What follows belongs to an exercise in optimizing a design on an open flow for small area; a production flow would make more cautious choices. The RTL was checked by simulation tests, not by an equivalence proof against the original design. The series may have gaps, and a smaller design here may also do less where the tests do not look. Power figures rest on the tool's default switching activity, not on a simulated workload.

## flow/lvl1.mem

```
001 001 001 001 001 001 001 001 001 001 001 001 001 001 001 001 001 001 001 001
001 001 001 001 001 001 001 001 001 001 001 001 001 001 001 001 001 001 001 001
001 001 001 000 000 000 000 000 000 000 000 000 000 000 000 000 000 000 001 001
001 001 001 000 000 000 000 000 000 000 000 000 000 000 000 000 000 000 001 001
001 001 001 000 000 000 000 000 000 000 000 000 000 000 000 000 000 000 001 001
001 001 001 000 000 000 000 000 000 000 000 000 000 001 001 011 011 011 001 001
001 001 001 000 000 000 000 000 000 000 000 000 000 001 001 011 011 011 001 001
001 001 001 000 000 000 000 000 000 001 001 001 001 001 001 001 001 001 001 001
001 001 001 010 010 010 010 010 010 001 001 001 001 001 001 001 001 001 001 001
001 001 001 000 000 000 000 000 000 000 000 000 000 001 001 001 001 001 001 001
001 001 001 001 001 001 000 000 000 000 000 000 000 001 001 001 001 001 001 001
001 001 001 001 001 001 001 001 001 001 001 001 001 001 001 001 001 001 001 001
001 001 001 001 001 001 001 001 001 001 001 001 001 001 001 001 001 001 001 001
001 001 001 001 001 001 001 001 001 001 001 001 001 001 001 001 001 001 001 001
001 001 001 001 001 001 001 001 001 001 001 001 001 001 001 001 001 001 001 001
```

## flow/lvl2.mem

```
001 001 001 001 001 001 001 001 001 001 001 001 001 001 001 001 001 001 001 001
001 001 001 001 001 001 001 001 001 001 001 001 001 001 001 001 001 001 001 001
001 001 001 001 001 001 001 001 001 001 001 001 000 000 000 000 000 000 000 001
001 001 001 001 001 001 001 001 001 001 001 001 000 000 000 000 000 000 000 001
001 001 001 001 001 001 001 001 001 001 001 001 000 000 000 000 000 000 000 001
001 000 000 000 000 000 000 000 000 000 000 000 000 001 010 010 010 010 000 001
001 000 000 000 000 000 000 000 000 000 011 011 011 001 000 000 000 000 000 001
001 000 000 000 000 000 000 000 000 000 011 011 011 001 000 000 000 000 000 001
001 000 000 000 000 000 000 000 000 001 001 001 001 001 000 010 010 010 001 001
001 001 010 010 010 000 000 000 000 000 000 000 000 000 000 000 000 000 001 001
001 001 000 000 000 000 000 000 000 000 000 000 000 000 000 000 000 000 001 001
001 001 001 001 001 010 010 010 010 010 010 001 001 001 001 001 001 001 001 001
001 001 001 001 001 000 000 000 000 000 000 001 001 001 001 001 001 001 001 001
001 001 001 001 001 001 001 001 001 001 001 001 001 001 001 001 001 001 001 001
001 001 001 001 001 001 001 001 001 001 001 001 001 001 001 001 001 001 001 001
```

## flow/lvl3.mem

```
001 001 001 001 001 001 001 001 001 001 001 001 001 001 001 001 001 001 001 001
001 000 000 000 000 000 000 000 000 000 000 000 000 000 000 000 000 000 000 001
001 000 000 000 000 000 000 000 000 000 000 000 000 000 000 000 000 000 000 001
001 011 011 011 000 000 000 000 000 000 000 000 000 000 000 000 000 000 000 001
001 011 011 011 000 000 000 000 000 000 000 000 000 000 000 000 000 000 000 001
001 001 001 001 010 010 010 010 010 010 000 000 000 010 010 010 010 010 010 001
001 001 001 001 000 000 000 000 000 000 000 000 000 000 000 000 000 000 000 001
001 000 000 000 000 000 000 000 000 000 000 000 000 000 000 000 000 000 000 001
001 000 000 000 000 000 000 000 000 000 000 000 000 000 001 001 001 001 001 001
001 000 000 000 000 000 000 000 000 000 000 000 000 000 001 001 001 001 001 001
001 000 000 000 100 000 000 000 000 000 000 000 000 100 001 001 001 001 001 001
001 000 000 000 000 001 001 001 001 001 001 001 001 000 001 001 001 001 001 001
001 000 000 000 000 001 001 001 001 001 001 001 001 000 001 001 001 001 001 001
001 000 000 000 000 001 001 001 001 001 001 001 001 001 001 001 001 001 001 001
001 001 001 001 001 001 001 001 001 001 001 001 001 001 001 001 001 001 001 001
```

## flow/lvl4.mem

```
001 001 001 001 001 001 001 001 001 001 001 001 001 001 001 001 001 001 001 001
001 000 000 000 000 000 000 001 001 001 001 001 001 001 001 001 001 001 001 001
001 000 000 000 000 000 000 000 000 001 000 000 000 000 000 000 000 000 000 001
001 010 010 010 001 000 000 000 000 001 000 000 000 000 000 000 000 000 000 001
001 000 000 000 001 000 000 000 000 001 000 000 000 000 000 001 000 000 000 001
001 001 001 001 001 000 000 000 000 001 000 000 000 000 000 001 000 000 000 001
001 000 000 000 001 010 000 000 000 001 000 000 000 000 000 001 000 000 000 001
001 000 000 000 000 000 000 000 000 001 010 010 010 000 000 001 000 000 000 001
001 000 000 001 001 001 001 001 001 001 000 000 000 000 000 001 000 000 000 001
001 000 000 000 000 000 000 000 000 000 000 000 000 000 000 001 000 000 000 001
001 000 000 000 000 000 000 000 000 000 000 000 001 001 001 001 000 000 000 001
001 000 000 000 000 000 000 000 000 000 000 000 001 001 001 001 000 000 000 001
001 000 000 000 000 000 000 000 010 010 010 010 001 011 011 011 000 000 000 001
001 100 000 000 000 000 000 000 000 000 000 100 001 011 011 011 000 000 000 001
001 001 001 001 001 001 001 001 001 001 001 001 001 001 001 001 001 001 001 001
```

## flow/run.sh

```bash
#!/bin/bash
# synth_recipe.tcl (not shown) runs the flow's synth.tcl, then flattens the netlist and writes it again
# the make line also repeats each setting of config.mk as NAME=value (left out here)
make -C /OpenROAD-flow-scripts/flow DESIGN_CONFIG=/design/flow/config.mk WORK_HOME=/design/flow/orfs CLKGATE_MAP_FILE= SYNTH_SCRIPT=/design/flow/synth_recipe.tcl finish
```

## flow/config.mk

```make
export PLATFORM = sky130hd
export DESIGN_NAME = sk_top
export DESIGN_NICKNAME = sk_top
export VERILOG_FILES = /design/flow/design.v
export SDC_FILE = /design/flow/constraint.sdc
export NUM_CORES = 4
export LEC_CHECK = 0
export CAP_MARGIN = 20
export CORE_MARGIN = 2
export CORE_UTILIZATION = 40
export SLEW_MARGIN = 20
```

## flow/constraint.sdc

```tcl
create_clock -name core_clock -period 10.0 [get_ports {ClkPort}]
set_input_delay 2.0000 -clock core_clock [delete_from_list [all_inputs] [get_ports {ClkPort}]]
set_output_delay 2.0000 -clock core_clock [all_outputs]
set_load 0.01 [all_outputs]
```

## flow/design.v

```verilog
`timescale 1ns / 1ps
module clk(
        input ClkPort,
        input rst,
        output sim_clk,
        output sim_tick
    );
    localparam TICK_BIT = 14;
    reg [26:0] clk_ctr;
    always @(posedge ClkPort)
        if (rst)
            clk_ctr <= 0;
        else
            clk_ctr <= clk_ctr + 1;
    assign sim_clk = clk_ctr[TICK_BIT];
    assign sim_tick = (clk_ctr[TICK_BIT:0] == {1'b0, {TICK_BIT{1'b1}}});
endmodule
`timescale 1ns / 1ps
module set_ptr (
        input [9:0] x, y,
        output [5:0] row_ptr, col_ptr,
        output valid
    );
    localparam ROW_MAX = 14;
    localparam COL_MAX = 19;
    localparam LEFT = 144;
    localparam TOP = 35;
    assign row_ptr = (y - TOP) >> 5;    
    assign col_ptr = (x - LEFT) >> 5;
    assign valid = (row_ptr >= 0 && row_ptr <= ROW_MAX) &&
           (col_ptr >= 0 && col_ptr <= COL_MAX);
endmodule
module level_rd (
        input [2:0] level_num,
        input [9:0] x, y,
        output [2:0] data
    );
    reg [2:0] level1 [0:299];
    reg [2:0] level2 [0:299];
    reg [2:0] level3 [0:299];
    reg [2:0] level4 [0:299];
    initial begin
        $readmemb("lvl1.mem", level1);
        $readmemb("lvl2.mem", level2);
        $readmemb("lvl3.mem", level3);
        $readmemb("lvl4.mem", level4);
    end
    wire [5:0] row_ptr, col_ptr;
    wire valid;
    set_ptr sp(
                .x(x),
                .y(y),
                .row_ptr(row_ptr),
                .col_ptr(col_ptr),
                .valid(valid)
            );
    wire [8:0] addr;
    assign addr = row_ptr * 20 + col_ptr;
    assign data = !valid
           ? 3'd0
           : level_num == 0
           ? level1[addr]
           : level_num == 1
           ? level2[addr]
           : level_num == 2
           ? level3[addr]
           : level4[addr];
endmodule
module level(
        input [2:0] level_num,
        input [9:0] x1,
        input [9:0] y1,
        output [2:0] data1,
        input [9:0] x2,
        input [9:0] y2,
        output [2:0] data2,
        input [9:0] x3,
        input [9:0] y3,
        output [2:0] data3,
        input [9:0] x4,
        input [9:0] y4,
        output [2:0] data4
    );
    level_rd rd1(.level_num(level_num), .x(x1), .y(y1), .data(data1));
    level_rd rd2(.level_num(level_num), .x(x2), .y(y2), .data(data2));
    level_rd rd3(.level_num(level_num), .x(x3), .y(y3), .data(data3));
    level_rd rd4(.level_num(level_num), .x(x4), .y(y4), .data(data4));
endmodule
`timescale 1ns / 1ps
module game_controller(
        input clk,
        input rst,
        input sim_tick,
        input reset,
        input playerWin,
        input levelSelect,
        input [1:0] levelSelectNum,
        output [31:0] initPlayerState,
        output [31:0] initLizardState,
        output [20:0] initBlockState,
        output [31:0] initCampfireState,
        output reg [2:0] level_num,
        output reg nextLevel
    );
    localparam LEFT = 144;
    localparam TOP = 35;
    function [9:0] grid_x;
        input [5:0] col;
        grid_x = ((col - 1) << 5) + LEFT;
    endfunction
    function [9:0] grid_y;
        input [5:0] row;
        grid_y = ((row - 1) << 5) + TOP + 31;
    endfunction
    localparam level1 = 3'd0,
               level2 = 3'd1,
               level3 = 3'd2,
               level4 = 3'd3;
    localparam LVL_MAX = 3'd3;
    wire [2:0] state;
    assign state = level_num;
    reg [9:0] player_xPos, player_yPos;
    reg [4:0] player_xSpeed, player_ySpeed;
    reg player_xDir, player_yDir;
    reg [9:0] lizard_xPos, lizard_yPos;
    reg [4:0] lizard_xSpeed;
    reg lizard_xDir, lizard_yDir;
    reg [9:0] blockX, blockY;
    reg blockVisible;
    reg [9:0] campfireX, campfireY;
    always @(posedge clk) begin
        if (rst) begin
            nextLevel <= 0;
            level_num <= 0;
        end
        else if (sim_tick) begin
            if (levelSelect) begin
                nextLevel <= 0;
                level_num <= {1'b0, levelSelectNum};
            end
            else if (playerWin) begin
                nextLevel <= 1;  
                level_num <= level_num == LVL_MAX
                          ? 0
                          : level_num + 1;
            end
            else
                nextLevel <= 0;
        end
    end
    always @(posedge clk) begin
        if (rst) begin
            player_xPos <= 0;
            player_yPos <= 0;
            player_xSpeed <= 0;
            player_ySpeed <= 0;
            player_xDir <= 0;
            player_yDir <= 0;
            lizard_xPos <= 0;
            lizard_yPos <= 0;
            lizard_xSpeed <= 0;
            lizard_xDir <= 0;
            lizard_yDir <= 0;
            blockX <= 0;
            blockY <= 0;
            blockVisible <= 0;
            campfireX <= 0;
            campfireY <= 0;
        end
        else if (sim_tick && reset) begin
            case (state)
                level1: begin
                    player_xPos <= grid_x(13);
                    player_yPos <= grid_y(11);
                    player_xSpeed <= 5'd4;
                    player_ySpeed <= 5'd0;
                    player_xDir <= 1'b0;
                    player_yDir <= 1'b0;
                    lizard_xPos <= 0;
                    lizard_yPos <= 0;
                    lizard_xSpeed <= 5'd0;
                    lizard_xDir <= 1'b1;
                    blockX <= 0;
                    blockY <= 0;
                    blockVisible <= 1'b0;
                    campfireX <= 0;
                    campfireY <= 0;
                end
                level2: begin
                    player_xPos <= grid_x(6);
                    player_yPos <= grid_y(13);
                    player_xSpeed <= 5'd4;
                    player_ySpeed <= 5'd0;
                    player_xDir <= 1'b0;
                    player_yDir <= 1'b0;
                    lizard_xPos <= 0;
                    lizard_yPos <= 0;
                    lizard_xSpeed <= 5'd0;
                    lizard_xDir <= 1'b1;
                    blockX <= 0;
                    blockY <= 0;
                    blockVisible <= 1'b0;
                    campfireX <= 0;
                    campfireY <= 0;
                end
                level3:  begin
                    player_xPos <= grid_x(2);
                    player_yPos <= grid_y(14);
                    player_xSpeed <= 5'd4;
                    player_ySpeed <= 5'd0;
                    player_xDir <= 1'b1;
                    player_yDir <= 1'b0;
                    lizard_xPos <= grid_x(6);
                    lizard_yPos <= grid_y(11);
                    lizard_xSpeed <= 5'd3;
                    lizard_xDir <= 1'b1;
                    blockX <= grid_x(14);
                    blockY <= grid_y(5);
                    blockVisible <= 1'b0;
                    campfireX <= 0;
                    campfireY <= 0;
                end
                level4: begin
                    player_xPos <= grid_x(4);
                    player_yPos <= grid_y(5);
                    player_xSpeed <= 5'd4;
                    player_ySpeed <= 5'd0;
                    player_xDir <= 1'b0;
                    player_yDir <= 1'b0;
                    lizard_xPos <= grid_x(3);
                    lizard_yPos <= grid_y(14);
                    lizard_xSpeed <= 5'd3;
                    lizard_xDir <= 1'b1;
                    blockX <= grid_x(16);
                    blockY <= grid_y(4);
                    blockVisible <= 1'b0;
                    campfireX <= 0;
                    campfireY <= 0;
                end
            endcase
        end
    end
    assign initPlayerState = {player_xPos, player_yPos, player_xSpeed, player_ySpeed, player_xDir, player_yDir};
    assign initLizardState = {lizard_xPos, lizard_yPos, lizard_xSpeed, 5'b0, lizard_xDir, 1'b0};
    assign initBlockState = {blockX, blockY, blockVisible};
    assign initCampfireState = {campfireX, campfireY, 12'b0};
endmodule
`timescale 1ns / 1ps
module lizard_resolver(
        input clk,
        input rst,
        input en,
        input [9:0] lizard_xPos, lizard_yPos,
        input [4:0] lizard_xSpeed,
        input lizard_xDir,
        input [2:0] blockType,
        output reg [9:0] x, y,
        output reg valid,
        output reg [1:0] col
    );
    localparam LIZARD_WIDTH = 32,
               LIZARD_HEIGHT = 32;
    localparam idle = 2'd0,
               check_left = 2'd1,
               check_right = 2'd2,
               done = 2'd3;
    reg [2:0] state;
    reg [9:0] nextX;
    reg collided;
    always @(posedge clk) begin
        if (rst) begin
            state <= idle;
            x <= 0;
            y <= 0;
            valid <= 0;
            col <= 0;
            nextX = 0;
            collided = 0;
        end
        else begin
            case (state)
                idle: begin
                    if (en) begin
                        col <= 0;
                        valid <= 0;
                        nextX = lizard_xDir == 1'b0
                        ? lizard_xPos - lizard_xSpeed
                        : lizard_xPos + lizard_xSpeed;
                        x <= nextX;
                        y <= lizard_yPos;
                        state <= check_left;
                    end
                end
                check_left: begin
                    state <= check_right;
                    x <= nextX + (LIZARD_WIDTH - 1);
                    y <= lizard_yPos;
                end
                check_right: begin
                    state <= done;
                    valid <= 1;
                end
                done: begin
                    if (!en)
                        state <= idle;
                end
            endcase
            if (state >= check_left && state <= check_right) begin
                case (blockType)
                    3'd1: collided = 1;
                    3'd4: collided = 1;
                    default: collided = 0;
                endcase
                if (collided)
                    if (lizard_xDir == 1'b0)
                        col[1] <= 1;
                    else
                        col[0] <= 1;
            end
        end
    end
endmodule
module blade_resolver(
        input clk,
        input rst,
        input en,
        input [9:0] blade_xPos, blade_yPos,
        input [4:0] blade_xSpeed,
        input blade_xDir,
        input [9:0] block_xPos, block_yPos,
        output reg blockCol,
        input [9:0] lizard_xPos, lizard_yPos,
        output reg lizardKillCol,
        input [2:0] blockType,
        output reg [9:0] x, y,
        output reg valid,
        output reg col
    );
    function detect_AABB_collision;
        input [9:0] x1, y1, x2, y2;
        input [9:0] width1, height1, width2, height2;
        reg AToRightOfB;
        reg AToLeftOfB;
        reg AAboveB;
        reg ABelowB;
        begin
            AToRightOfB = x1 > (x2 + width2 - 1);
            AToLeftOfB = (x1 + width1 - 1) < x2;
            AAboveB = y1 < (y2 - height2 + 1);
            ABelowB = (y1 - height1 + 1) > y2;
            detect_AABB_collision = !(AToRightOfB || AToLeftOfB || AAboveB || ABelowB);
        end
    endfunction
    localparam BLADE_WIDTH = 28,
               BLADE_HEIGHT = 16;
    localparam idle = 3'd0,
               check_bl = 3'd1,
               check_ul = 3'd2,
               check_ur = 3'd3,
               check_br = 3'd4,
               done = 3'd5;
    reg [2:0] state;
    reg [9:0] bNextX;
    reg collided;
    reg collidedWithBlock;
    reg collidedWithLizard;
    always @(posedge clk) begin
        if (rst) begin
            state <= idle;
            x <= 0;
            y <= 0;
            valid <= 0;
            col <= 0;
            blockCol <= 0;
            lizardKillCol <= 0;
            bNextX = 0;
            collided = 0;
            collidedWithBlock = 0;
            collidedWithLizard = 0;
        end
        else begin
            case (state)
                idle: begin
                    if (en) begin
                        col <= 0;
                        blockCol <= 0;
                        lizardKillCol <= 0;
                        valid <= 0;
                        bNextX = blade_xDir == 1'b0
                        ? blade_xPos - blade_xSpeed
                        : blade_xPos + blade_xSpeed;
                        x <= bNextX;
                        y <= blade_yPos;   
                        state <= check_bl;
                    end
                end
                check_bl: begin
                    state <= check_ul;
                    x <= bNextX;
                    y <= blade_yPos - (BLADE_HEIGHT - 1);
                end
                check_ul: begin
                    state <= check_ur;
                    x <= bNextX + (BLADE_WIDTH - 1);
                    y <= blade_yPos - (BLADE_HEIGHT - 1);
                end
                check_ur: begin
                    state <= check_br;
                    x <= bNextX + (BLADE_WIDTH - 1);
                    y <= blade_yPos;
                end
                check_br: begin
                    state <= done;
                    valid <= 1;
                end
                done: begin
                    if (!en)
                        state <= idle;
                end
            endcase
            if (state >= check_bl && state <= check_br) begin
                case (blockType)
                    3'd0: collided = 0;
                    3'd3: collided = 0;
                    3'd4: collided = 0;
                    default: collided = 1;
                endcase
                if (state == check_bl) begin
                    collidedWithBlock = detect_AABB_collision(
                            x, y, block_xPos, block_yPos, BLADE_WIDTH, BLADE_HEIGHT, 32, 32
                        );
                    collidedWithLizard = detect_AABB_collision(
                            x, y, lizard_xPos, lizard_yPos, BLADE_WIDTH, BLADE_HEIGHT, 32, 32
                        );
                end
                if (collided || collidedWithBlock || collidedWithLizard)
                    col <= 1;
                if (collidedWithBlock) begin
                    blockCol <= 1;
                end
                if (collidedWithLizard) begin
                    lizardKillCol <= 1;
                end
            end
        end
    end
endmodule
module player_resolver(
        input clk,
        input rst,
        input en,
        input [9:0] player_xPos, player_yPos,
        input [4:0] player_xSpeed, player_ySpeed,
        input player_xDir, player_yDir,
        input [9:0] block_xPos, block_yPos,
        input [9:0] lizard_xPos, lizard_yPos,
        input [2:0] blockType,
        output reg [9:0] x, y,
        output reg valid,
        output reg [3:0] col,
        output reg playerKill,
        output reg playerWin
    );
    function detect_AABB_collision;
        input [9:0] x1, y1, x2, y2;
        input [9:0] width1, height1, width2, height2;
        reg AToRightOfB;
        reg AToLeftOfB;
        reg AAboveB;
        reg ABelowB;
        begin
            AToRightOfB = x1 > (x2 + width2 - 1);
            AToLeftOfB = (x1 + width1 - 1) < x2;
            AAboveB = y1 < (y2 - height2 + 1);
            ABelowB = (y1 - height1 + 1) > y2;
            detect_AABB_collision = !(AToRightOfB || AToLeftOfB || AAboveB || ABelowB);
        end
    endfunction
    localparam TOP_COL = 4'd3,
               RIGHT_COL = 4'd2,
               BOT_COL = 4'd1,
               LEFT_COL = 4'd0;
    reg [3:0] state;
    reg [9:0] nextX, nextY;
    reg [9:0] xCheck, yCheck;
    reg checkingHor;
    reg collided;
    reg collidedWithBlock;
    reg collidedWithLizard;
    localparam
        idle = 4'd0,
        horizontal = 4'd1,
        vertical = 4'd2,
        check_bl = 4'd3,     
        check_ul = 4'd4,    
        check_ur = 4'd5,    
        check_br = 4'd6,    
        checked = 4'd7,
        done = 4'd8;
    localparam left = 1'b0,
               right = 1'b1,
               down = 1'b0,
               up = 1'b1;
    always @ (posedge clk) begin
        if (rst) begin
            state <= idle;
            x <= 0;
            y <= 0;
            valid <= 0;
            col <= 0;
            playerKill <= 0;
            playerWin <= 0;
            nextX = 0;
            nextY = 0;
            checkingHor <= 0;
            collided = 0;
            collidedWithBlock = 0;
            collidedWithLizard = 0;
        end
        else begin
            case (state)
                idle: begin
                    if (en) begin
                        state <= horizontal;
                        valid <= 0;
                        col <= 4'b0000;
                        playerKill <= 0;
                        playerWin <= 0;
                    end
                end
                horizontal: begin
                    nextX = player_xDir == left
                    ? player_xPos - player_xSpeed
                    : player_xPos + player_xSpeed;
                    nextY = player_yPos;
                    x <= nextX;
                    y <= nextY;
                    state <= check_bl;
                    checkingHor <= 1;
                end
                vertical: begin
                    nextX = player_xPos;
                    nextY = player_yDir == down
                    ? player_yPos + player_ySpeed
                    : player_yPos - player_ySpeed;
                    x <= nextX;            
                    y <= nextY;
                    state <= check_bl;
                    checkingHor <= 0;
                end
                check_bl: begin
                    state <= check_ul;
                    x <= nextX;            
                    y <= nextY - 10'd31;
                end
                check_ul: begin
                    state <= check_ur;
                    x <= nextX + 10'd31;   
                    y <= nextY - 10'd31;
                end
                check_ur: begin
                    state <= check_br;
                    x <= nextX + 10'd31;   
                    y <= nextY;
                end
                check_br: state <= checked;
                checked: begin
                    if (checkingHor == 1)
                        state <= vertical;
                    else begin
                        valid <= 1;
                        state <= done;
                    end
                end
                done: begin
                    if (!en) begin
                        state <= idle;
                    end
                end
            endcase
            if (state >= check_bl && state <= check_br) begin
                case (blockType)
                    3'd1: collided = 1;
                    3'd2: begin
                        if (player_yDir == down)
                            collided = 1;
                        else
                            collided = 0;
                    end
                    3'd3: playerWin <= 1;
                    default: collided = 0;
                endcase
                if (state == check_bl) begin
                    collidedWithBlock = detect_AABB_collision(
                            x, y, block_xPos, block_yPos, 10'd32, 10'd32, 10'd32, 10'd32
                        );
                    collidedWithLizard = detect_AABB_collision(
                            x, y, lizard_xPos, lizard_yPos, 10'd32, 10'd32, 10'd32, 10'd32
                        );
                end
                if (collided || collidedWithBlock)
                    if (checkingHor)
                        if (player_xDir == left)
                            col[LEFT_COL] <= 1;
                        else
                            col[RIGHT_COL] <= 1;
                    else
                        if (player_yDir == down)
                            col[BOT_COL] <= 1;
                        else
                            col[TOP_COL] <= 1;
                if (collidedWithLizard)
                    playerKill <= 1;
            end
        end
    end
endmodule
module collision_resolver(
        input clk,
        input rst,
        input sim_clk,
        input [31:0] playerState,
        output reg [3:0] playerCol,
        output reg playerKill,
        output reg playerWin,
        input [26:0] bladeState,
        output reg bladeCol,
        input [31:0] lizardState,
        output reg [1:0] lizardCol,
        output reg lizardKillCol,
        input [19:0] blockPos,
        output reg blockCol,
        input [2:0] blockType1,
        output [9:0] x1, y1,
        input [2:0] blockType2,
        output [9:0] x2, y2,
        input [2:0] blockType3,
        output [9:0] x3, y3
    );
    reg [9:0] player_xPos, player_yPos;
    reg [4:0] player_xSpeed, player_ySpeed;
    reg player_xDir, player_yDir;
    wire tempPlayerKill;
    wire tempPlayerWin;
    wire [3:0] temp_col;
    reg playerEn;
    wire playerValid;
    reg [9:0] blade_xPos, blade_yPos;
    reg [4:0] blade_xSpeed;
    reg blade_xDir;
    wire tempBladeCol;
    reg bladeEn;
    wire bladeValid;
    reg [9:0] lizard_xPos, lizard_yPos;
    reg [4:0] lizard_xSpeed;
    reg lizard_xDir;
    wire [1:0] tempLizardCol;
    wire tempLizardKillCol;
    reg lizardEn;
    wire lizardValid;
    reg [9:0] lizard_nextX;
    reg [9:0] block_xPos, block_yPos;
    wire tempBlockCol;
    reg sim_clk_s, sim_clk_ss;
    always @(posedge clk) begin
        if (rst) begin
            sim_clk_s <= 0;
            sim_clk_ss <= 0;
        end
        else begin
            sim_clk_s <= sim_clk;
            sim_clk_ss <= sim_clk_s;
        end
    end
    localparam
        init = 3'd0,
        send = 3'd3;
    reg [2:0] state;
    always @(posedge clk) begin
        if (rst) begin
            state <= init;
            playerEn <= 0;
            bladeEn <= 0;
            lizardEn <= 0;
            player_xPos <= 0;
            player_yPos <= 0;
            player_xSpeed <= 0;
            player_ySpeed <= 0;
            player_xDir <= 0;
            player_yDir <= 0;
            blade_xPos <= 0;
            blade_yPos <= 0;
            blade_xSpeed <= 0;
            blade_xDir <= 0;
            lizard_xPos <= 0;
            lizard_yPos <= 0;
            lizard_xSpeed <= 0;
            lizard_xDir <= 0;
            lizard_nextX <= 0;
            block_xPos <= 0;
            block_yPos <= 0;
            playerCol <= 0;
            bladeCol <= 0;
            lizardCol <= 0;
            lizardKillCol <= 0;
            playerKill <= 0;
            playerWin <= 0;
            blockCol <= 0;
        end
        else begin
            case (state)
                init: begin
                    player_xPos <= playerState[31:22];
                    player_yPos <= playerState[21:12];
                    player_xSpeed <= playerState[11:7];
                    player_ySpeed <= playerState[6:2];
                    player_xDir <= playerState[1];
                    player_yDir <= playerState[0];
                    blade_xPos <= bladeState[26:17];
                    blade_yPos <= bladeState[16:7];
                    blade_xSpeed <= bladeState[6:2];
                    blade_xDir <= bladeState[1];
                    lizard_xPos <= lizardState[31:22];
                    lizard_yPos <= lizardState[21:12];
                    lizard_xSpeed <= lizardState[11:7];
                    lizard_xDir <= lizardState[1];
                    lizard_nextX <= lizardState[1] == 1'b0
                    ? lizardState[31:22] - lizardState[11:7]
                    : lizardState[31:22] + lizardState[11:7];
                    block_xPos <= blockPos[19:10];
                    block_yPos <= blockPos[9:0];
                    playerEn <= 1;
                    bladeEn <= 1;
                    lizardEn <= 1;
                    state <= send;
                end
                send: begin
                    if (sim_clk_ss && playerValid && bladeValid && lizardValid) begin
                        playerCol <= temp_col;
                        bladeCol <= tempBladeCol;
                        lizardCol <= tempLizardCol;
                        lizardKillCol <= tempLizardKillCol;
                        playerKill <= tempPlayerKill;
                        playerWin <= tempPlayerWin;
                        blockCol <= tempBlockCol;
                        playerEn <= 0;
                        bladeEn <= 0;
                        lizardEn <= 0;
                        state <= init;
                    end
                end
            endcase
        end
    end
    player_resolver pc(.clk(clk),
                       .rst(rst),
                       .en(playerEn),
                       .player_xPos(player_xPos),
                       .player_yPos(player_yPos),
                       .player_xSpeed(player_xSpeed),
                       .player_ySpeed(player_ySpeed),
                       .player_xDir(player_xDir),
                       .player_yDir(player_yDir),
                       .playerKill(tempPlayerKill),
                       .playerWin(tempPlayerWin),
                       .lizard_xPos(lizard_nextX),
                       .lizard_yPos(lizard_yPos),
                       .block_xPos(block_xPos),
                       .block_yPos(block_yPos),
                       .blockType(blockType1),
                       .valid(playerValid),
                       .col(temp_col),
                       .x(x1),
                       .y(y1));
    blade_resolver br(.clk(clk),
                      .rst(rst),
                      .en(bladeEn),
                      .blade_xPos(blade_xPos),
                      .blade_yPos(blade_yPos),
                      .blade_xSpeed(blade_xSpeed),
                      .blade_xDir(blade_xDir),
                      .lizard_xPos(lizard_nextX),
                      .lizard_yPos(lizard_yPos),
                      .lizardKillCol(tempLizardKillCol),
                      .block_xPos(block_xPos),
                      .block_yPos(block_yPos),
                      .blockCol(tempBlockCol),
                      .blockType(blockType2),
                      .x(x2),
                      .y(y2),
                      .valid(bladeValid),
                      .col(tempBladeCol)
                     );
    lizard_resolver lr(.clk(clk),
                       .rst(rst),
                       .en(lizardEn),
                       .lizard_xPos(lizard_xPos),
                       .lizard_yPos(lizard_yPos),
                       .lizard_xSpeed(lizard_xSpeed),
                       .lizard_xDir(lizard_xDir),
                       .blockType(blockType3),
                       .x(x3),
                       .y(y3),
                       .valid(lizardValid),
                       .col(tempLizardCol)
                      );
endmodule
`timescale 1ns / 1ps
module player(
        input clk,
        input rst,
        input sim_tick,
        input reset,
        input jump_r,
        input playerKill,
        input [3:0] playerCol,
        input [31:0] initPlayerState,
        output [31:0] playerState,
        output reg playerDead
    );
    reg [9:0] xPos, yPos;
    reg [4:0] xSpeed, ySpeed;
    reg xDir, yDir;
    localparam left = 1'b0,
               right = 1'b1,
               down = 1'b0,
               up = 1'b1;
    localparam GRAVITY = 1;
    localparam BOT_COL = 4'd1;
    wire HOR_COL;
    wire VERT_COL;
    assign HOR_COL = playerCol[0] || playerCol[2];
    assign VERT_COL = playerCol[1] || playerCol[3];
    reg airborne;
    always @(posedge clk) begin
        if (rst) begin
            xPos <= 10'd176;
            yPos <= 10'd99;
            xSpeed <= 5'd4;
            ySpeed <= 5'd0;
            xDir <= right;
            yDir <= down;
            airborne <= 0;
            playerDead <= 0;
        end
        else if (sim_tick) begin
        if (reset) begin
            xPos <= initPlayerState[31:22];
            yPos <= initPlayerState[21:12];
            xSpeed <= initPlayerState[11:7];
            ySpeed <= initPlayerState[6:2];
            xDir <= initPlayerState[1];
            yDir <= initPlayerState[0];
            playerDead <= 0;
        end
        else begin
            xPos <= xDir == left
                 ? xPos - xSpeed
                 : xPos + xSpeed;
            yPos <= yDir == down
                 ? yPos + ySpeed:
                 yPos - ySpeed;
            if (jump_r && !airborne && (playerCol[BOT_COL] || ySpeed == 0)) begin
                ySpeed <= 17;  
                yDir <= up;
                airborne <= 1;
            end
            else begin
                if (yDir == down)
                    ySpeed <= ySpeed + GRAVITY;
                else begin
                    if (ySpeed > GRAVITY)
                        ySpeed <= ySpeed - GRAVITY;
                    else begin
                        ySpeed <= 0;
                        yDir <= down;
                    end
                end
            end
            if (HOR_COL) begin
                xPos <= xDir == left
                     ? xPos - xSpeed + (32 - ((xPos - xSpeed - 144) & 31))
                     : xPos + xSpeed - ((xPos + xSpeed - 144) & 31) - 1;
                xDir <= xDir == left ? right : left;
            end
            if (VERT_COL) begin
                if (playerCol[BOT_COL]) begin
                    yPos <= yPos + ySpeed - ((yPos + ySpeed - 35) & 31) - 1;
                    ySpeed <= 0;
                    airborne <= 0;
                end
                else begin
                    yPos <= yPos - ySpeed + (32 - (((yPos - ySpeed - 35) & 31) + 1));
                    ySpeed <= 0;
                    yDir <= down;
                end
            end
            if (playerKill)
                playerDead <= 1;
        end
        end
    end
    assign playerState = {xPos, yPos, xSpeed, ySpeed, xDir, yDir};
endmodule
`timescale 1ns / 1ps
module blade(
        input clk,
        input rst,
        input sim_tick,
        input shoot,
        input [9:0] player_xPos, player_yPos,
        input [4:0] player_xSpeed,
        input player_xDir,
        input bladeCol,
        output [26:0] bladeState
    );
    reg [9:0] xPos, yPos;
    reg [4:0] xSpeed;   
    reg xDir;
    reg isActive;
    reg [9:0] nextX;
    localparam X_OFFSET = 40,
               Y_OFFSET = 8,
               X_SPEED_OFFSET = 8;
    localparam init = 1'b0,
               move = 1'b1;
    reg state;
    always @(posedge clk) begin
        if (rst) begin
            state <= init;
            xPos <= 0;
            yPos <= 0;
            xSpeed <= 0;
            xDir <= 0;
            isActive <= 0;
        end
        else if (sim_tick) begin
        case (state)
            init: begin
                if (shoot) begin
                    xPos <= player_xDir == 1'b0
                    ? player_xPos - X_OFFSET - 28
                    : player_xPos + X_OFFSET;
                    yPos <= player_yPos - Y_OFFSET;
                    xSpeed <= player_xSpeed + X_SPEED_OFFSET;
                    xDir <= player_xDir;
                    isActive <= 1;
                    state <= move;
                end
            end
            move: begin
                nextX = xDir == 1'b0
                ? xPos - xSpeed
                : xPos + xSpeed;
                xPos <= nextX;
                if (nextX < 144 || nextX > 783 || bladeCol) begin
                    xPos <= 0;
                    yPos <= 0;
                    xSpeed <= 0;
                    isActive <= 0;
                    state <= init;
                end
            end
        endcase
        end
    end
    assign bladeState = {xPos, yPos, xSpeed, xDir, isActive};
endmodule
`timescale 1ns / 1ps
module lizard(
        input clk,
        input rst,
        input sim_tick,
        input reset,
        input [1:0] lizardCol,        
        input lizardKillCol,
        input [31:0] initLizardState,
        output [31:0] lizardState     
    );
    reg [9:0] xPos, yPos;             
    reg [4:0] xSpeed;                 
    reg xDir;                         
    localparam left = 1'b0,           
               right = 1'b1;          
    wire HOR_COL;                     
    assign HOR_COL = lizardCol[0] || lizardCol[1];   
    always @(posedge clk) begin
        if (rst) begin
            xPos <= 10'd200;               
            yPos <= 10'd150;               
            xSpeed <= 5'd3;                
            xDir <= right;                 
        end
        else if (sim_tick) begin
        if (reset) begin
            xPos <= initLizardState[31:22];
            yPos <= initLizardState[21:12];
            xSpeed <= initLizardState[11:7];
            xDir <= initLizardState[1];
        end
        else begin
            xPos <= xDir == left
                 ? xPos - xSpeed
                 : xPos + xSpeed;
            if (HOR_COL) begin
                xPos <= xDir == left
                     ? xPos - xSpeed + (32 - ((xPos - xSpeed) & 31))
                     : xPos + xSpeed - ((xPos + xSpeed) & 31) - 1;
                xDir <= ~xDir;   
            end
            if (lizardKillCol) begin
                xPos <= 0;
                yPos <= 0;
                xSpeed <= 0;
            end
        end
        end
    end
    assign lizardState = {xPos, yPos, xSpeed, 5'b0, xDir, 1'b0};
endmodule
`timescale 1ns / 1ps
module campfire(
        input clk,
        input rst,
        input sim_tick,
        input reset,
        input [31:0] initCampfireState,
        output [31:0] campfireState     
    );
    reg [9:0] xPos, yPos;               
    always @(posedge clk) begin
        if (rst) begin
            xPos <= 10'd250;                 
            yPos <= 10'd180;                 
        end
        else if (sim_tick && reset) begin
            xPos <= initCampfireState[31:22];
            yPos <= initCampfireState[21:12];
        end
    end
    assign campfireState = {xPos, yPos, 12'b0};  
endmodule
`timescale 1ns / 1ps
module destroyable_block (
        input clk,
        input rst,
        input sim_tick,
        input reset,
        input col,
        input [20:0] initBlockState,
        output [20:0] blockState
    );
    reg [9:0] blockX, blockY;
    reg blockVisible;
    always @(posedge clk) begin
        if (rst) begin
            blockX <= 10'b0;
            blockY <= 10'b0;
            blockVisible <= 1'b0;
        end
        else if (sim_tick) begin
        if (reset) begin
            blockX <= initBlockState[20:11];
            blockY <= initBlockState[10:1];
            blockVisible <= initBlockState[0];
        end
        if (col) begin
            blockVisible <= 1'b0;
            blockX <= 10'b0;
            blockY <= 10'b0;
        end
        end
    end
    assign blockState = {blockX, blockY, blockVisible};
endmodule
`timescale 1ns / 1ps
module vga_controller(
        input clk,
        input rst,
        output hSync, vSync,
        output frameStart,
        output reg bright,
        output reg [9:0] hCount,
        output reg [9:0] vCount  
    );
    reg pulse;
    reg clk25;
    wire en25;
    assign en25 = ~pulse & ~clk25;
    always @(posedge clk)
        if (rst) begin
            pulse <= 0;
            clk25 <= 0;
        end
        else begin
            pulse <= ~pulse;
            if (~pulse)
                clk25 <= ~clk25;
        end
    always @ (posedge clk)
    begin
        if (rst)
        begin
            hCount <= 0;
            vCount <= 0;
        end
        else if (en25)
        begin
        if (hCount < 10'd799)
        begin
            hCount <= hCount + 1;
        end
        else if (vCount < 10'd524)
        begin
            hCount <= 0;
            vCount <= vCount + 1;
        end
        else
        begin
            hCount <= 0;
            vCount <= 0;
        end
        end
    end
    assign hSync = (hCount < 96) ? 1:0;
    assign vSync = (vCount < 2) ? 1:0;
    assign frameStart = ((vCount == 0) && (hCount == 0)) ? 1:0;
    always @(posedge clk)
    begin
        if (rst)
            bright <= 0;
        else if (en25)
        begin
        if(hCount > 10'd143 && hCount < 10'd784 && vCount > 10'd34 && vCount < 10'd516)
            bright <= 1;
        else
            bright <= 0;
        end
    end
endmodule
`timescale 1ns / 1ps
module display_player(
        input [9:0] x, y, playerX, playerY,
        output playerZone,
        output [11:0] rgb
    );
    localparam PLAYER_SIZE = 32;
    assign playerZone = (x >= playerX && x <= (playerX + PLAYER_SIZE - 1))
           && (y >= (playerY - (PLAYER_SIZE - 1)) && y <= playerY);
    localparam RED = 12'b1111_0000_0000;
    assign rgb = RED;
endmodule
module display_blade(
        input [9:0] x, y, bladeX, bladeY,
        output bladeZone,
        output [11:0] rgb
    );
    localparam BLADE_WIDTH = 28,
               BLADE_HEIGHT = 16;
    assign bladeZone = (x >= bladeX && x <= (bladeX + BLADE_WIDTH - 1))
           && (y >= (bladeY - (BLADE_HEIGHT - 1)) && y <= bladeY);
    localparam CYAN = 12'h6DF;
    assign rgb = CYAN;
endmodule
module display_foreground_block(
        input [2:0] blockType,
        output foregroundBlockZone,
        output [11:0] rgb
    );
    localparam FOREGROUND_BLOCK_ID = 1;
    localparam BLUE = 12'b0000_0000_1111;
    assign foregroundBlockZone = blockType == FOREGROUND_BLOCK_ID;
    assign rgb = BLUE;
endmodule
module display_half_slab(
        input [9:0] x, y,
        input [2:0] blockType,
        output halfSlabZone,
        output [11:0] rgb
    );
    localparam HALF_SLAB_ID = 2;
    wire isHalfSlab;
    assign isHalfSlab = blockType == HALF_SLAB_ID;
    wire isUpperHalf;
    assign isUpperHalf = ((y - 35) & 31) <= 15;
    assign halfSlabZone = isHalfSlab && isUpperHalf;
    localparam GREEN = 12'b0000_1111_0000;
    assign rgb = GREEN;
endmodule
module display_door(
        input [2:0] blockType,
        output doorZone,
        output [11:0] rgb
    );
    localparam DOOR_ID = 3;
    assign doorZone = blockType == 3;
    localparam BROWN = 12'h630;
    assign rgb = BROWN;
endmodule
module display_lizard(
        input [9:0] x, y, lizardX, lizardY,
        output lizardZone,
        output [11:0] rgb
    );
    localparam LIZARD_WIDTH = 32,
               LIZARD_HEIGHT = 32;
    assign lizardZone = (x >= lizardX && x <= (lizardX + LIZARD_WIDTH - 1))
           && (y >= (lizardY - (LIZARD_HEIGHT - 1)) && y <= lizardY);
    localparam ORANGE = 12'b1111_1010_0000;
    assign rgb = ORANGE;
endmodule
module display_destroyable_block(
        input [9:0] x, y, blockX, blockY,
        input blockVisible,
        output blockZone,
        output [11:0] rgb
    );
    localparam BLOCK_SIZE = 32;
    assign blockZone = blockVisible
           && (x >= blockX && x <= (blockX + BLOCK_SIZE - 1))
           && (y >= (blockY - (BLOCK_SIZE - 1)) && y <= blockY);
    localparam PURPLE = 12'h905;
    assign rgb = PURPLE;
endmodule
module display_campfire(
        input [9:0] x, y, campfireX, campfireY,
        output campfireZone,
        output [11:0] rgb
    );
    localparam CAMPFIRE_WIDTH = 20,
               CAMPFIRE_HEIGHT = 20;
    assign campfireZone = (x >= campfireX && x <= (campfireX + CAMPFIRE_WIDTH - 1))
           && (y >= (campfireY - (CAMPFIRE_HEIGHT - 1)) && y <= campfireY);
    localparam FLAME = 12'hF30;
    assign rgb = FLAME;
endmodule
module display_controller(
        input clk,
        input rst,
        input frameStart,
        input bright,
        input [9:0] hCount, vCount,
        input [19:0] playerPos,
        input [3:0] playerCol,
        input [19:0] bladePos,
        input [2:0] blockType,
        input [19:0] lizardPos,
        input [19:0] blockPos,
        input isBlockVisible,
        input [19:0] campfirePos,
        output reg [11:0] rgb
    );
    parameter BLACK = 12'b0000_0000_0000;
    parameter RAND = 12'b1101_1010_1101;
    parameter GREEN = 12'b0000_1111_0000;
    parameter RED = 12'b0011_0000_0000;
    parameter GRAY = 12'b1111_1111_1111;
    parameter ORANGE = 12'b1111_1010_0000;
    reg [9:0] playerX, playerY;
    reg [9:0] bladeX, bladeY;
    reg [9:0] lizardX, lizardY;
    reg [9:0] blockX, blockY;
    reg blockVisible;
    reg [9:0] campfireX, campfireY;
    always @(posedge clk)
    begin
        if (rst)
        begin
            playerX <= 0;
            playerY <= 0;
            bladeX <= 0;
            bladeY <= 0;
            lizardX <= 0;
            lizardY <= 0;
            blockX <= 0;
            blockY <= 0;
            blockVisible <= 0;
            campfireX <= 0;
            campfireY <= 0;
        end
        else if (frameStart)
        begin
            playerX <= playerPos[19:10];
            playerY <= playerPos[9:0];
            bladeX <= bladePos[19:10];
            bladeY <= bladePos[9:0];
            lizardX <= lizardPos[19:10];
            lizardY <= lizardPos[9:0];
            blockX <= blockPos[19:10];
            blockY <= blockPos[9:0];
            blockVisible <= isBlockVisible;
            campfireX <= campfirePos[19:10];
            campfireY <= campfirePos[9:0];
        end
    end
    wire BLADE_ZONE;
    wire [11:0] BLADE_RGB;
    display_blade d_b(.x(hCount),
                      .y(vCount),
                      .bladeX(bladeX),
                      .bladeY(bladeY),
                      .bladeZone(BLADE_ZONE),
                      .rgb(BLADE_RGB)
                     );
    wire PLAYER_ZONE;
    wire [11:0] PLAYER_RGB;
    display_player d_p(
                       .x(hCount),
                       .y(vCount),
                       .playerX(playerX),
                       .playerY(playerY),
                       .playerZone(PLAYER_ZONE),
                       .rgb(PLAYER_RGB)
                   );
    wire FOREGROUND_BLOCK_ZONE;
    wire [11:0] FOREGROUND_BLOCK_RGB;
    display_foreground_block d_fb(.blockType(blockType),
                                  .foregroundBlockZone(FOREGROUND_BLOCK_ZONE),
                                  .rgb(FOREGROUND_BLOCK_RGB));
    wire HALF_SLAB_ZONE;
    wire [11:0] HALF_SLAB_RGB;
    display_half_slab d_hs(
                          .x(hCount),
                          .y(vCount),
                          .blockType(blockType),
                          .halfSlabZone(HALF_SLAB_ZONE),
                          .rgb(HALF_SLAB_RGB)
                      );
    wire DOOR_ZONE;
    wire [11:0] DOOR_RGB;
    display_door d_d(.blockType(blockType),
                     .doorZone(DOOR_ZONE),
                     .rgb(DOOR_RGB));
    wire LIZARD_ZONE, BLOCK_ZONE, CAMPFIRE_ZONE;
    wire [11:0] LIZARD_RGB, BLOCK_RGB, CAMPFIRE_RGB;
    display_lizard d_l(.x(hCount), .y(vCount), .lizardX(lizardX), .lizardY(lizardY),
                       .lizardZone(LIZARD_ZONE), .rgb(LIZARD_RGB));
    display_destroyable_block d_db(.x(hCount),
                                   .y(vCount),
                                   .blockX(blockX),
                                   .blockY(blockY),
                                   .blockVisible(blockVisible),
                                   .blockZone(BLOCK_ZONE),
                                   .rgb(BLOCK_RGB));
    display_campfire d_cf(.x(hCount), .y(vCount), .campfireX(campfireX), .campfireY(campfireY),
                          .campfireZone(CAMPFIRE_ZONE), .rgb(CAMPFIRE_RGB));
    always @(*)
    begin
        if (~bright)
            rgb = BLACK;
        else if (BLADE_ZONE)
            rgb = BLADE_RGB;
        else if (PLAYER_ZONE)
            rgb = PLAYER_RGB;
        else if (LIZARD_ZONE)
            rgb = LIZARD_RGB;
        else if (BLOCK_ZONE)
            rgb = BLOCK_RGB;
        else if (CAMPFIRE_ZONE)
            rgb = CAMPFIRE_RGB;
        else if (FOREGROUND_BLOCK_ZONE)
            rgb = FOREGROUND_BLOCK_RGB;
        else if (HALF_SLAB_ZONE)
            rgb = HALF_SLAB_RGB;
        else if (DOOR_ZONE)
            rgb = DOOR_RGB;
        else
            rgb = GRAY;
    end
endmodule
`timescale 1ns / 1ps
module sk_top(
        input ClkPort,
        input Reset,
        input BtnL, BtnR, BtnD,
        input Sw0, Sw1, Sw2, Sw3, Sw4, Sw5, Sw6, Sw7,
        output hSync, vSync,
        output [3:0] vgaR, vgaB, vgaG,
        output QuadSpiFlashCS
    );
    wire [7:0] adjustableValue;
    assign adjustableValue = {Sw7, Sw6, Sw5, Sw4, Sw3, Sw2, Sw1, Sw0};
    wire fs;
    wire bright;
    wire [9:0] hc, vc;
    wire [11:0] rgb;
    wire sim_clk;
    wire sim_tick;
    clk sc(.ClkPort(ClkPort), .rst(Reset), .sim_clk(sim_clk), .sim_tick(sim_tick));
    wire jump_r;
    assign jump_r = BtnL;
    wire [2:0] level_num;
    wire [31:0] initPlayerState;
    wire [31:0] pState;
    wire [3:0] pCol;
    wire playerKill;
    wire playerDead;
    wire playerWin;
    wire [26:0] bState;
    wire bCol;
    wire [31:0] initLizardState;
    wire [31:0] lizardState;
    wire [1:0] lizardCol;
    wire lizardKillCol;
    wire blockCol;
    wire [20:0] initBlockState;
    wire [20:0] blockState;
    wire [31:0] initCampfireState;
    wire [31:0] campfireState;
    wire nextLevel;
    wire reset;
    assign reset = playerDead || BtnD || nextLevel;
    game_controller gc(.clk(ClkPort),
                       .rst(Reset),
                       .sim_tick(sim_tick),
                       .reset(reset),
                       .initPlayerState(initPlayerState),
                       .initLizardState(initLizardState),
                       .initBlockState(initBlockState),
                       .initCampfireState(initCampfireState),
                       .level_num(level_num),
                       .playerWin(playerWin),
                       .levelSelect(BtnD),
                       .levelSelectNum({Sw1, Sw0}),
                       .nextLevel(nextLevel)
                      );
    wire [2:0] playerBlockType;
    wire [2:0] bladeBlockType;
    wire [2:0] lizardBlockType;
    wire [9:0] colX1, colY1, colX2, colY2, colX3, colY3;
    collision_resolver cr(.clk(ClkPort),
                          .rst(Reset),
                          .sim_clk(sim_clk),
                          .playerState(pState),
                          .playerCol(pCol),
                          .playerKill(playerKill),
                          .playerWin(playerWin),
                          .bladeState(bState),
                          .bladeCol(bCol),
                          .lizardState(lizardState),
                          .lizardCol(lizardCol),
                          .lizardKillCol(lizardKillCol),
                          .blockPos(blockState[20:1]),
                          .blockCol(blockCol),
                          .blockType1(playerBlockType),
                          .x1(colX1),
                          .y1(colY1),
                          .blockType2(bladeBlockType),
                          .x2(colX2),
                          .y2(colY2),
                          .blockType3(lizardBlockType),
                          .x3(colX3),
                          .y3(colY3)
                         );
    wire [2:0] displayBlockType;
    level lvl(.level_num(level_num),
              .x1(hc),
              .y1(vc),
              .data1(displayBlockType),
              .x2(colX1),
              .y2(colY1),
              .data2(playerBlockType),
              .x3(colX2),
              .y3(colY2),
              .data3(bladeBlockType),
              .x4(colX3),
              .y4(colY3),
              .data4(lizardBlockType));
    player p(.clk(ClkPort),
             .rst(Reset),
             .sim_tick(sim_tick),
             .reset(reset),
             .jump_r(jump_r),
             .playerCol(pCol),
             .initPlayerState(initPlayerState),
             .playerState(pState),
             .playerKill(playerKill),
             .playerDead(playerDead));
    blade b(.clk(ClkPort),
            .rst(Reset),
            .sim_tick(sim_tick),
            .shoot(BtnR),
            .player_xPos(pState[31:22]),
            .player_yPos(pState[21:12]),
            .player_xSpeed(pState[11:7]),
            .player_xDir(pState[1]),
            .bladeState(bState),
            .bladeCol(bCol));
    lizard liz(
               .clk(ClkPort),
               .rst(Reset),
               .sim_tick(sim_tick),
               .reset(reset),
               .lizardCol(lizardCol),
               .lizardKillCol(lizardKillCol),
               .initLizardState(initLizardState),
               .lizardState(lizardState)
           );
    campfire cf(
                 .clk(ClkPort),
                 .rst(Reset),
                 .sim_tick(sim_tick),
                 .reset(reset),
                 .initCampfireState(initCampfireState),
                 .campfireState(campfireState)
             );
    destroyable_block db(.clk(ClkPort),
                         .rst(Reset),
                         .sim_tick(sim_tick),
                         .reset(reset),
                         .col(blockCol),
                         .initBlockState(initBlockState),
                         .blockState(blockState)
                        );
    vga_controller vctrl(.clk(ClkPort),
                         .rst(Reset),
                         .frameStart(fs),
                         .hSync(hSync), .vSync(vSync),
                         .bright(bright), .hCount(hc), .vCount(vc));
    display_controller dctrl(
                           .clk(ClkPort),
                           .rst(Reset),
                           .frameStart(fs),
                           .hCount(hc),
                           .vCount(vc),
                           .bright(bright),
                           .rgb(rgb),
                           .playerPos(pState[31:12]),
                           .playerCol(pCol),
                           .bladePos(bState[26:7]),
                           .blockType(displayBlockType),
                           .lizardPos(lizardState[31:12]),
                           .campfirePos(campfireState[31:12]),
                           .blockPos(blockState[20:1]),
                           .isBlockVisible(blockState[0])
                       );
    assign vgaR = rgb[11 : 8];
    assign vgaG = rgb[7  : 4];
    assign vgaB = rgb[3  : 0];
    assign {QuadSpiFlashCS} = 1'b1;
endmodule
```

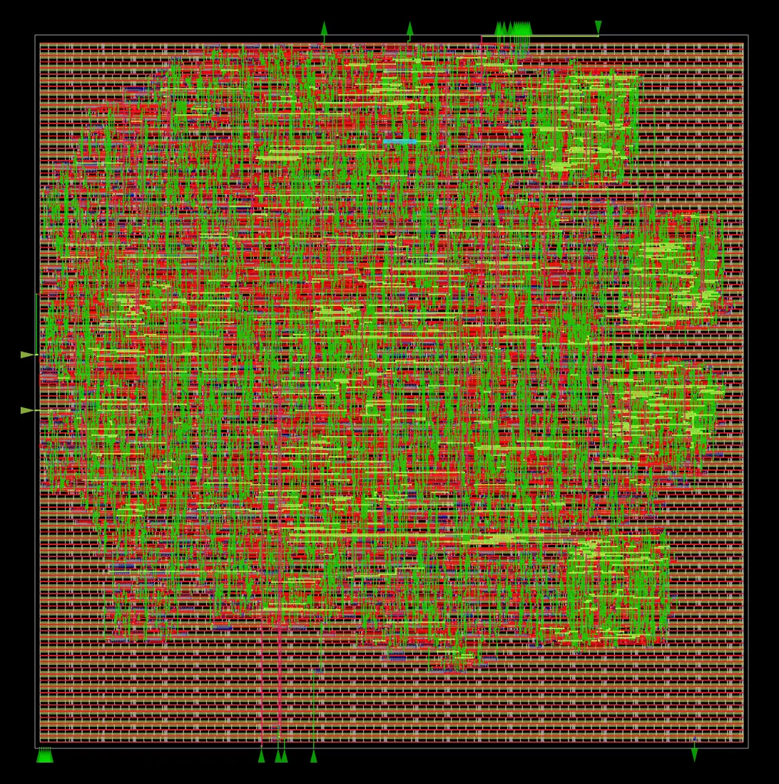
(run_1/routed.png)
DRT met1 WL: 55.69 mm
met2 wirelength from detailed routing: 51.35 mm

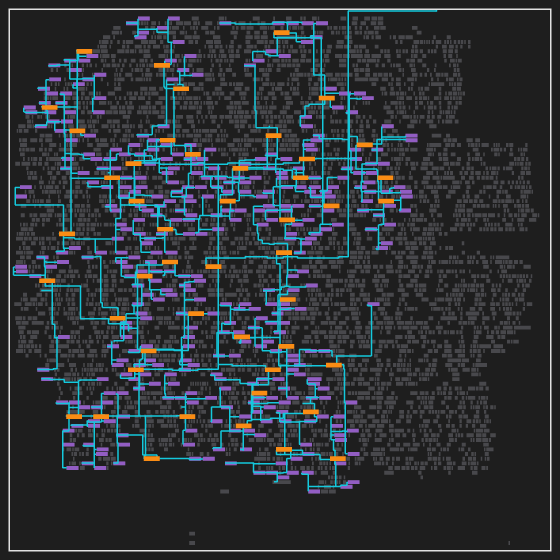
(run_1/clock_wires.png)
legend:
  flip-flops:
    color: purple
    count: 397
  clock wires:
    color: cyan
    length: 6020 um
  clock-net drivers:
    color: orange
    count: 47
routed clock nets: 48
Clock Power Share: 15.6%
setup clock skew after layout: 15.97 ps
clock latency of the later-clocked register in the worst-skew pair: 580 ps
power dissipated in the clock network: 0.00184 W

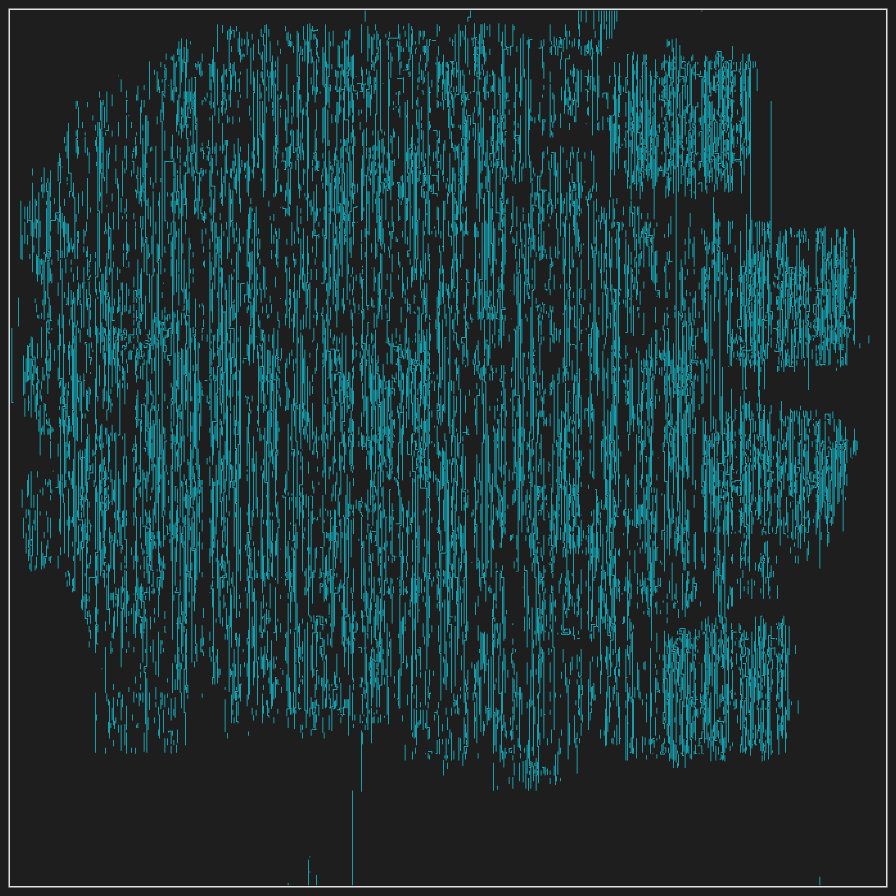
(run_1/m2.png)
nets with wire on the layer: 4195
share of all routed wire: 44%
wire length on this layer: 51.3 mm
main direction: vertical

==> impl.org, run 1 <==
** Critical path
- Endpoint arrival time on the critical path :: between 6000 and 7000 ps
- The largest single stage delay on the critical path is approximately 560 ps.
- The critical path is of the flip-flop to output pin type.
- Setup slack on the worst reg-to-reg path comes out at ~3700 ps.
- The most numerous cell type found on the critical path is sky130_fd_sc_hd__ha_1.
- The critical path starts at vctrl.vCount[3].
- Terminus of the critical flop-to-flop path :: cr.pc.col[1]
- Required time worst endpoint :: roughly 8000 ps
- The critical path ends at vgaR[2].
- Measured in cells, the most critical reg-to-reg path has a length of 18.
- Counting both buffers and inverters, the worst setup path holds a total of 1.
- The critical path goes through or3_1 -> o21ai_0 -> xor2_1 -> ha_1 -> ha_1 -> ha_1 -> a21o_1 -> or3_1 -> nand2_1 -> nand2_1 -> o21ai_0 -> nor3_1 -> o41ai_1 -> a41o_1 -> mux2_2 -> a21oi_1 -> clkdlybuf4s50_1.

** STA
- Final cycle utilization of the critical path :: 87.21%
- Setup slack closes at approximately 1300 ps.
- After layout, the minimum clock period comes to 8721 ps.
- Max Clk Rate :: roughly 110 MHz
- Setup TNS after final layout :: 0 ps
- Worst slew pin tran :: roughly 1200 ps
- The max-slew violation count came to 0.
- Relative slew slack :: about 20%
- Setup violations remaining at the end of the flow were counted as 0.

** Clock network
- The H-tree was split into 2 levels.
- Number of buffers added to fix hold violations after cts :: 0
- Number of setup buffers added after CTS :: 0
- The clock passes through at most 3 buffers.
- CTS-repair resized insts :: 0
- Clock-pin slew reported for the worst setup and hold paths after clock tree synthesis :: 60 ps
- Clock root buffer :: sky130_fd_sc_hd__clkbuf_16
- Counting the buffers created by CTS gives 47.

** Cells and area
- Counting flops per register, the top entry is sc.clk_ctr.
- The multi-input combinational cells in the finished layout cover a total of ~28000 um2.
- Number of nets in the layout :: 5430
- Util after Layout :: 43.15%

** Floorplan
- The floorplan step defined a core boundary enclosing between 90000 and 100000 um2.
- Die Footprint :: a little under 100000 um2
- Pin placement for this block handled 28 I/O pins.
- Once the floorplan was initialized, standard cells occupied around two fifths of the core.

** Logic synthesis
- Gate count after technology mapping :: approximately 5000
- Share of async-settable or async-resettable flops after synthesis :: 0%
- Library cells used by synthesis :: 99
- Flop and latch count out of synthesis :: a little under 400
- Syn nets :: approximately 5600
- Number of enable flip-flop cells after synthesis :: 0
- Yosys Warn Count :: 14
- Post-synthesis cell area :: ~38000 um2
- Summing the sequential cell areas from Yosys gives between 20% and 30% of the chip area.
- Of the post-synthesis cell area, the dominant cell type holds roughly 21%.
- Mean cell area of the mapped netlist :: ~7.5 um2
- Cell types occupying the most area after synthesis :: sky130_fd_sc_hd__dfxtp_1 21%, sky130_fd_sc_hd__ha_1 16%, sky130_fd_sc_hd__a21oi_1 6.0%, sky130_fd_sc_hd__nand2_1 5.5%, sky130_fd_sc_hd__xnor2_1 4.6%

** Global route
- The total overflow left after global routing is 0.
- Global-route total usage across every layer :: a little under a quarter
- Initial antenna violation count :: 3

** Drt
- Dividing the detail-routed wire length by the instance count gives roughly 19 um.
- First drt pass iteration count :: 6

** Hold path
- Number of cells on the worst hold path :: 1
- Type of the most critical hold path :: flip-flop to flip-flop
- In this run the most critical hold path is launched from cr.sim_clk_ss.

** Power and ir drop
- For this design the static power due to leakage is 16.58 nW.
- Power Dens Cells :: 287.8 nW/um2

** Placed design
- DPL Wire Length :: between 80 and 90 mm
- Gp weighted congestion :: between 0.9 and 1

** Outcome
- The run finished with no timing, DRC or antenna violations.

** Job
- Max-cap violations :: 0
-- run 1: power breakdown --
group          internal [W]  switching, W
Sequential          0.00166      0.000172
Clock               0.00112      0.000718
Combinational       0.00291       0.00522
Total               0.00569       0.00611
-- run 1: cell type report --
class	count	area share (%)
sequential	397	19.40
clock buffer	61	3.248
tap	1265	3.861
antenna	2	0.01221
multi-input combinational	4095	68.59
clock inverter	20	0.7295
inverter	303	2.774
timing repair buffer	67	1.392
-- run 1: cell usage after synthesis, drive strengths merged (25+ instances only) --
cell type,number
dfxtp,397
nand3,140
nor2b,49
a2111oi,27
a21o,58
o21a,45
a211oi,104
a221oi,30
a21oi,462
and2,29
nand2,559
and3,40
nand2b,58
inv,299
nor3,153
xor2,119
o211ai,62
a31oi,66
a311oi,25
nor2,457
o22ai,31
nor4,39
clkbuf,234
xnor2,202
or3,45
mux2i,123
ha,484
buf,76
o21ai,240
nand4,51
-- run 1: cells by family (layout without fill, tap and decap cells) --
family          count (synthesis)  in the layout  share of synthesized area (%)
xor+xnor                      323            323                          7.574
buf+inv                       613            451                          6.210
compound gates               1417           1417                          24.09
simple gates                 1706           1706                          20.60
other cells                     1              3                       0.009776
mux                           142            142                          3.855
flops                         397            397                          20.72
fa+ha+maj                     506            506                          16.93
-- run 1: cell usage in the layout (no fill, tap or decap), drive strengths merged, types with 30 or more instances in the layout --
cell    netlist  routed
o21ai       240     240
o22ai        31      31
nand2b       58      58
xor2        119     119
xnor2       202     202
nor2        457     457
nor3        153     153
o211ai       62      62
a21oi       462     462
o21a         45      45
nand4        51      51
buf          76      48
mux2i       123     123
ha          484     484
a31oi        66      66
inv         299     301
dfxtp       397     397
a221oi       30      30
a211oi      104     104
or3          45      45
and3         40      40
nand3       140     140
nand2       559     559
nor4         39      39
nor2b        49      49
a21o         58      58
clkbuf      234      61
-- run 1: per-stage QoR --
stage | cell area (um2) | total power [W] | cells | hold slack [ps]
final | 40990 | 0.01180 | 6210 | 437.7
after floorplan | 38360 | 0.008016 | 5105 | 413.8
after global routing | 40990 | 0.01271 | 6209 | 472.5
after CTS | 40980 | 0.01164 | 6208 | 442.0
after detailed placement | 39350 | 0.009757 | 6127 | 433.7
after global placement | 39350 | 0.009754 | 6127 | 426.3
-- run 1: routing by layer --
metal	up-vias	GRT usage (%)
met5	-	0
met4	2	6.155
met3	172	2.375
met2	1175	36.44
met1	17350	33.36
li1	17960	-
==> run_1/sizing.png <==
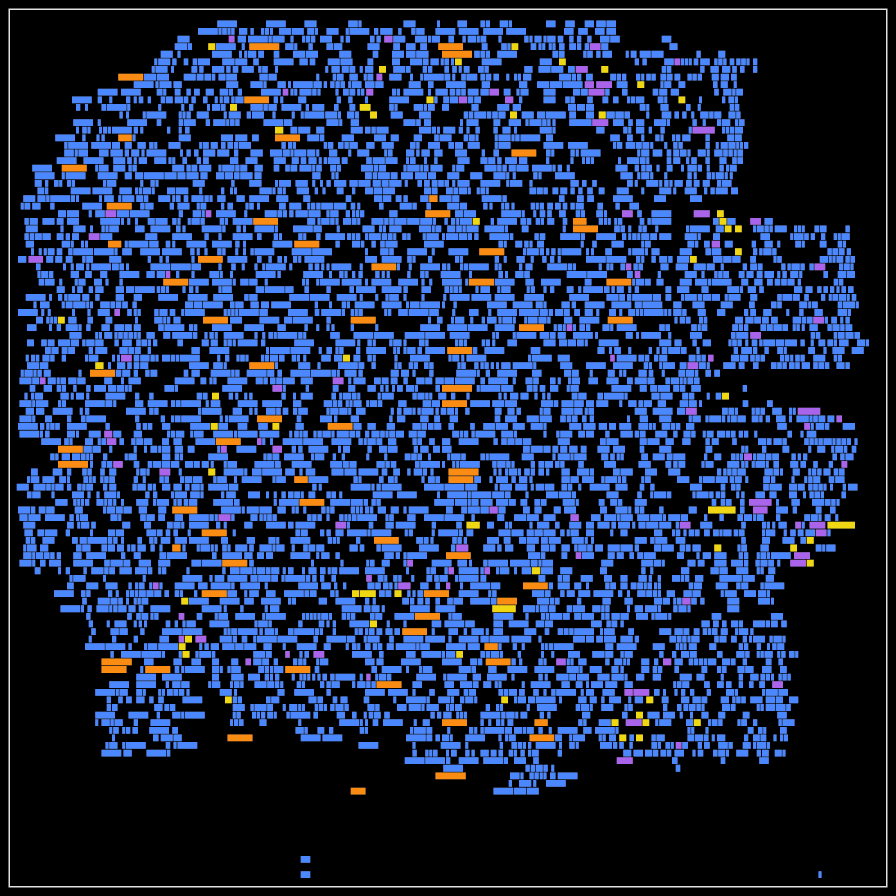

## Run 2: large edit since run 1, in outline
flow/design.v: 1541 -> 3432 lines; modules unchanged: 0
  sk_top: edited, 170 -> 3432 lines
  removed: clk, set_ptr, level_rd, level, game_controller, lizard_resolver, blade_resolver, player_resolver, collision_resolver, player, blade, lizard, campfire, destroyable_block, vga_controller, display_player, display_blade, display_foreground_block, display_half_slab, display_door, display_lizard, display_destroyable_block, display_campfire, display_controller
==> flow/flow/run.sh (new file) <==
#!/bin/bash
# The standard layout (standard.sh), with these changes:
#  - synthesis: the standard flow's synthesis script, except that ABC maps the logic
#    with an area-oriented script (flow/synth_area.tcl, flow/area.abc);
#    flip-flop mapping, flattening and register names are unchanged
#  - clock tree: clkbuf_8 buffers, sink clusters of up to 16 within 50 um,
#    no dummy loads
#  - port buffers: the smallest buffer cell (every port is still buffered)
# Each tool writes its full log under orfs/logs/ (ORFS's per-step logs);
# make's own output goes to standard.log.
set -euo pipefail
here=$(pwd)
bash standard.sh \
  SYNTH_SCRIPT="$here/flow/synth_area.tcl" \
  CTS_ARGS="-sink_clustering_enable -repair_clock_nets -dont_use_dummy_load -buf_list sky130_fd_sc_hd__clkbuf_4 -sink_clustering_size 12 -sink_clustering_max_diameter 40" \
  BUFFER_PORTS_ARGS="-inputs -outputs -buffer_cell sky130_fd_sc_hd__buf_1" \
  finish > standard.log 2>&1
==> flow/flow/area.abc (new file) <==
strash
dch -f
amap
topo
dnsize -c
==> flow/flow/synth_area.tcl (new file) <==
# The standard flow's synthesis (synth_recipe.tcl) with one change: ABC maps the logic
# with the area-oriented script area.abc (next to this file) instead of
# ORFS's. Flip-flop mapping, flattening and naming are unchanged.
set area_abc_script [file join [file dirname [file normalize [info script]]] area.abc]
proc synth {args} { yosys synth -nofsm -noshare {*}$args }
proc abc {args} {
  set i [lsearch -exact $args -script]
  if { $i >= 0 } {
    lset args [expr { $i + 1 }] $::area_abc_script
  }
  yosys abc {*}$args
}
source $::env(SCRIPTS_DIR)/synth.tcl
# left out here: clear keep_hierarchy, flatten, clean up, hide names made inside functions, write 1_2_yosys.v
==> flow/standard.sh (new file) <==
#!/bin/bash
# synth_recipe.tcl (not shown) runs the flow's synth.tcl, then flattens the netlist and writes it again
# the make line also repeats each setting of config.mk as NAME=value (left out here)
make -C /OpenROAD-flow-scripts/flow DESIGN_CONFIG=/design/flow/config.mk WORK_HOME=/design/flow/orfs CLKGATE_MAP_FILE= SYNTH_SCRIPT=/design/flow/synth_recipe.tcl "${@:-finish}"
removed: flow/lvl1.mem
removed: flow/lvl2.mem
removed: flow/lvl3.mem
removed: flow/lvl4.mem
removed: flow/run.sh
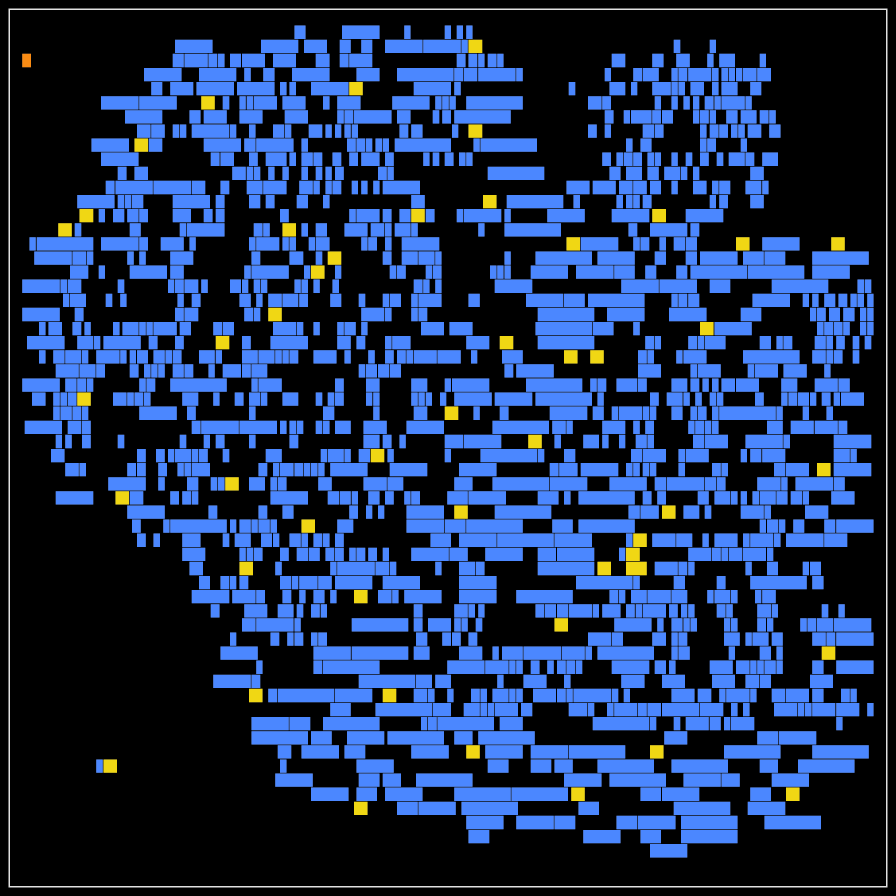
(run_2/sizing.png)
legend:
  x3 and x4:
    color: yellow
    cells: 48
    most_used: clkbuf_4
  x1 and smaller:
    color: blue
    cells: 1230
    most_used: nor2_1
  x2:
    color: orange
    cells: 1
    most_used: clkbuf_2

==> impl.org, run 2 <==
** Outcome
- The run finished with no timing, DRC or antenna violations.

** Logic synthesis
- Gate count after technology mapping :: roughly 1200
- For this run, the number of Yosys warnings is 1.
- Of the synthesized area, sequential elements account for between 40% and 50%.
- Cell types occupying the most area after synthesis :: sky130_fd_sc_hd__dfxtp_1 25%, sky130_fd_sc_hd__edfxtp_1 18%, sky130_fd_sc_hd__ha_1 11%, sky130_fd_sc_hd__nor2_1 6.4%, sky130_fd_sc_hd__clkinv_1 5.5%
- In this run, synthesis inferred between 60 and 70 flip-flops with an integrated enable.
- Flop and latch count out of synthesis :: roughly 200
- The cell area that synthesis handed to floorplanning was 10870 um2.
- Area fraction of the dominant cell type after synthesis :: between 20% and 30%
- Most frequently used cell type in the post-synthesis netlist :: sky130_fd_sc_hd__nor2_1
- In the synthesized netlist, the cells that appear most often are 184 x sky130_fd_sc_hd__nor2_1, 160 x sky130_fd_sc_hd__clkinv_1, 138 x sky130_fd_sc_hd__dfxtp_1.
- Mean cell area of the mapped netlist :: around 8.9 um2
- Syn nets :: between 1000 and 1500
- In this run, distinct cell masters in the synthesized netlist total between 50 and 60.
- Share of async-settable or async-resettable flops after synthesis :: 0%

** STA
- Final Max Slew Viols :: 0
- Adding up every negative setup slack in the final design gives 0 ps.
- Worst-case hold slack :: ~360 ps
- The worst path uses roughly 70% of the clock period.
- After layout, the worst setup slack is around 3100 ps.
- Time the final worst path needs with I/O delays and setup :: 6928 ps
- Setup violations remaining at the end of the flow were counted as 0.
- Clock skew on the completed layout was measured at between 100 and 150 ps.
- For this run, the top clock speed supported by timing is 144.3 MHz.
- Worst slew pin tran :: 906.8 ps
- Relative slew slack :: a little under two fifths

** Power and ir drop
- Summed over all cells, the static leakage comes to 4.245 nW.
- Overall power consumption :: between 0.0015 and 0.002 W
- The worst-case IR drop observed on VDD is 0.00007914 V.
- Power Dens Cells :: around 150 nW/um2

** Drt
- Wires add up to approximately 31 mm.
- For this block, the initial DRC count from the detailed router was 903.
- In the routed layout, each cell is associated on average with a via count of about 6.
- The first detailed-routing pass took 6 iterations.
- Detailed routing inserted a total of about 9500 vias.

** Clock network
- Clock tree buffer depth :: 3
- Clock-pin slew was measured on the worst setup and hold paths at ~100 ps.
- For this design, the CTS-stage hold fixing added 0 buffers.
- Clock root buffer :: sky130_fd_sc_hd__clkbuf_4
- TritonCTS built the clock tree.
- H-Tree Level Count :: 2
- Counting the buffers created by CTS gives 36.
- Clock latency on the worst-skew pair, taken at its later pin, is between 600 and 700 ps.
- CTS-repair resized insts :: 0
- Counting every sink on the clock net gives roughly 200.
- The number of setup buffers added after CTS is 0.

** Critical path
- Required time worst endpoint :: approximately 11000 ps
- Worst setup SP type :: flip-flop
- Peak fanout along the critical path :: 15
- Type of the worst setup path :: flip-flop to flip-flop
- Cell count of the worst reg-to-reg path :: 27
- Data on the critical path arrives at its endpoint at about 7500 ps.
- STA classifies the critical path endpoint as a flip-flop.

** Floorplan
- Number of well taps :: between 300 and 400
- The region available for standard cell placement spans roughly 27000 um2.
- Die Footprint :: between 20000 and 30000 um2
- For this configuration, the core starts out at a cell density of 40.56%.
- Floorplan row count :: 60
- In this run the horizontal extent of the chip is between 150 and 200 um.
- Number of ports placed on the die boundary :: 28

** Placed design
- The wire-length estimate of the detail-placed layout is roughly 23 mm.
- Quantity of I/O buffers inserted on ports :: 20
- The congestion estimate from routability-driven global placement came to between 0.9 and 1.
- Number of placed instances with taps included :: 1584
- Setup Slack @ Placement :: ~3200 ps
- After detailed placement, the total cell area comes to between 10000 and 15000 um2.

** Cells and area
- Register with the most flip-flops :: sc.ctr
- Registers take between 4000 and 5000 um2.
- Number of nets in the layout :: 1392
- Non-clock buffering takes up roughly 1.4% of total cell area after layout.
- The finished cells cover roughly 12000 um2.
- The multi-input combinational cells in the finished layout cover a total of between 5000 and 6000 um2.
- After layout, the inverter instance count without clock inverters stands at 160.
- Final std cells w/o fill :: around 1600
- Multi-input logic portion of the cell area :: 47.45%
- Share of the final layout cell area in sequential cells :: about two fifths
- Antenna cell count :: 1
- In the layout the commonest cells are 183 x sky130_fd_sc_hd__nor2_1, 160 x sky130_fd_sc_hd__clkinv_1, 138 x sky130_fd_sc_hd__dfxtp_1.
- The design has ~200 sequential cells.
- Util after Layout :: 43.62%
- The clock buffers instantiated in the layout total 36.
- Leaving out fill and tap cells, the most frequent cell in the layout is sky130_fd_sc_hd__nor2_1.
- Clock tree buffers and inverters occupy under 10% of the routed design's cell area.
- Plain + repair buffers :: 31
- In the final design, more cell area goes to multi-input combinational cells than to any other class.
- Flip-flop count of the largest register, all copies and words added :: 15
- Filler Cells Inserted :: 2647
- Comb_multi_in :: between 800 and 900

** Hold path
- Number of cells on the worst hold path :: 0
- Type of the most critical hold path :: flip-flop to flip-flop

** Global route
- In the global route stage, overall resource usage came out at roughly 22%.
- Overflow left after global routing :: 0
- Via count of the first global-routing pass :: around 9100
- Initial antenna violation count :: 1

** Job
- Max-cap violations :: 0
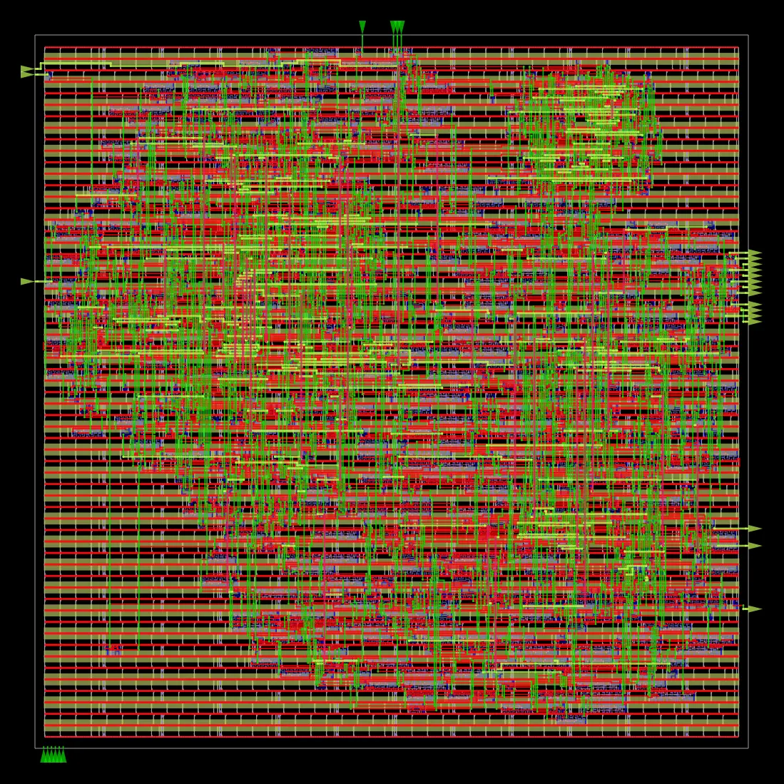
(run_2/routed.png)
routed wirelength normalized by instance count: 19.40 um
highest metal used: met4

## run 2: final timing paths
check             startpoint            end  slack (ps)
setup / recovery   sc.ctr[0]  cr.playerVcol        3070
hold / removal     cr.row[1]      cr.row[0]         360
setup reg to reg   sc.ctr[0]  cr.playerVcol        3070
hold reg to reg    cr.row[1]      cr.row[0]         360
## run 2: routing by layer
| layer | global-route usage [%] | up-vias | part of all wire [%] | wire (um) |
|---|---|---|---|---|
| met3 | 3.484 | 77 | 7.2 | 2264 |
| met1 | 31.17 | 4449 | 46 | 14370 |
| met5 | 0 | - | 0 | 0 |
| li1 | - | 4629 | - | - |
| met2 | 34.43 | 387 | 44 | 13710 |
| met4 | 8.433 | 0 | 3.5 | 1088 |
## run 2: cell families (layout without fill, tap and decap cells)
group	count (synthesis)	count (layout)	share of synthesized area (%)
AO/OA/AOI/OAI	360	360	23.63
adder cells (fa/ha/maj)	98	98	11.35
buffers and inverters	166	227	5.939
flip-flops	202	202	43.09
other	1	2	0.03450
AND/OR/NAND/NOR	391	391	15.95
## run 2: power breakdown
group	internal [W]	switching, W
clock network	0.000165	0.000281
registers	0.000918	0.0000441
logic	0.000116	0.000243
## run 2: critical path, stage by stage, from the launching register on
cell	delay (ps)
sky130_fd_sc_hd__dfxtp_1	310
sky130_fd_sc_hd__buf_4	190
sky130_fd_sc_hd__clkinv_1	230
sky130_fd_sc_hd__ha_1	280
sky130_fd_sc_hd__clkinv_1	410
sky130_fd_sc_hd__nor2_1	260
sky130_fd_sc_hd__nand2_1	120
sky130_fd_sc_hd__ha_1	250
sky130_fd_sc_hd__a31oi_1	360
sky130_fd_sc_hd__nor3_1	110
sky130_fd_sc_hd__a21oi_1	700
sky130_fd_sc_hd__clkinv_1	310
sky130_fd_sc_hd__ha_1	310
sky130_fd_sc_hd__nor2_1	400
sky130_fd_sc_hd__clkinv_1	200
sky130_fd_sc_hd__nor2_1	250
sky130_fd_sc_hd__o311ai_0	270
sky130_fd_sc_hd__o21a_1	200
sky130_fd_sc_hd__nor3_1	180
sky130_fd_sc_hd__o21ai_0	170
sky130_fd_sc_hd__a31oi_1	350
sky130_fd_sc_hd__clkinv_1	190
sky130_fd_sc_hd__a21oi_1	220
sky130_fd_sc_hd__nand2_1	70
sky130_fd_sc_hd__o21ai_0	120
sky130_fd_sc_hd__o211ai_1	190
sky130_fd_sc_hd__nor2_1	140
sky130_fd_sc_hd__o21a_1	120
==> run_2/congestion_map.png <==
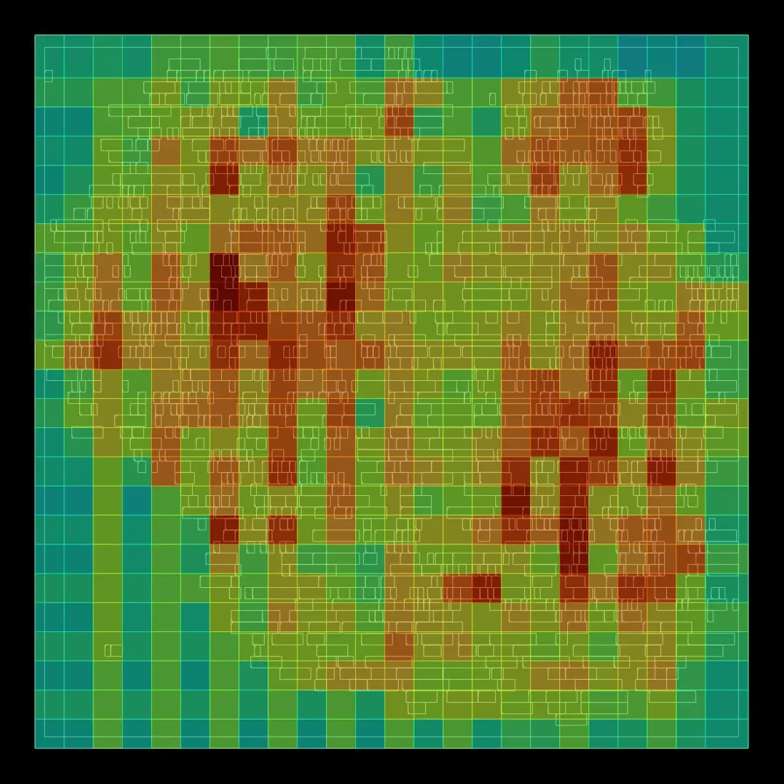

==> run 2 -> run 3 <==
--- a/flow/flow/run.sh
+++ b/flow/flow/run.sh
@@ -14,3 +14,3 @@
   SYNTH_SCRIPT="$here/flow/synth_area.tcl" \
-  CTS_ARGS="-sink_clustering_enable -repair_clock_nets -dont_use_dummy_load -buf_list sky130_fd_sc_hd__clkbuf_4 -sink_clustering_size 12 -sink_clustering_max_diameter 40" \
+  CTS_ARGS="-sink_clustering_enable -repair_clock_nets -dont_use_dummy_load -buf_list sky130_fd_sc_hd__clkbuf_8 -sink_clustering_size 16 -sink_clustering_max_diameter 50" \
   BUFFER_PORTS_ARGS="-inputs -outputs -buffer_cell sky130_fd_sc_hd__buf_1" \
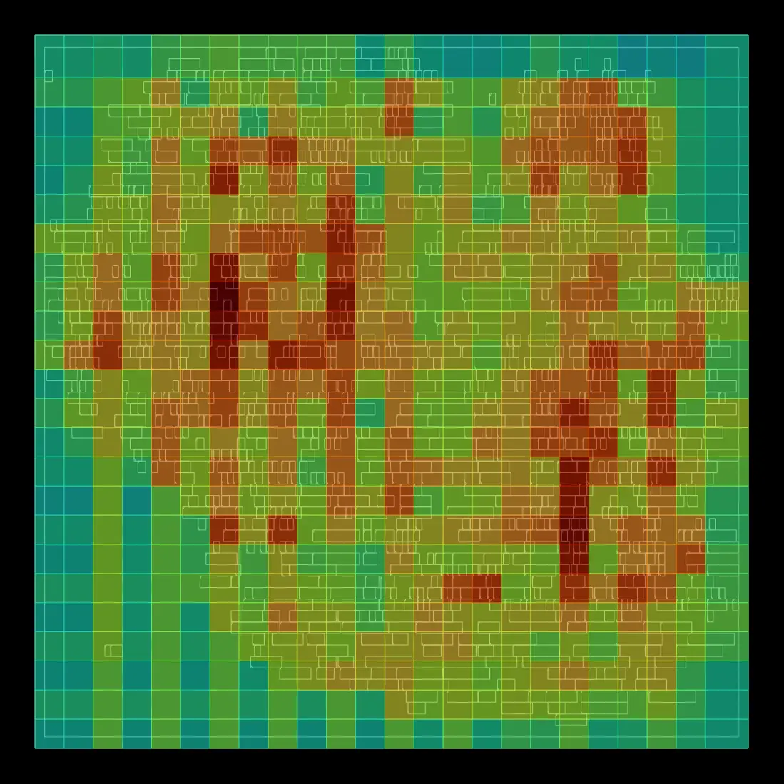
(run_3/congestion_map.png)
most utilized layer in the global route result: met2
routed wirelength normalized by instance count: 19.47 um
M1 GR Usage: 30.96%
met3 layer usage reported by global route: 3.390%

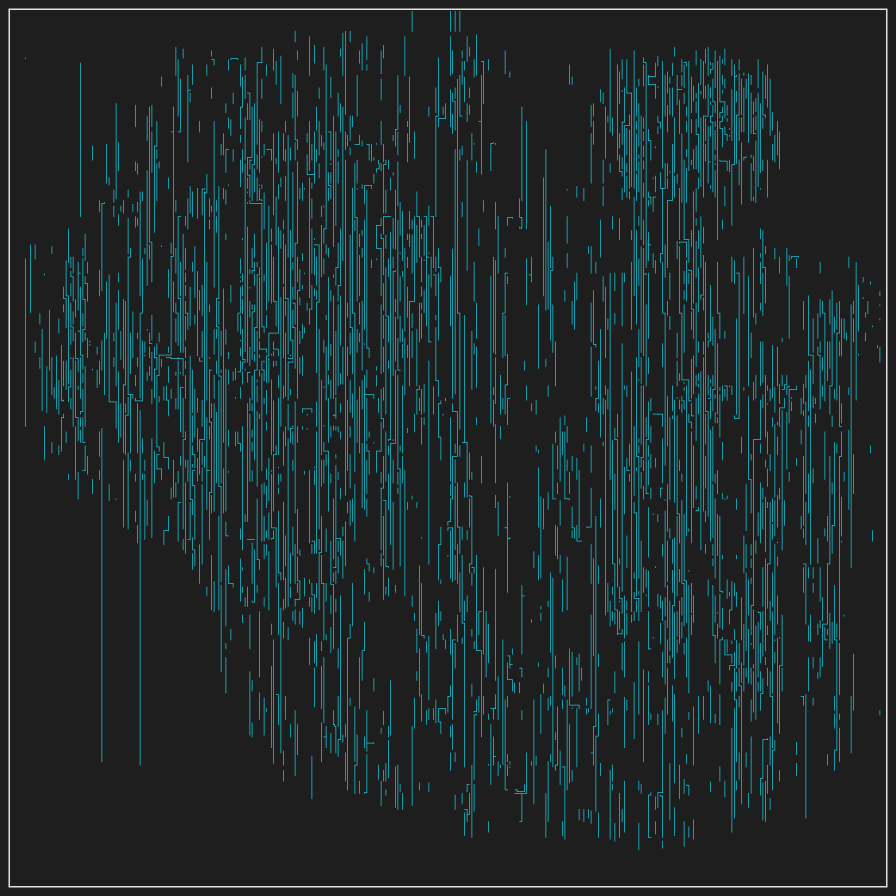
(run_3/m2.png)
share of all routed wire: 44%
wire length on this layer: 13700 um
nets with wire on the layer: 1098
longest straight run: 68.3 um
main direction: vertical

==> impl.org, run 3 <==
** Global route
- Global routing used 21.91% of the available tracks.
- The first global-routing pass estimated approximately 50 mm of wire.
- Entering global routing, the biggest net connects 58 pins.
- Initial antenna violation count :: 0
- Via count of the first global-routing pass :: approximately 9000
- For this run the aggregate overflow at the end of global routing stands at 0.

** STA
- Of the available clock period, the critical path in the final layout requires between 60 and 70%.
- The max-slew violation count is 0.
- Max Clk Rate :: about 150 MHz
- Setup repair after global routing left no endpoint under its margin.
- Time the final worst path needs with I/O delays and setup :: between 6000 and 7000 ps
- Relative slew slack :: about two fifths
- Final Hold Fails :: 0
- Setup violations remaining at the end of the flow were counted as 0.
- Setup clock skew after layout :: 52.27 ps
- Setup TNS after final layout :: 0 ps
- For the pin with the worst max-slew slack, the measured transition is about 890 ps.

** Cells and area
- Layout overhead on the synthesized area :: 8.333%
- Most frequent cells in the layout :: 183 x sky130_fd_sc_hd__nor2_1, 160 x sky130_fd_sc_hd__clkinv_1, 138 x sky130_fd_sc_hd__dfxtp_1
- More flip-flops sit in one register than any other, and that register is sc.ctr.
- Flip-flop count of the largest register, all copies and words added :: 15
- Antenna cell count :: 0
- Util after Layout :: between 40% and 50%
- Leading cell type in the layout, fill and taps excluded :: sky130_fd_sc_hd__nor2_1
- Number of nets in the layout :: 1382
- The post-route netlist has ~3.1% of its cells at a drive strength greater than 1.

** Logic synthesis
- After synthesis, the share of flip-flops with an asynchronous set or reset is 0%.
- Among all cell types in the netlist, the one instantiated most often is sky130_fd_sc_hd__nor2_1.
- Flop and latch count out of synthesis :: about 200
- Among all flip-flop cells after synthesis, the most frequent one is sky130_fd_sc_hd__dfxtp_1.
- For this run, the number of Yosys warnings is 1.
- When the netlist entered floorplanning its net count stood at between 1000 and 1500.
- Sequential area share after synthesis :: 43.09%
- By count the netlist is led by 184 x sky130_fd_sc_hd__nor2_1, 160 x sky130_fd_sc_hd__clkinv_1, 138 x sky130_fd_sc_hd__dfxtp_1.
- Post-synthesis cell area :: roughly 11000 um2
- Cell types occupying the most area after synthesis :: sky130_fd_sc_hd__dfxtp_1 25%, sky130_fd_sc_hd__edfxtp_1 18%, sky130_fd_sc_hd__ha_1 11%, sky130_fd_sc_hd__nor2_1 6.4%, sky130_fd_sc_hd__clkinv_1 5.5%
- The cell count after synthesis came out at 1218.
- Mean cell area of the mapped netlist :: roughly 8.9 um2
- Library cells used by synthesis :: 51
- Summed over all instances, the cell type with the most area after synthesis is sky130_fd_sc_hd__dfxtp_1.
- Area fraction of the dominant cell type after synthesis :: between 20% and 30%
- Number of enable flip-flop cells after synthesis :: 64

** Clock network
- Clock tree synthesis inserted a total of 26 buffers.
- The root buffer cell chosen for the clock tree is sky130_fd_sc_hd__clkbuf_8.
- CTS-repair resized insts :: 0
- The clock passes through at most 3 buffers.
- Number of buffers added to fix hold violations after cts :: 0
- Clock-pin slew was measured on the worst setup and hold paths at about 90 ps.
- Number of sinks on the clock net :: about 200
- In this run the number of H-tree levels came out at 1.
- Clock latency of the later-clocked register in the worst-skew pair :: ~570 ps
- TritonCTS built the clock tree.
- Post-CTS timing repair inserted 0 buffers for setup.

** Critical path
- Worst setup SP type :: flip-flop
- Total stage count of the critical path :: 27
- Stage delay of the slowest cell on the critical path :: approximately 710 ps
- On the critical path the largest part of the delay comes from compound AO/OA/AOI/OAI gates.
- The cell that appears most often on the critical path is sky130_fd_sc_hd__clkinv_1.
- Setup crit end kind :: flip-flop
- Type of the worst setup path :: flip-flop to flip-flop
- Among all stages on the critical path, the largest delay is contributed by sky130_fd_sc_hd__a21oi_1.
- For the worst setup path, the data arrival time is about 7400 ps.
- The critical path contains buffers and inverters numbering 6 combined.
- Peak fanout along the critical path :: 15
- Cell count of the worst reg-to-reg path :: 27
- Data on the critical path is required at its endpoint by 10520 ps.

** Drt
- Dividing the detail-routed via count by the number of cells gives between 5 and 6.
- The first routing iteration left about 880 violations.
- The pre-antenna-repair detailed-routing pass consisted of 8 iterations.
- Vias :: ~9500
- The routed design has about 31 mm of wire.
- Antenna-violating nets left :: 0
- DRC viols :: 0

** Power and ir drop
- In this run the power density over the cells is 155.7 nW/um2.
- Worst ir drop on vdd :: roughly 0.000099 V
- LEAKAGE :: around 4.3 nW

** Outcome
- Result of the run :: complete, no violations

** Floorplan
- Once the floorplan was initialized, standard cells occupied approximately two fifths of the core.
- Number of ports placed on the die boundary :: 28
- The die is approximately 170 um tall.
- After floorplanning, the core was sized to cover ~27000 um2.
- Die X :: about 170 um
- Floorplan row count :: 60
- Die Footprint :: about 29000 um2

** Placed design
- Routability-driven placement finished with a final weighted congestion of 0.9364.
- Quantity of I/O buffers inserted on ports :: 20
- The HPWL after detailed placement is 22.82 mm.

** Hold path
- Along the worst hold path, the cell count comes to 0.
- The tightest min-delay check is of the flip-flop to flip-flop type.

** Job
- Across the run, the number of max-cap violations was 0.
[run 3: cell counts after synthesis]
No cell type changed its count.
[run 3: layout make-up]
cell class / instances / area, um2
Tap cell: 341 / 426.7
Sequential cell: 202 / 4684
Clock buffer: 26 / 357.8
Multi-Input combinational cell: 850 / 5548
Timing Repair Buffer: 31 / 158.9
Inverter: 160 / 600.6
Fill cell: 2639 / 15020
[run 3: path summary, 6_finish.rpt]
path | from | to | slack, ps
max | sc.ctr[0] | cr.playerVcol | 3110
min | cr.row[4] | cr.row[3] | 340
max reg2reg | sc.ctr[0] | cr.playerVcol | 3110
min reg2reg | cr.row[4] | cr.row[3] | 340
[run 3: logic make-up (layout without fill, tap and decap cells)]
kind of cell / after synthesis / after routing / synth area share [%]
and+or+nand+nor: 391 / 391 / 15.95
adders and majority gates: 98 / 98 / 11.35
buffers and inverters: 166 / 217 / 5.939
other: 1 / 1 / 0.03450
AOI/OAI and AO/OA: 360 / 360 / 23.63
DFF: 202 / 202 / 43.09
[run 3: report_power, final]
part | leakage (nW) | total (W) | internal [W] | switching [W]
Clock | 0.187 | 0.000512 | 0.000229 | 0.000283
Sequential | 1.72 | 0.000963 | 0.000919 | 0.0000440
Combinational | 2.36 | 0.000359 | 0.000116 | 0.000243
Total | 4.27 | 0.00183 | 0.00126 | 0.000570
[run 3: stage by stage]
step | hold slack [ps] | total power (W) | instance area, um2 | cells | setup WS (ps)
after global routing | 351.7 | 0.001925 | 11780 | 1610 | 2463
after global placement | 331.6 | 0.001334 | 11420 | 1584 | 3185
after CTS | 343.0 | 0.001843 | 11780 | 1610 | 3183
final | 342.8 | 0.001834 | 11780 | 1610 | 3106
after floorplan | 325.9 | 0.001214 | 10870 | 1218 | 2239
after detailed placement | 337.5 | 0.001332 | 11420 | 1584 | 3245
[run 3: layer usage]
metal  vias to the layer above  GRT usage, %  wire, um  share of wire, %
li1                       4580             -         -                 -
met1                      4428         30.96     14370                46
met2                       372         34.28     13660                44
met3                        85         3.390      2209               7.0
met4                         0         7.346      1105               3.5
met5                         -             0         0                 0
==> run_3/clock_wires.png <==
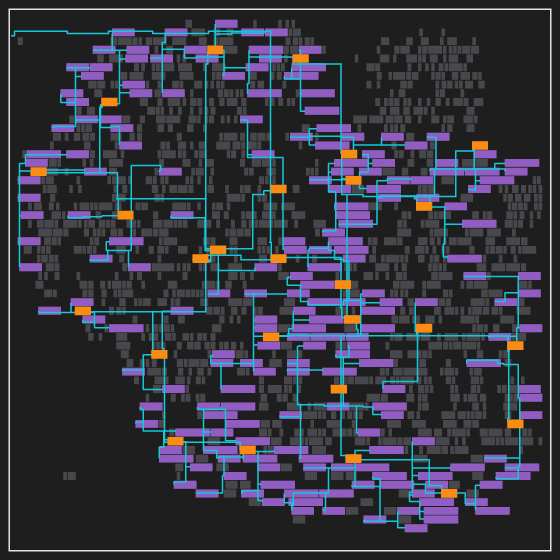

## Run 4: large edit since run 3, in outline
flow/design.v: 3432 -> 3404 lines; modules unchanged: 0
  sk_top: edited, 3432 -> 3404 lines
--- a/flow/flow/run.sh
+++ b/flow/flow/run.sh
@@ -13,5 +13,5 @@
 bash standard.sh \
   SYNTH_SCRIPT="$here/flow/synth_area.tcl" \
-  CTS_ARGS="-sink_clustering_enable -repair_clock_nets -dont_use_dummy_load -buf_list sky130_fd_sc_hd__clkbuf_8 -sink_clustering_size 16 -sink_clustering_max_diameter 50" \
+  CTS_ARGS="-sink_clustering_enable -repair_clock_nets -dont_use_dummy_load -buf_list {sky130_fd_sc_hd__clkbuf_4 sky130_fd_sc_hd__clkbuf_8} -sink_clustering_size 14 -sink_clustering_max_diameter 45" \
   BUFFER_PORTS_ARGS="-inputs -outputs -buffer_cell sky130_fd_sc_hd__buf_1" \
   finish > standard.log 2>&1
==> flow/flow/area.abc (replaced) <==
strash
dch -f
amap -m
strash
dch -f
amap -m
topo
dnsize -c
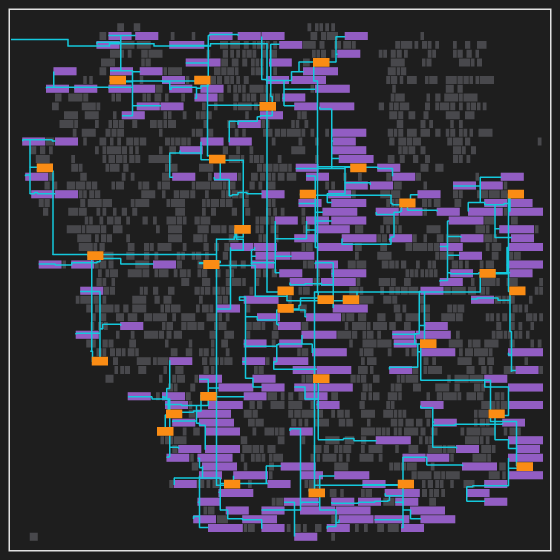
(run_4/clock_wires.png)
legend:
  flip-flops:
    color: purple
    count: 202
  clock wires:
    color: cyan
    length: 2700 um
  clock-net drivers:
    color: orange
    count: 30
flops lie: widely spread
routed clock nets: 31
Clock Power Share: 29.9%
power dissipated in the clock network: 0.000551 W
setup clock skew after layout: 83.21 ps

==> impl.org, run 4 <==
** Clock network
- After clock tree synthesis, the repair step resized 0 gates.
- Inserted Clock Buffers :: 30
- After clock tree synthesis, the clock-pin slew on the worst setup and hold paths is ~60 ps.
- The later pin in the worst-skew pair is clocked with a latency of approximately 600 ps.
- CTS tree :: yes
- Clock root buffer :: sky130_fd_sc_hd__clkbuf_8
- For this design, the CTS-stage hold fixing added 0 buffers.
- Once the clock tree was built, the setup fixing pass inserted 0 buffers.
- Clock tree buffer depth :: 3
- H-Tree Level Count :: 1
- The clock net in this run drives a total of just over 200 sinks.

** Floorplan
- Initial cell density of the core :: approximately two fifths
- Die X :: about 170 um
- Die Footprint :: approximately 28000 um2
- Die Height :: 167.2 um
- Row generation in the floorplan step produced around 60 rows.
- The region available for standard cell placement spans ~26000 um2.
- Pin placement for this block handled 28 I/O pins.

** STA
- The final count of hold timing violations came to 0.
- In the final timing run, aggregate negative setup slack is 0 ps.
- Relative slew slack :: between 40% and 50%
- Across all hold checks on the routed design, the worst slack comes to 343.9 ps.
- Final Max Slew Viols :: 0
- For this run, the top clock speed supported by timing is 138.8 MHz.
- Number of endpoints failing setup at the final stage :: 0
- Unrepaired setup endpoints after global routing :: false
- Time the final worst path needs with I/O delays and setup :: 7204 ps
- For the pin with the worst max-slew slack, the measured transition is a little under 900 ps.
- Final cycle utilization of the critical path :: slightly above 70%

** Cells and area
- The library cells used most frequently in the layout, excluding fill and tap cells, are 219 x sky130_fd_sc_hd__nor2_1, 158 x sky130_fd_sc_hd__clkinv_1, 138 x sky130_fd_sc_hd__dfxtp_1.
- The register with the most flip-flops in the layout has 15 of them.
- Antenna cell count :: 0
- sc.ctr holds more flip-flops than any other register.
- At the end of the flow, the number of nets in the layout was 1404.
- Cells fill ~45% of the core in the end.
- The library cell used most frequently in the layout, excluding fill and tap cells, is sky130_fd_sc_hd__nor2_1.
- Layout overhead on the synthesized area :: 9.337%
- Of the cells placed in the final design, the portion with a size suffix greater than 1 is 3.695%.

** Logic synthesis
- The synthesized netlist devotes between 10% and 20% of its cell area to simple gates.
- After Yosys synthesis, full adders, half adders and majority gates account for between 10% and 20% of the synthesized area.
- Area share of xor/xnor cells in the synthesized design :: 0.08221%
- For this run, the leading register cell type out of synthesis is sky130_fd_sc_hd__dfxtp_1.
- Mux contribution to synthesized area :: 0.09395%
- Library cells used by synthesis :: 54
- Number of enable flip-flop cells after synthesis :: 64
- Complex-gate fraction of the synthesized area :: 22.02%
- Most frequently used cell type in the post-synthesis netlist :: sky130_fd_sc_hd__nor2_1
- Counting flops and latches in the post-synthesis netlist gives about 200.
- The number of nets in the synthesized netlist is 1344.
- By count the netlist is led by 220 x sky130_fd_sc_hd__nor2_1, 158 x sky130_fd_sc_hd__clkinv_1, 138 x sky130_fd_sc_hd__dfxtp_1.
- Summed over its instances, the top area cell type makes up between 20 and 30% of the synthesized netlist area.
- Gate count after technology mapping :: around 1200
- The share of the Yosys chip area taken by registers is between 40% and 50%.
- Share of async-settable or async-resettable flops after synthesis :: 0%
- Yosys Warn Count :: 1
- Summed over all instances, the cell type with the most area after synthesis is sky130_fd_sc_hd__dfxtp_1.
- Combinational family with the most area after synthesis :: compound AO/OA/AOI/OAI gates
- Cell types occupying the most area after synthesis :: sky130_fd_sc_hd__dfxtp_1 26%, sky130_fd_sc_hd__edfxtp_1 18%, sky130_fd_sc_hd__ha_1 11%, sky130_fd_sc_hd__nor2_1 7.8%, sky130_fd_sc_hd__clkinv_1 5.6%
- The average instance in the mapped netlist occupies 8.585 um2.
- Post-synthesis cell area :: ~11000 um2

** Critical path
- Type of the worst setup path :: flip-flop to flip-flop
- Stage delay of the slowest cell on the critical path :: a little over 600 ps
- Cell at the slowest stage of the critical path :: sky130_fd_sc_hd__o22ai_1
- Peak fanout along the critical path :: 11
- Critical register-to-register path startpoint :: sc.ctr[3]
- Worst setup startpoint :: sc.ctr[3]
- The worst setup path is captured at a flip-flop.
- STA puts the critical path data required time at approximately 10000 ps.
- At the worst endpoint, the arrival time is approximately 7700 ps.
- The most numerous cell type found on the critical path is sky130_fd_sc_hd__ha_1.
- Worst setup SP type :: flip-flop

** Drt
- Using the TritonRoute via totals, the vias-per-cell ratio works out to 5.744.
- Vias :: about 9400
- Routed wirelength normalized by instance count :: ~18 um
- For this run, the detailed router's first-pass iteration total came to 17.
- Once detail routing completed, the nets flagged for antenna violations numbered 0.
- Initial DRC count :: between 800 and 900
- In the routed design, unresolved DRC markers number 0.
- Detailed Route WL :: ~30 mm

** Global route
- The via count of the first global-routing pass was around 8700.
- In the global route stage, overall resource usage came out at a little over a fifth.
- Overflow left after global routing :: 0
- Maximum number of pins on one net before global-route repair :: 55
- The first global-routing pass estimated about 47 mm of wire.
- Initial antenna violation count :: 0

** Power and ir drop
- Overall power consumption :: between 0.0015 and 0.002 W
- IR analysis of the VDD net gives a maximum drop of 0.00008883 V.
- LEAKAGE :: 4.242 nW
- In this run the power density over the cells is approximately 160 nW/um2.

** Outcome
- The run finished with no timing, DRC or antenna violations.

** Placed design
- Gp weighted congestion :: 0.9375
- DPL Wire Length :: ~22 mm
- Quantity of I/O buffers inserted on ports :: 20

** Job
- Max-cap violations in this run came to 0.

** Hold path
- Type of the most critical hold path :: flip-flop to flip-flop
- In this run the most critical hold path is launched from cr.col[1].
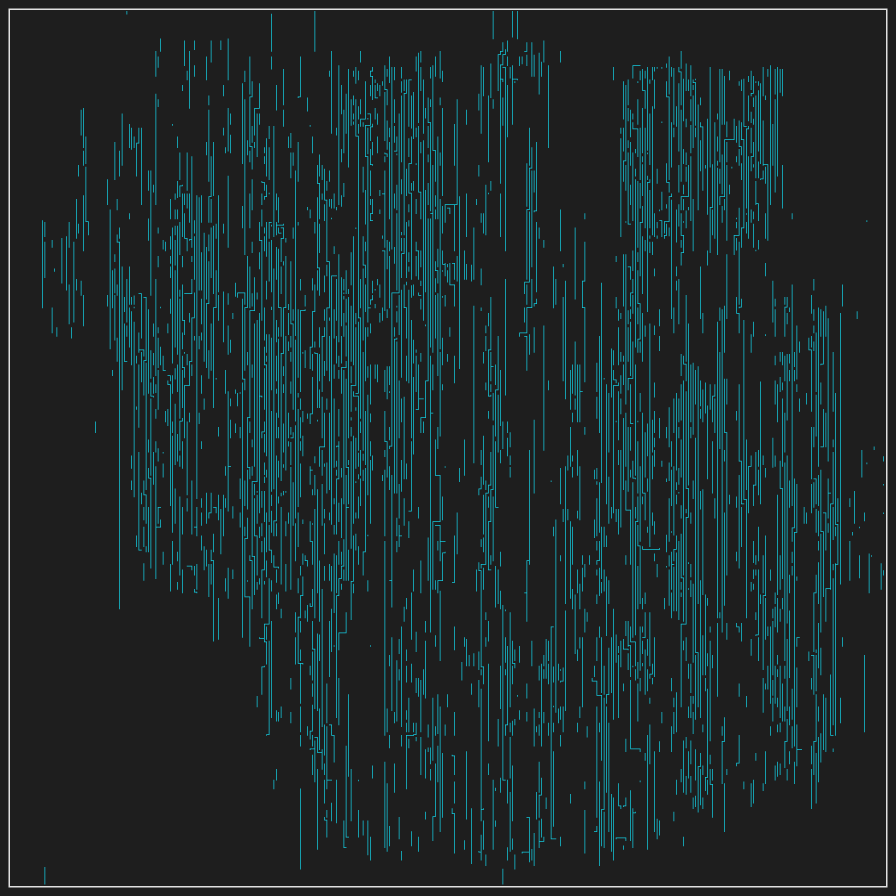
(run_4/m2.png)
share of all routed wire: 45%
nets with wire on the layer: 1124
longest straight run: 70.0 um

## run 4: changes by cell type after synthesis, sizes merged, moves of 7 or more
| cell | change |
|---|---|
| ha | -7 |
| o221a | -30 |
| o22ai | +32 |
| nor3 | +11 |
| or2 | -8 |
| nor2 | +36 |
| o211ai | -8 |
| o21a | -8 |
| nand2 | -7 |
| o21ai | +24 |
## run 4: kinds of logic after synthesis
kind of cell,after synthesis
AO/OA/AOI/OAI,361
XOR/XNOR,1
multiplexers,1
adder cells (fa/ha/maj),90
flip-flops,202
AND/OR/NAND/NOR,420
other,1
buffers and inverters,165
## run 4: power by group
part | switching, W | internal, W
Clock | 0.000289 | 0.000262
Combinational | 0.000228 | 0.000115
Sequential | 0.0000353 | 0.000914
## run 4: worst paths after layout
check	endpoint	slack, ps	cells after the start
worst max-delay path	cr.playerVcol	2800	30
worst min register to register	cr.col[0]	340	0
worst min-delay path	cr.col[0]	340	0
worst max register to register	cr.playerVcol	2800	30
## run 4: critical path, delay by kind of cell, from the launching register on
| family | cells | cell delay, ps |
|---|---|---|
| AOI/OAI and AO/OA | 8 | 2270 |
| and+or+nand+nor | 11 | 1900 |
| adders and majority gates | 7 | 1370 |
| buffers and inverters | 4 | 1000 |
| DFF | 1 | 590 |
## run 4: layout make-up
class	count	area [um2]
Fill cell	2639	14480
Inverter	158	593.1
Clock buffer	30	412.9
Sequential cell	202	4684
Timing Repair Buffer	35	191.4
Tap cell	335	419.2
Multi-Input combinational cell	874	5348
## run 4: layer usage
metal  up-vias  part of all wire, %  global-route usage (%)
met5         -                    0                       0
met4         0                  3.2                   7.524
met3        69                  5.5                   2.529
met2       271                   45                   33.93
met1      4406                   46                   29.28
li1       4639                    -                       -
## run 4: stage by stage
stage / setup WS [ps] / area [um2] / std cells
after detailed placement: 2873 / 11240 / 1604
after global routing: 2102 / 11650 / 1634
after global placement: 2897 / 11240 / 1604
after CTS: 2870 / 11650 / 1634
after floorplan: 1284 / 10650 / 1241
final: 2796 / 11650 / 1634
==> run_4/congestion_map.png <==
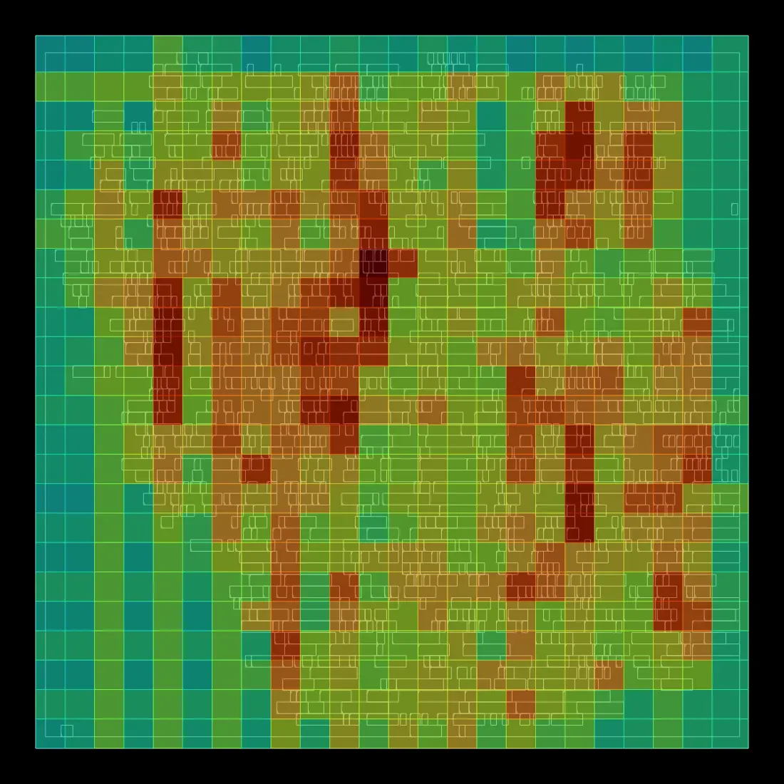

==> run 4 -> run 5 <==
--- a/flow/flow/run.sh
+++ b/flow/flow/run.sh
@@ -14,3 +14,3 @@
   SYNTH_SCRIPT="$here/flow/synth_area.tcl" \
-  CTS_ARGS="-sink_clustering_enable -repair_clock_nets -dont_use_dummy_load -buf_list {sky130_fd_sc_hd__clkbuf_4 sky130_fd_sc_hd__clkbuf_8} -sink_clustering_size 14 -sink_clustering_max_diameter 45" \
+  CTS_ARGS="-sink_clustering_enable -repair_clock_nets -dont_use_dummy_load -buf_list sky130_fd_sc_hd__clkbuf_8 -sink_clustering_size 16 -sink_clustering_max_diameter 50" \
   BUFFER_PORTS_ARGS="-inputs -outputs -buffer_cell sky130_fd_sc_hd__buf_1" \
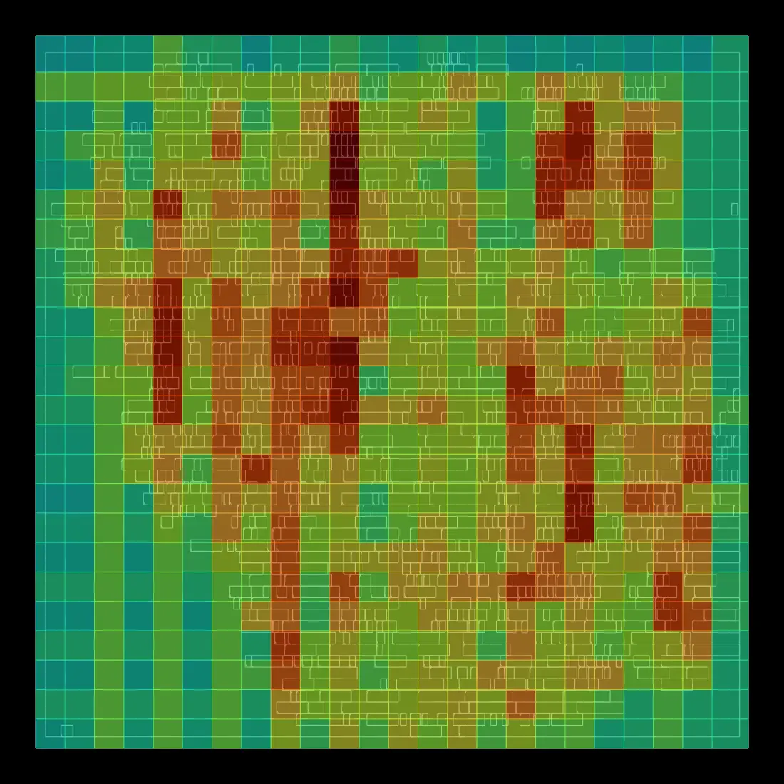
(run_5/congestion_map.png)
global-route total usage across every layer: 21.08%
M1 GR Usage: 29.04%
global-route met2 utilization: 34.04%
met3 layer usage reported by global route: 2.813%

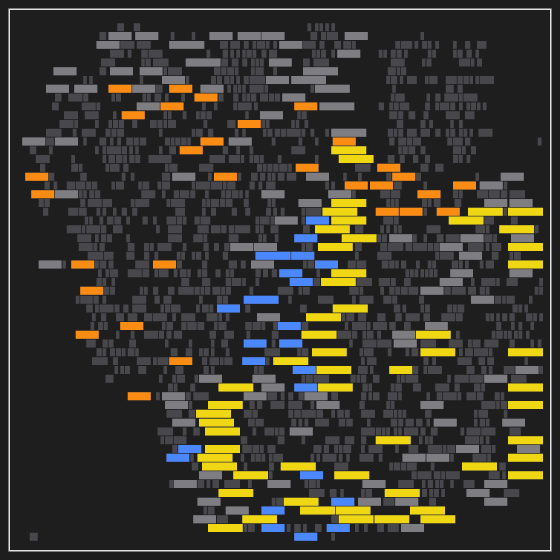
(run_5/blocks.png)
legend:
  `b`:
    color: blue
    placed_flops: 23
  `dctrl`:
    color: yellow
    placed_flops: 56
  `cr`:
    color: orange
    placed_flops: 30

==> impl.org, run 5 <==
** Outcome
- The run finished with no timing, DRC or antenna violations.

** STA
- Final Hold Fails :: 0
- Setup violations remaining at the end of the flow were counted as 0.
- For the pin with the worst max-slew slack, the measured transition is ~860 ps.
- Max Clk Rate :: between 100 and 150 MHz
- Between clock sinks in the finished design, the worst skew comes to approximately 70 ps.
- Counting I/O delays and the setup requirement, the final critical path takes roughly 7000 ps.
- The final critical path takes up 71.57% of the cycle.
- Relative slew slack :: a little over two fifths
- Setup WS post-layout :: around 2800 ps
- Hold is met by 326.9 ps.
- Setup repair after global routing left no endpoint under its margin.
- Final Max Slew Viols :: 0
- Setup TNS after final layout :: 0 ps

** Cells and area
- Antenna cell count :: 0
- Number of nets in the layout :: between 1000 and 1500
- Layout cells sized above 1 :: 3.547%
- The top cell types in the final layout, fill and taps aside, are 219 x sky130_fd_sc_hd__nor2_1, 158 x sky130_fd_sc_hd__clkinv_1, 138 x sky130_fd_sc_hd__dfxtp_1.
- Post-route design area :: approximately 12000 um2
- Leading cell type in the layout, fill and taps excluded :: sky130_fd_sc_hd__nor2_1
- Flip-flop count of the largest register, all copies and words added :: 15

** Critical path
- Endpoint arrival time on the critical path :: between 7000 and 8000 ps
- In this design, the stage delay of the slowest critical-path cell is 620 ps.
- Among cell families on the critical path, the largest total delay comes from compound AO/OA/AOI/OAI gates.
- Type of the worst setup path :: flip-flop to flip-flop
- Critical register-to-register path startpoint :: sc.ctr[3]
- Required time worst endpoint :: between 10000 and 15000 ps
- Setup crit end kind :: flip-flop
- Among the stages of the critical path, the cell type that occurs most often is sky130_fd_sc_hd__ha_1.
- The worst setup path is launched from a flip-flop.
- Terminus of the critical flop-to-flop path :: cr.playerVcol
- Reg2Reg Setup Slack :: approximately 2800 ps
- Cell count of the worst reg-to-reg path :: 30
- Worst Path Buf+Inv :: 4
- Peak fanout along the critical path :: 11
- The slowest stage of the critical path is the sky130_fd_sc_hd__o22ai_1 cell.

** Logic synthesis
- Dividing the synthesized area by the synthesized cell count gives about 8.6 um2.
- The number of different library cells used by synthesis comes to 54.
- Synthesis produced between 1000 and 1500 cells.
- Leading area contributor after synthesis :: sky130_fd_sc_hd__dfxtp_1
- Syn nets :: between 1000 and 1500
- Sequential area share after synthesis :: approximately 44%
- Among all cell types in the netlist, the one instantiated most often is sky130_fd_sc_hd__nor2_1.
- Flop and latch count out of synthesis :: 202
- Share of async-settable or async-resettable flops after synthesis :: 0%
- Yosys Warn Count :: 1
- The cell area that synthesis handed to floorplanning was about 11000 um2.
- Cell types occupying the most area after synthesis :: sky130_fd_sc_hd__dfxtp_1 26%, sky130_fd_sc_hd__edfxtp_1 18%, sky130_fd_sc_hd__ha_1 11%, sky130_fd_sc_hd__nor2_1 7.8%, sky130_fd_sc_hd__clkinv_1 5.6%

** Drt
- In the routed layout, each cell is associated on average with a via count of around 5.8.
- The final route contains around 9400 vias.
- After detailed routing, the total wire length is approximately 30 mm.
- After detailed routing, the number of remaining DRC violations is 0.
- Routed wirelength normalized by instance count :: around 18 um
- Initial DRC count :: ~830
- The first detailed-routing pass took 16 iterations.
- Once detail routing completed, the nets flagged for antenna violations numbered 0.

** Floorplan
- Core Region :: ~26000 um2
- Die Footprint :: between 20000 and 30000 um2
- Floorplan row count :: around 60
- 28 I/O pins were placed.
- Once the floorplan was initialized, standard cells occupied approximately two fifths of the core.
- Die Height :: about 170 um
- In this run the horizontal extent of the chip is around 170 um.

** Placed design
- Setup Slack @ Placement :: between 2000 and 3000 ps
- DPL Wire Length :: 21.98 mm
- Summing all placed instances gives a cell area of 11240 um2.
- The count of buffers added on input and output ports is 20.
- Gp weighted congestion :: between 0.9 and 1

** Power and ir drop
- Switching Share :: a little under a third
- The internal power of the cells totals about 0.0013 W.
- The clock network is responsible for roughly 29% of the overall power.
- LEAKAGE :: around 4.2 nW
- The share of total power dissipated in combinational logic is about a fifth.
- P_sw :: 0.0005506 W
- Worst ir drop on vdd :: approximately 0.000057 V
- Dividing total power by cell area gives a power density of ~160 nW/um2.
- Of the total power, registers draw a little over half.

** Global route
- The first global-routing pass estimated around 47 mm of wire.
- Entering global routing, the biggest net connects 55 pins.
- Overflow left after global routing :: 0
- Via count of the first global-routing pass :: ~8700
- The initial antenna violation count came to 0.

** Clock network
- After clock tree synthesis, the clock-pin slew on the worst setup and hold paths is about 90 ps.
- TritonCTS built the clock tree.
- H-Tree Level Count :: 1
- Buffers inserted to repair hold after CTS numbered 0.
- Clock tree buffer depth :: 3
- The later pin in the worst-skew pair is clocked with a latency of 590 ps.
- Inserted Clock Buffers :: 28
- The cell sitting at the root of the clock tree is a sky130_fd_sc_hd__clkbuf_8.
- Clock tree synthesis found a total of a little over 200 sinks.

** Job
- The tool flagged a number of max-cap violations equal to 0.

** Hold path
- The worst hold path passes through 0 cells.
- Type of the most critical hold path :: flip-flop to flip-flop
run 5: worst register-to-register path, delay by kind of cell, from the launching register on:
family / cells / cell delay (ps)
buf+inv: 4 / 1010
simple gates: 11 / 1900
fa+ha+maj: 7 / 1370
flops: 1 / 600
compound gates: 8 / 2250
run 5: cells by family (layout without fill, tap and decap cells):
group                    after synthesis  after routing  share of synthesized area, %
AO/OA/AOI/OAI                        361            361                         22.02
XOR/XNOR                               1              1                       0.08222
adder cells (fa/ha/maj)               90             90                         10.57
buffers and inverters                165            221                         6.025
flip-flops                           202            202                         43.97
multiplexers                           1              1                       0.09396
other                                  1              1                       0.03520
AND/OR/NAND/NOR                      420            420                         17.20
run 5: worst max path at each step:
| stage | startpoint | end | slack [ps] | cells past startpoint |
|---|---|---|---|---|
| after global routing | sc.ctr[3] | cr.playerHcol | 2110 | 30 |
| after CTS | sc.ctr[3] | cr.playerVcol | 2890 | 30 |
| final | sc.ctr[3] | cr.playerVcol | 2840 | 30 |
| after floorplan | sc.ctr[7] | liz.yCode[0] | 1280 | 15 |
| after global placement | sc.ctr[3] | cr.playerVcol | 2900 | 30 |
| after detailed placement | sc.ctr[3] | cr.playerVcol | 2870 | 30 |
run 5: through the flow:
step | util (%) | std cells | power (W)
6_report | 44.47 | 1632 | 0.001825
5_1_grt | 44.47 | 1632 | 0.001916
4_1_cts | 44.47 | 1632 | 0.001835
3_5_place_dp | 43.00 | 1604 | 0.001305
3_3_place_gp | 43.00 | 1604 | 0.001307
2_1_floorplan | - | 1241 | 0.001194
run 5: final cells by class:
class	count	area [um2]
flip-flops and latches	202	4684
repair buffers	35	191.4
fillers	2638	14510
multi-input cells	874	5348
well taps	335	419.2
clock buffers	28	385.4
inverters	158	593.1
run 5: per-layer routing:
metal	routed length [um]	GRT usage (%)	share of wire (%)
met5	0	0	0
met4	979	7.561	3.3
met3	1658	2.813	5.5
met2	13400	34.04	45
met1	13920	29.04	46
run 5: power groups by stage:
| stage | registers [W] | clock network, W | logic [W] |
|---|---|---|---|
| 2_1_floorplan | 0.000959 | 0 | 0.000235 |
| 3_3_place_gp | 0.000966 | 0 | 0.000340 |
| 3_5_place_dp | 0.000967 | 0 | 0.000339 |
| 4_1_cts | 0.000949 | 0.000546 | 0.000340 |
| 5_1_grt | 0.000956 | 0.000580 | 0.000381 |
| 6_report | 0.000949 | 0.000531 | 0.000345 |
==> run_5/sizing.png <==
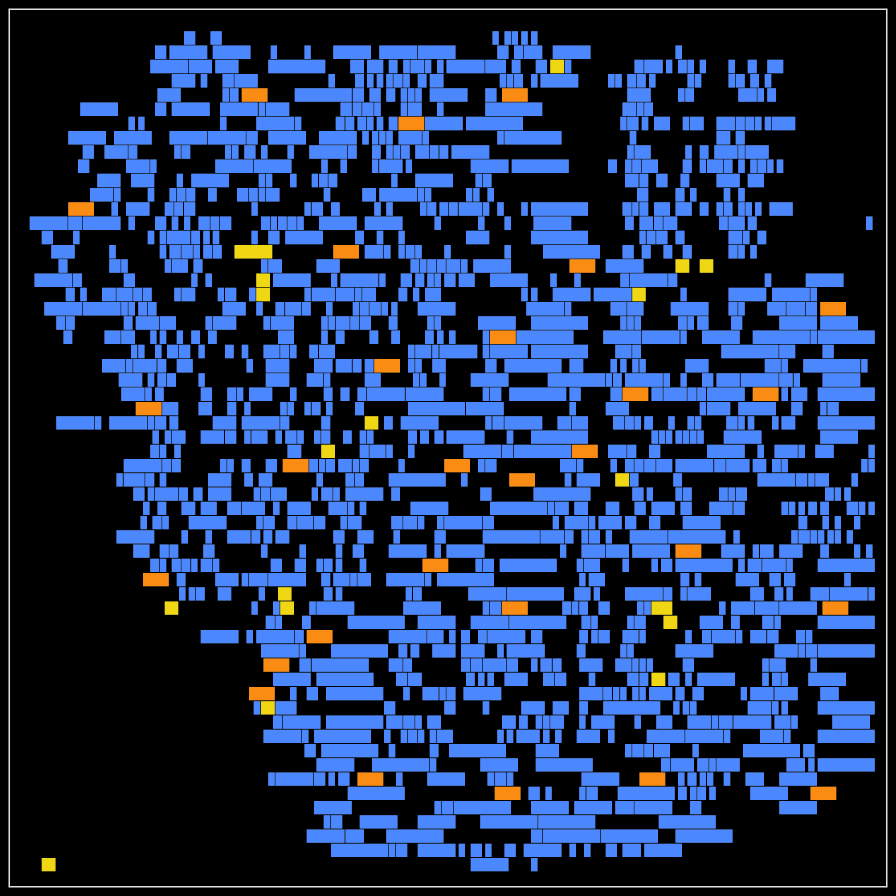

==> run 5 -> run 6 <==
--- a/flow/flow/run.sh
+++ b/flow/flow/run.sh
@@ -14,3 +14,3 @@
   SYNTH_SCRIPT="$here/flow/synth_area.tcl" \
-  CTS_ARGS="-sink_clustering_enable -repair_clock_nets -dont_use_dummy_load -buf_list sky130_fd_sc_hd__clkbuf_8 -sink_clustering_size 16 -sink_clustering_max_diameter 50" \
+  CTS_ARGS="-sink_clustering_enable -repair_clock_nets -dont_use_dummy_load -buf_list sky130_fd_sc_hd__clkbuf_4 -sink_clustering_size 12 -sink_clustering_max_diameter 40" \
   BUFFER_PORTS_ARGS="-inputs -outputs -buffer_cell sky130_fd_sc_hd__buf_1" \
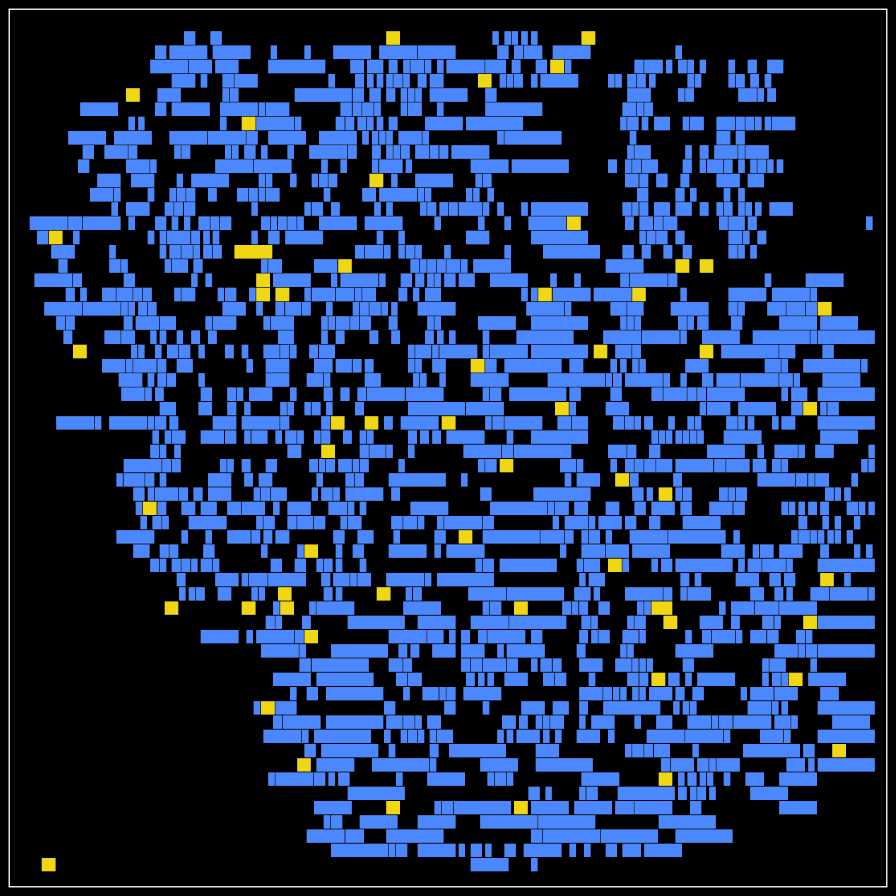
(run_6/sizing.png)
legend:
  x3 and x4:
    color: yellow
    cells: 56
    most_used: clkbuf_4
  x1 and smaller:
    color: blue
    cells: 1251
    most_used: nor2_1
post-route design area: 11520 um2
Plain + repair buffers: 35

==> impl.org, run 6 <==
** Outcome
- The flow ran to the end and the layout has no timing, DRC or antenna violations.

** Hold path
- Type of the most critical hold path :: flip-flop to flip-flop
- Hold Startpoint :: cr.col[1]

** STA
- Unrepaired setup endpoints after global routing :: false
- Subtracting the final worst setup slack from the clock period gives about 7100 ps.
- Adding up every negative setup slack in the final design gives 0 ps.
- Relative slew slack :: 40.28%
- The max-slew violation count was 0.

** Drt
- Routed wirelength normalized by instance count :: roughly 18 um
- DRC viols :: 0

** Power and ir drop
- Power Dens Cells :: between 150 and 200 nW/um2
- Per report_power, the combinational group accounts for approximately a fifth of the total.

** Critical path
- In this run the worst path has a maximum fanout of 11.

** Logic synthesis
- Share of async-settable or async-resettable flops after synthesis :: 0%
- Most frequently used cell type in the post-synthesis netlist :: sky130_fd_sc_hd__nor2_1
- After Yosys synthesis, full adders, half adders and majority gates account for a little over a tenth of the synthesized area.
- In the synthesized netlist, mux cells make up less than 1% of the area.

** Global route
- Overflow left after global routing :: 0

** Clock network
- Once the clock tree was built, the setup fixing pass inserted 0 buffers.
- H-Tree Level Count :: 2
- Clock tree buffer depth :: 3

** Placed design
- Prior to clock tree synthesis, the placed netlist has a worst setup slack of about 2900 ps.

** Floorplan
- Measured along the y axis, the die boundary spans 167.2 um.

** Cells and area
- Of the cells placed in the final design, the portion with a size suffix greater than 1 is between 4 and 5%.

** Job
- The tool flagged a number of max-cap violations equal to 0.
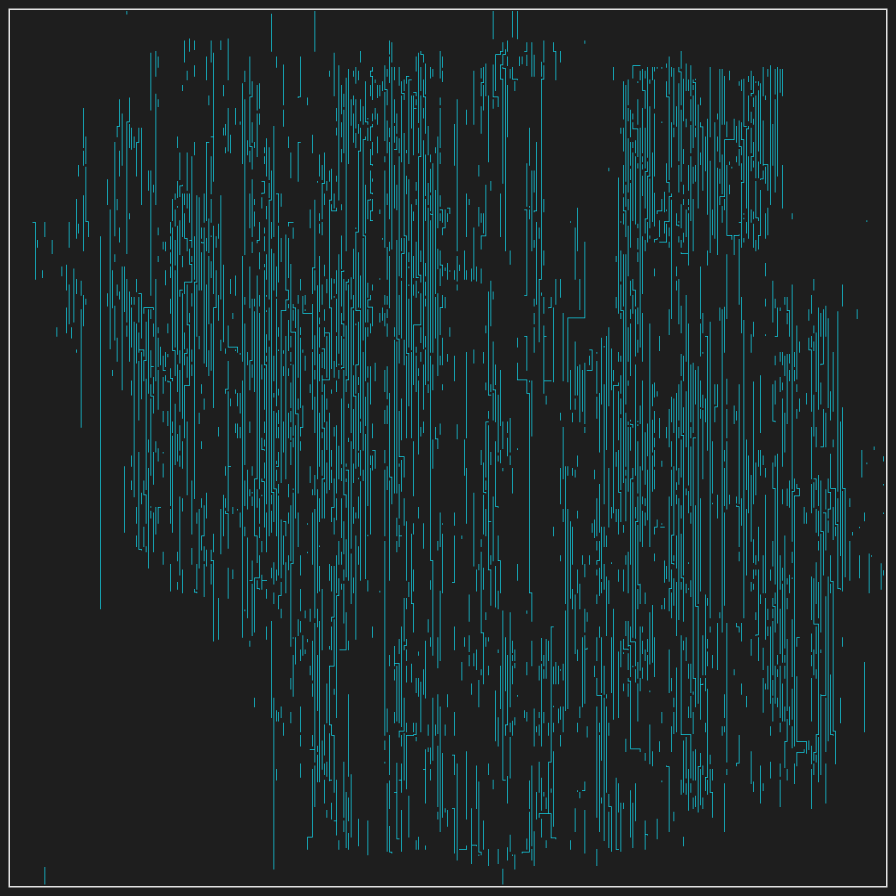
(run_6/m2.png)
main direction: vertical
wire length on this layer: 13400 um
nets with wire on the layer: 1138
share of all routed wire: 45%

==> run 6: cell families (layout without fill, tap and decap cells) <==
family,count (synthesis),count (layout)
other,1,2
adder cells (fa/ha/maj),90,90
XOR/XNOR,1,1
AND/OR/NAND/NOR,420,420
multiplexers,1,1
buffers and inverters,165,231
AO/OA/AOI/OAI,361,361
flip-flops,202,202
==> run 6: metal layers <==
metal	global-route usage (%)	vias to the layer above	part of all wire [%]	wire length, um
met4	9.074	0	3.4	1027
met5	0	-	0	0
met1	29.09	4428	45	13570
li1	-	4664	-	-
met2	33.57	306	45	13430
met3	3.380	72	6.6	1967
==> run 6: final timing paths <==
kind | to | slack (ps) | cells past startpoint
min | cr.col[0] | 350 | 0
max reg2reg | cr.playerVcol | 2880 | 30
min reg2reg | cr.col[0] | 350 | 0
max | cr.playerVcol | 2880 | 30
==> run 6: power by group through the flow <==
stage | registers (W) | clock network, W | logic (W)
floorplan | 0.000959 | 0 | 0.000235
global placement | 0.000966 | 0 | 0.000340
detailed placement | 0.000967 | 0 | 0.000339
CTS | 0.000949 | 0.000474 | 0.000340
global route | 0.000955 | 0.000509 | 0.000381
finish | 0.000949 | 0.000456 | 0.000344
==> run 6: layout make-up <==
class                           count  area, um2
Fill cell                        2644      14610
Tap cell                          335      419.2
Antenna cell                        1      2.502
Timing Repair Buffer               35      191.4
Multi-Input combinational cell    874       5348
Sequential cell                   202       4684
Inverter                          158      593.1
Clock buffer                       38      285.3
==> run 6: critical path: cells and delay by family, from the launching register on <==
kind / cells / cell delay, ps
AOI/OAI and AO/OA: 8 / 2230
and+or+nand+nor: 11 / 1900
adders and majority gates: 7 / 1360
buffers and inverters: 4 / 1010
DFF: 1 / 600

==> gallery <==
Flops by top-level scope.
picture 1
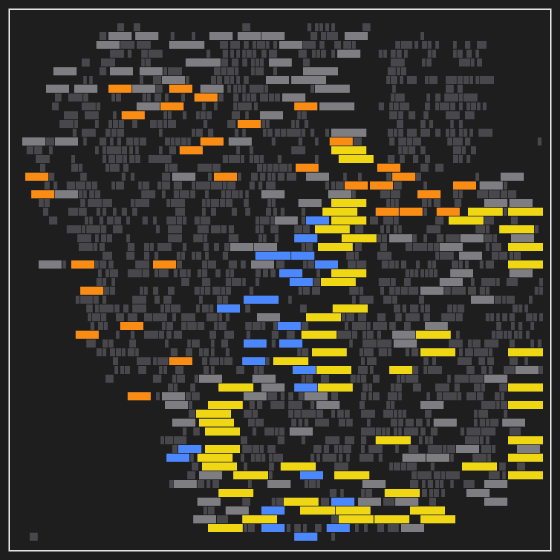
picture 2
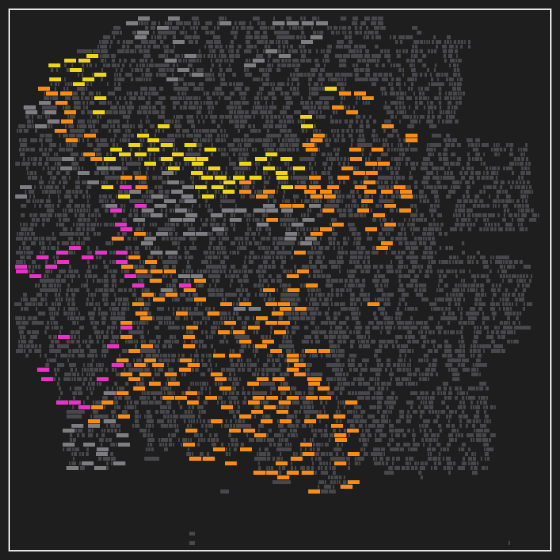
For run 6, see picture 1.
For run 1, see picture 2.

==> static timing again, ports no longer ideal <==
Ports are ideal in the flow. The routed layouts listed here were re-timed in OpenROAD.
Step 1, drivers: a clkbuf_16 drives ClkPort and a buf_2 each remaining input, both assumed.
Step 2 also shifts input and output timing later by t, the mid clock arrival at the registers, as if the neighbouring blocks saw the same clock.
Three values: ideal ports, drivers, drivers and shift; two values: the first two.
run | shift t [ns] | setup slack, ns | worst data-port slew with drivers (ns)
run 1 | 0.643 | 1.279 / 1.210 / 1.854 | 0.13
run 2 | 0.661 | 3.072 / 3.072 / 3.072 | 0.03
run 3 | 0.591 | 3.106 / 3.106 / 3.106 | 0.03
run 4 | 0.604 | 2.796 / 2.796 / 2.796 | 0.04
run 5 | 0.603 | 2.843 / 2.843 / 2.843 | 0.04
run 6 | 0.672 | 2.882 / 2.882 / 2.882 | 0.04
After both steps setup and hold are still met in every run listed.
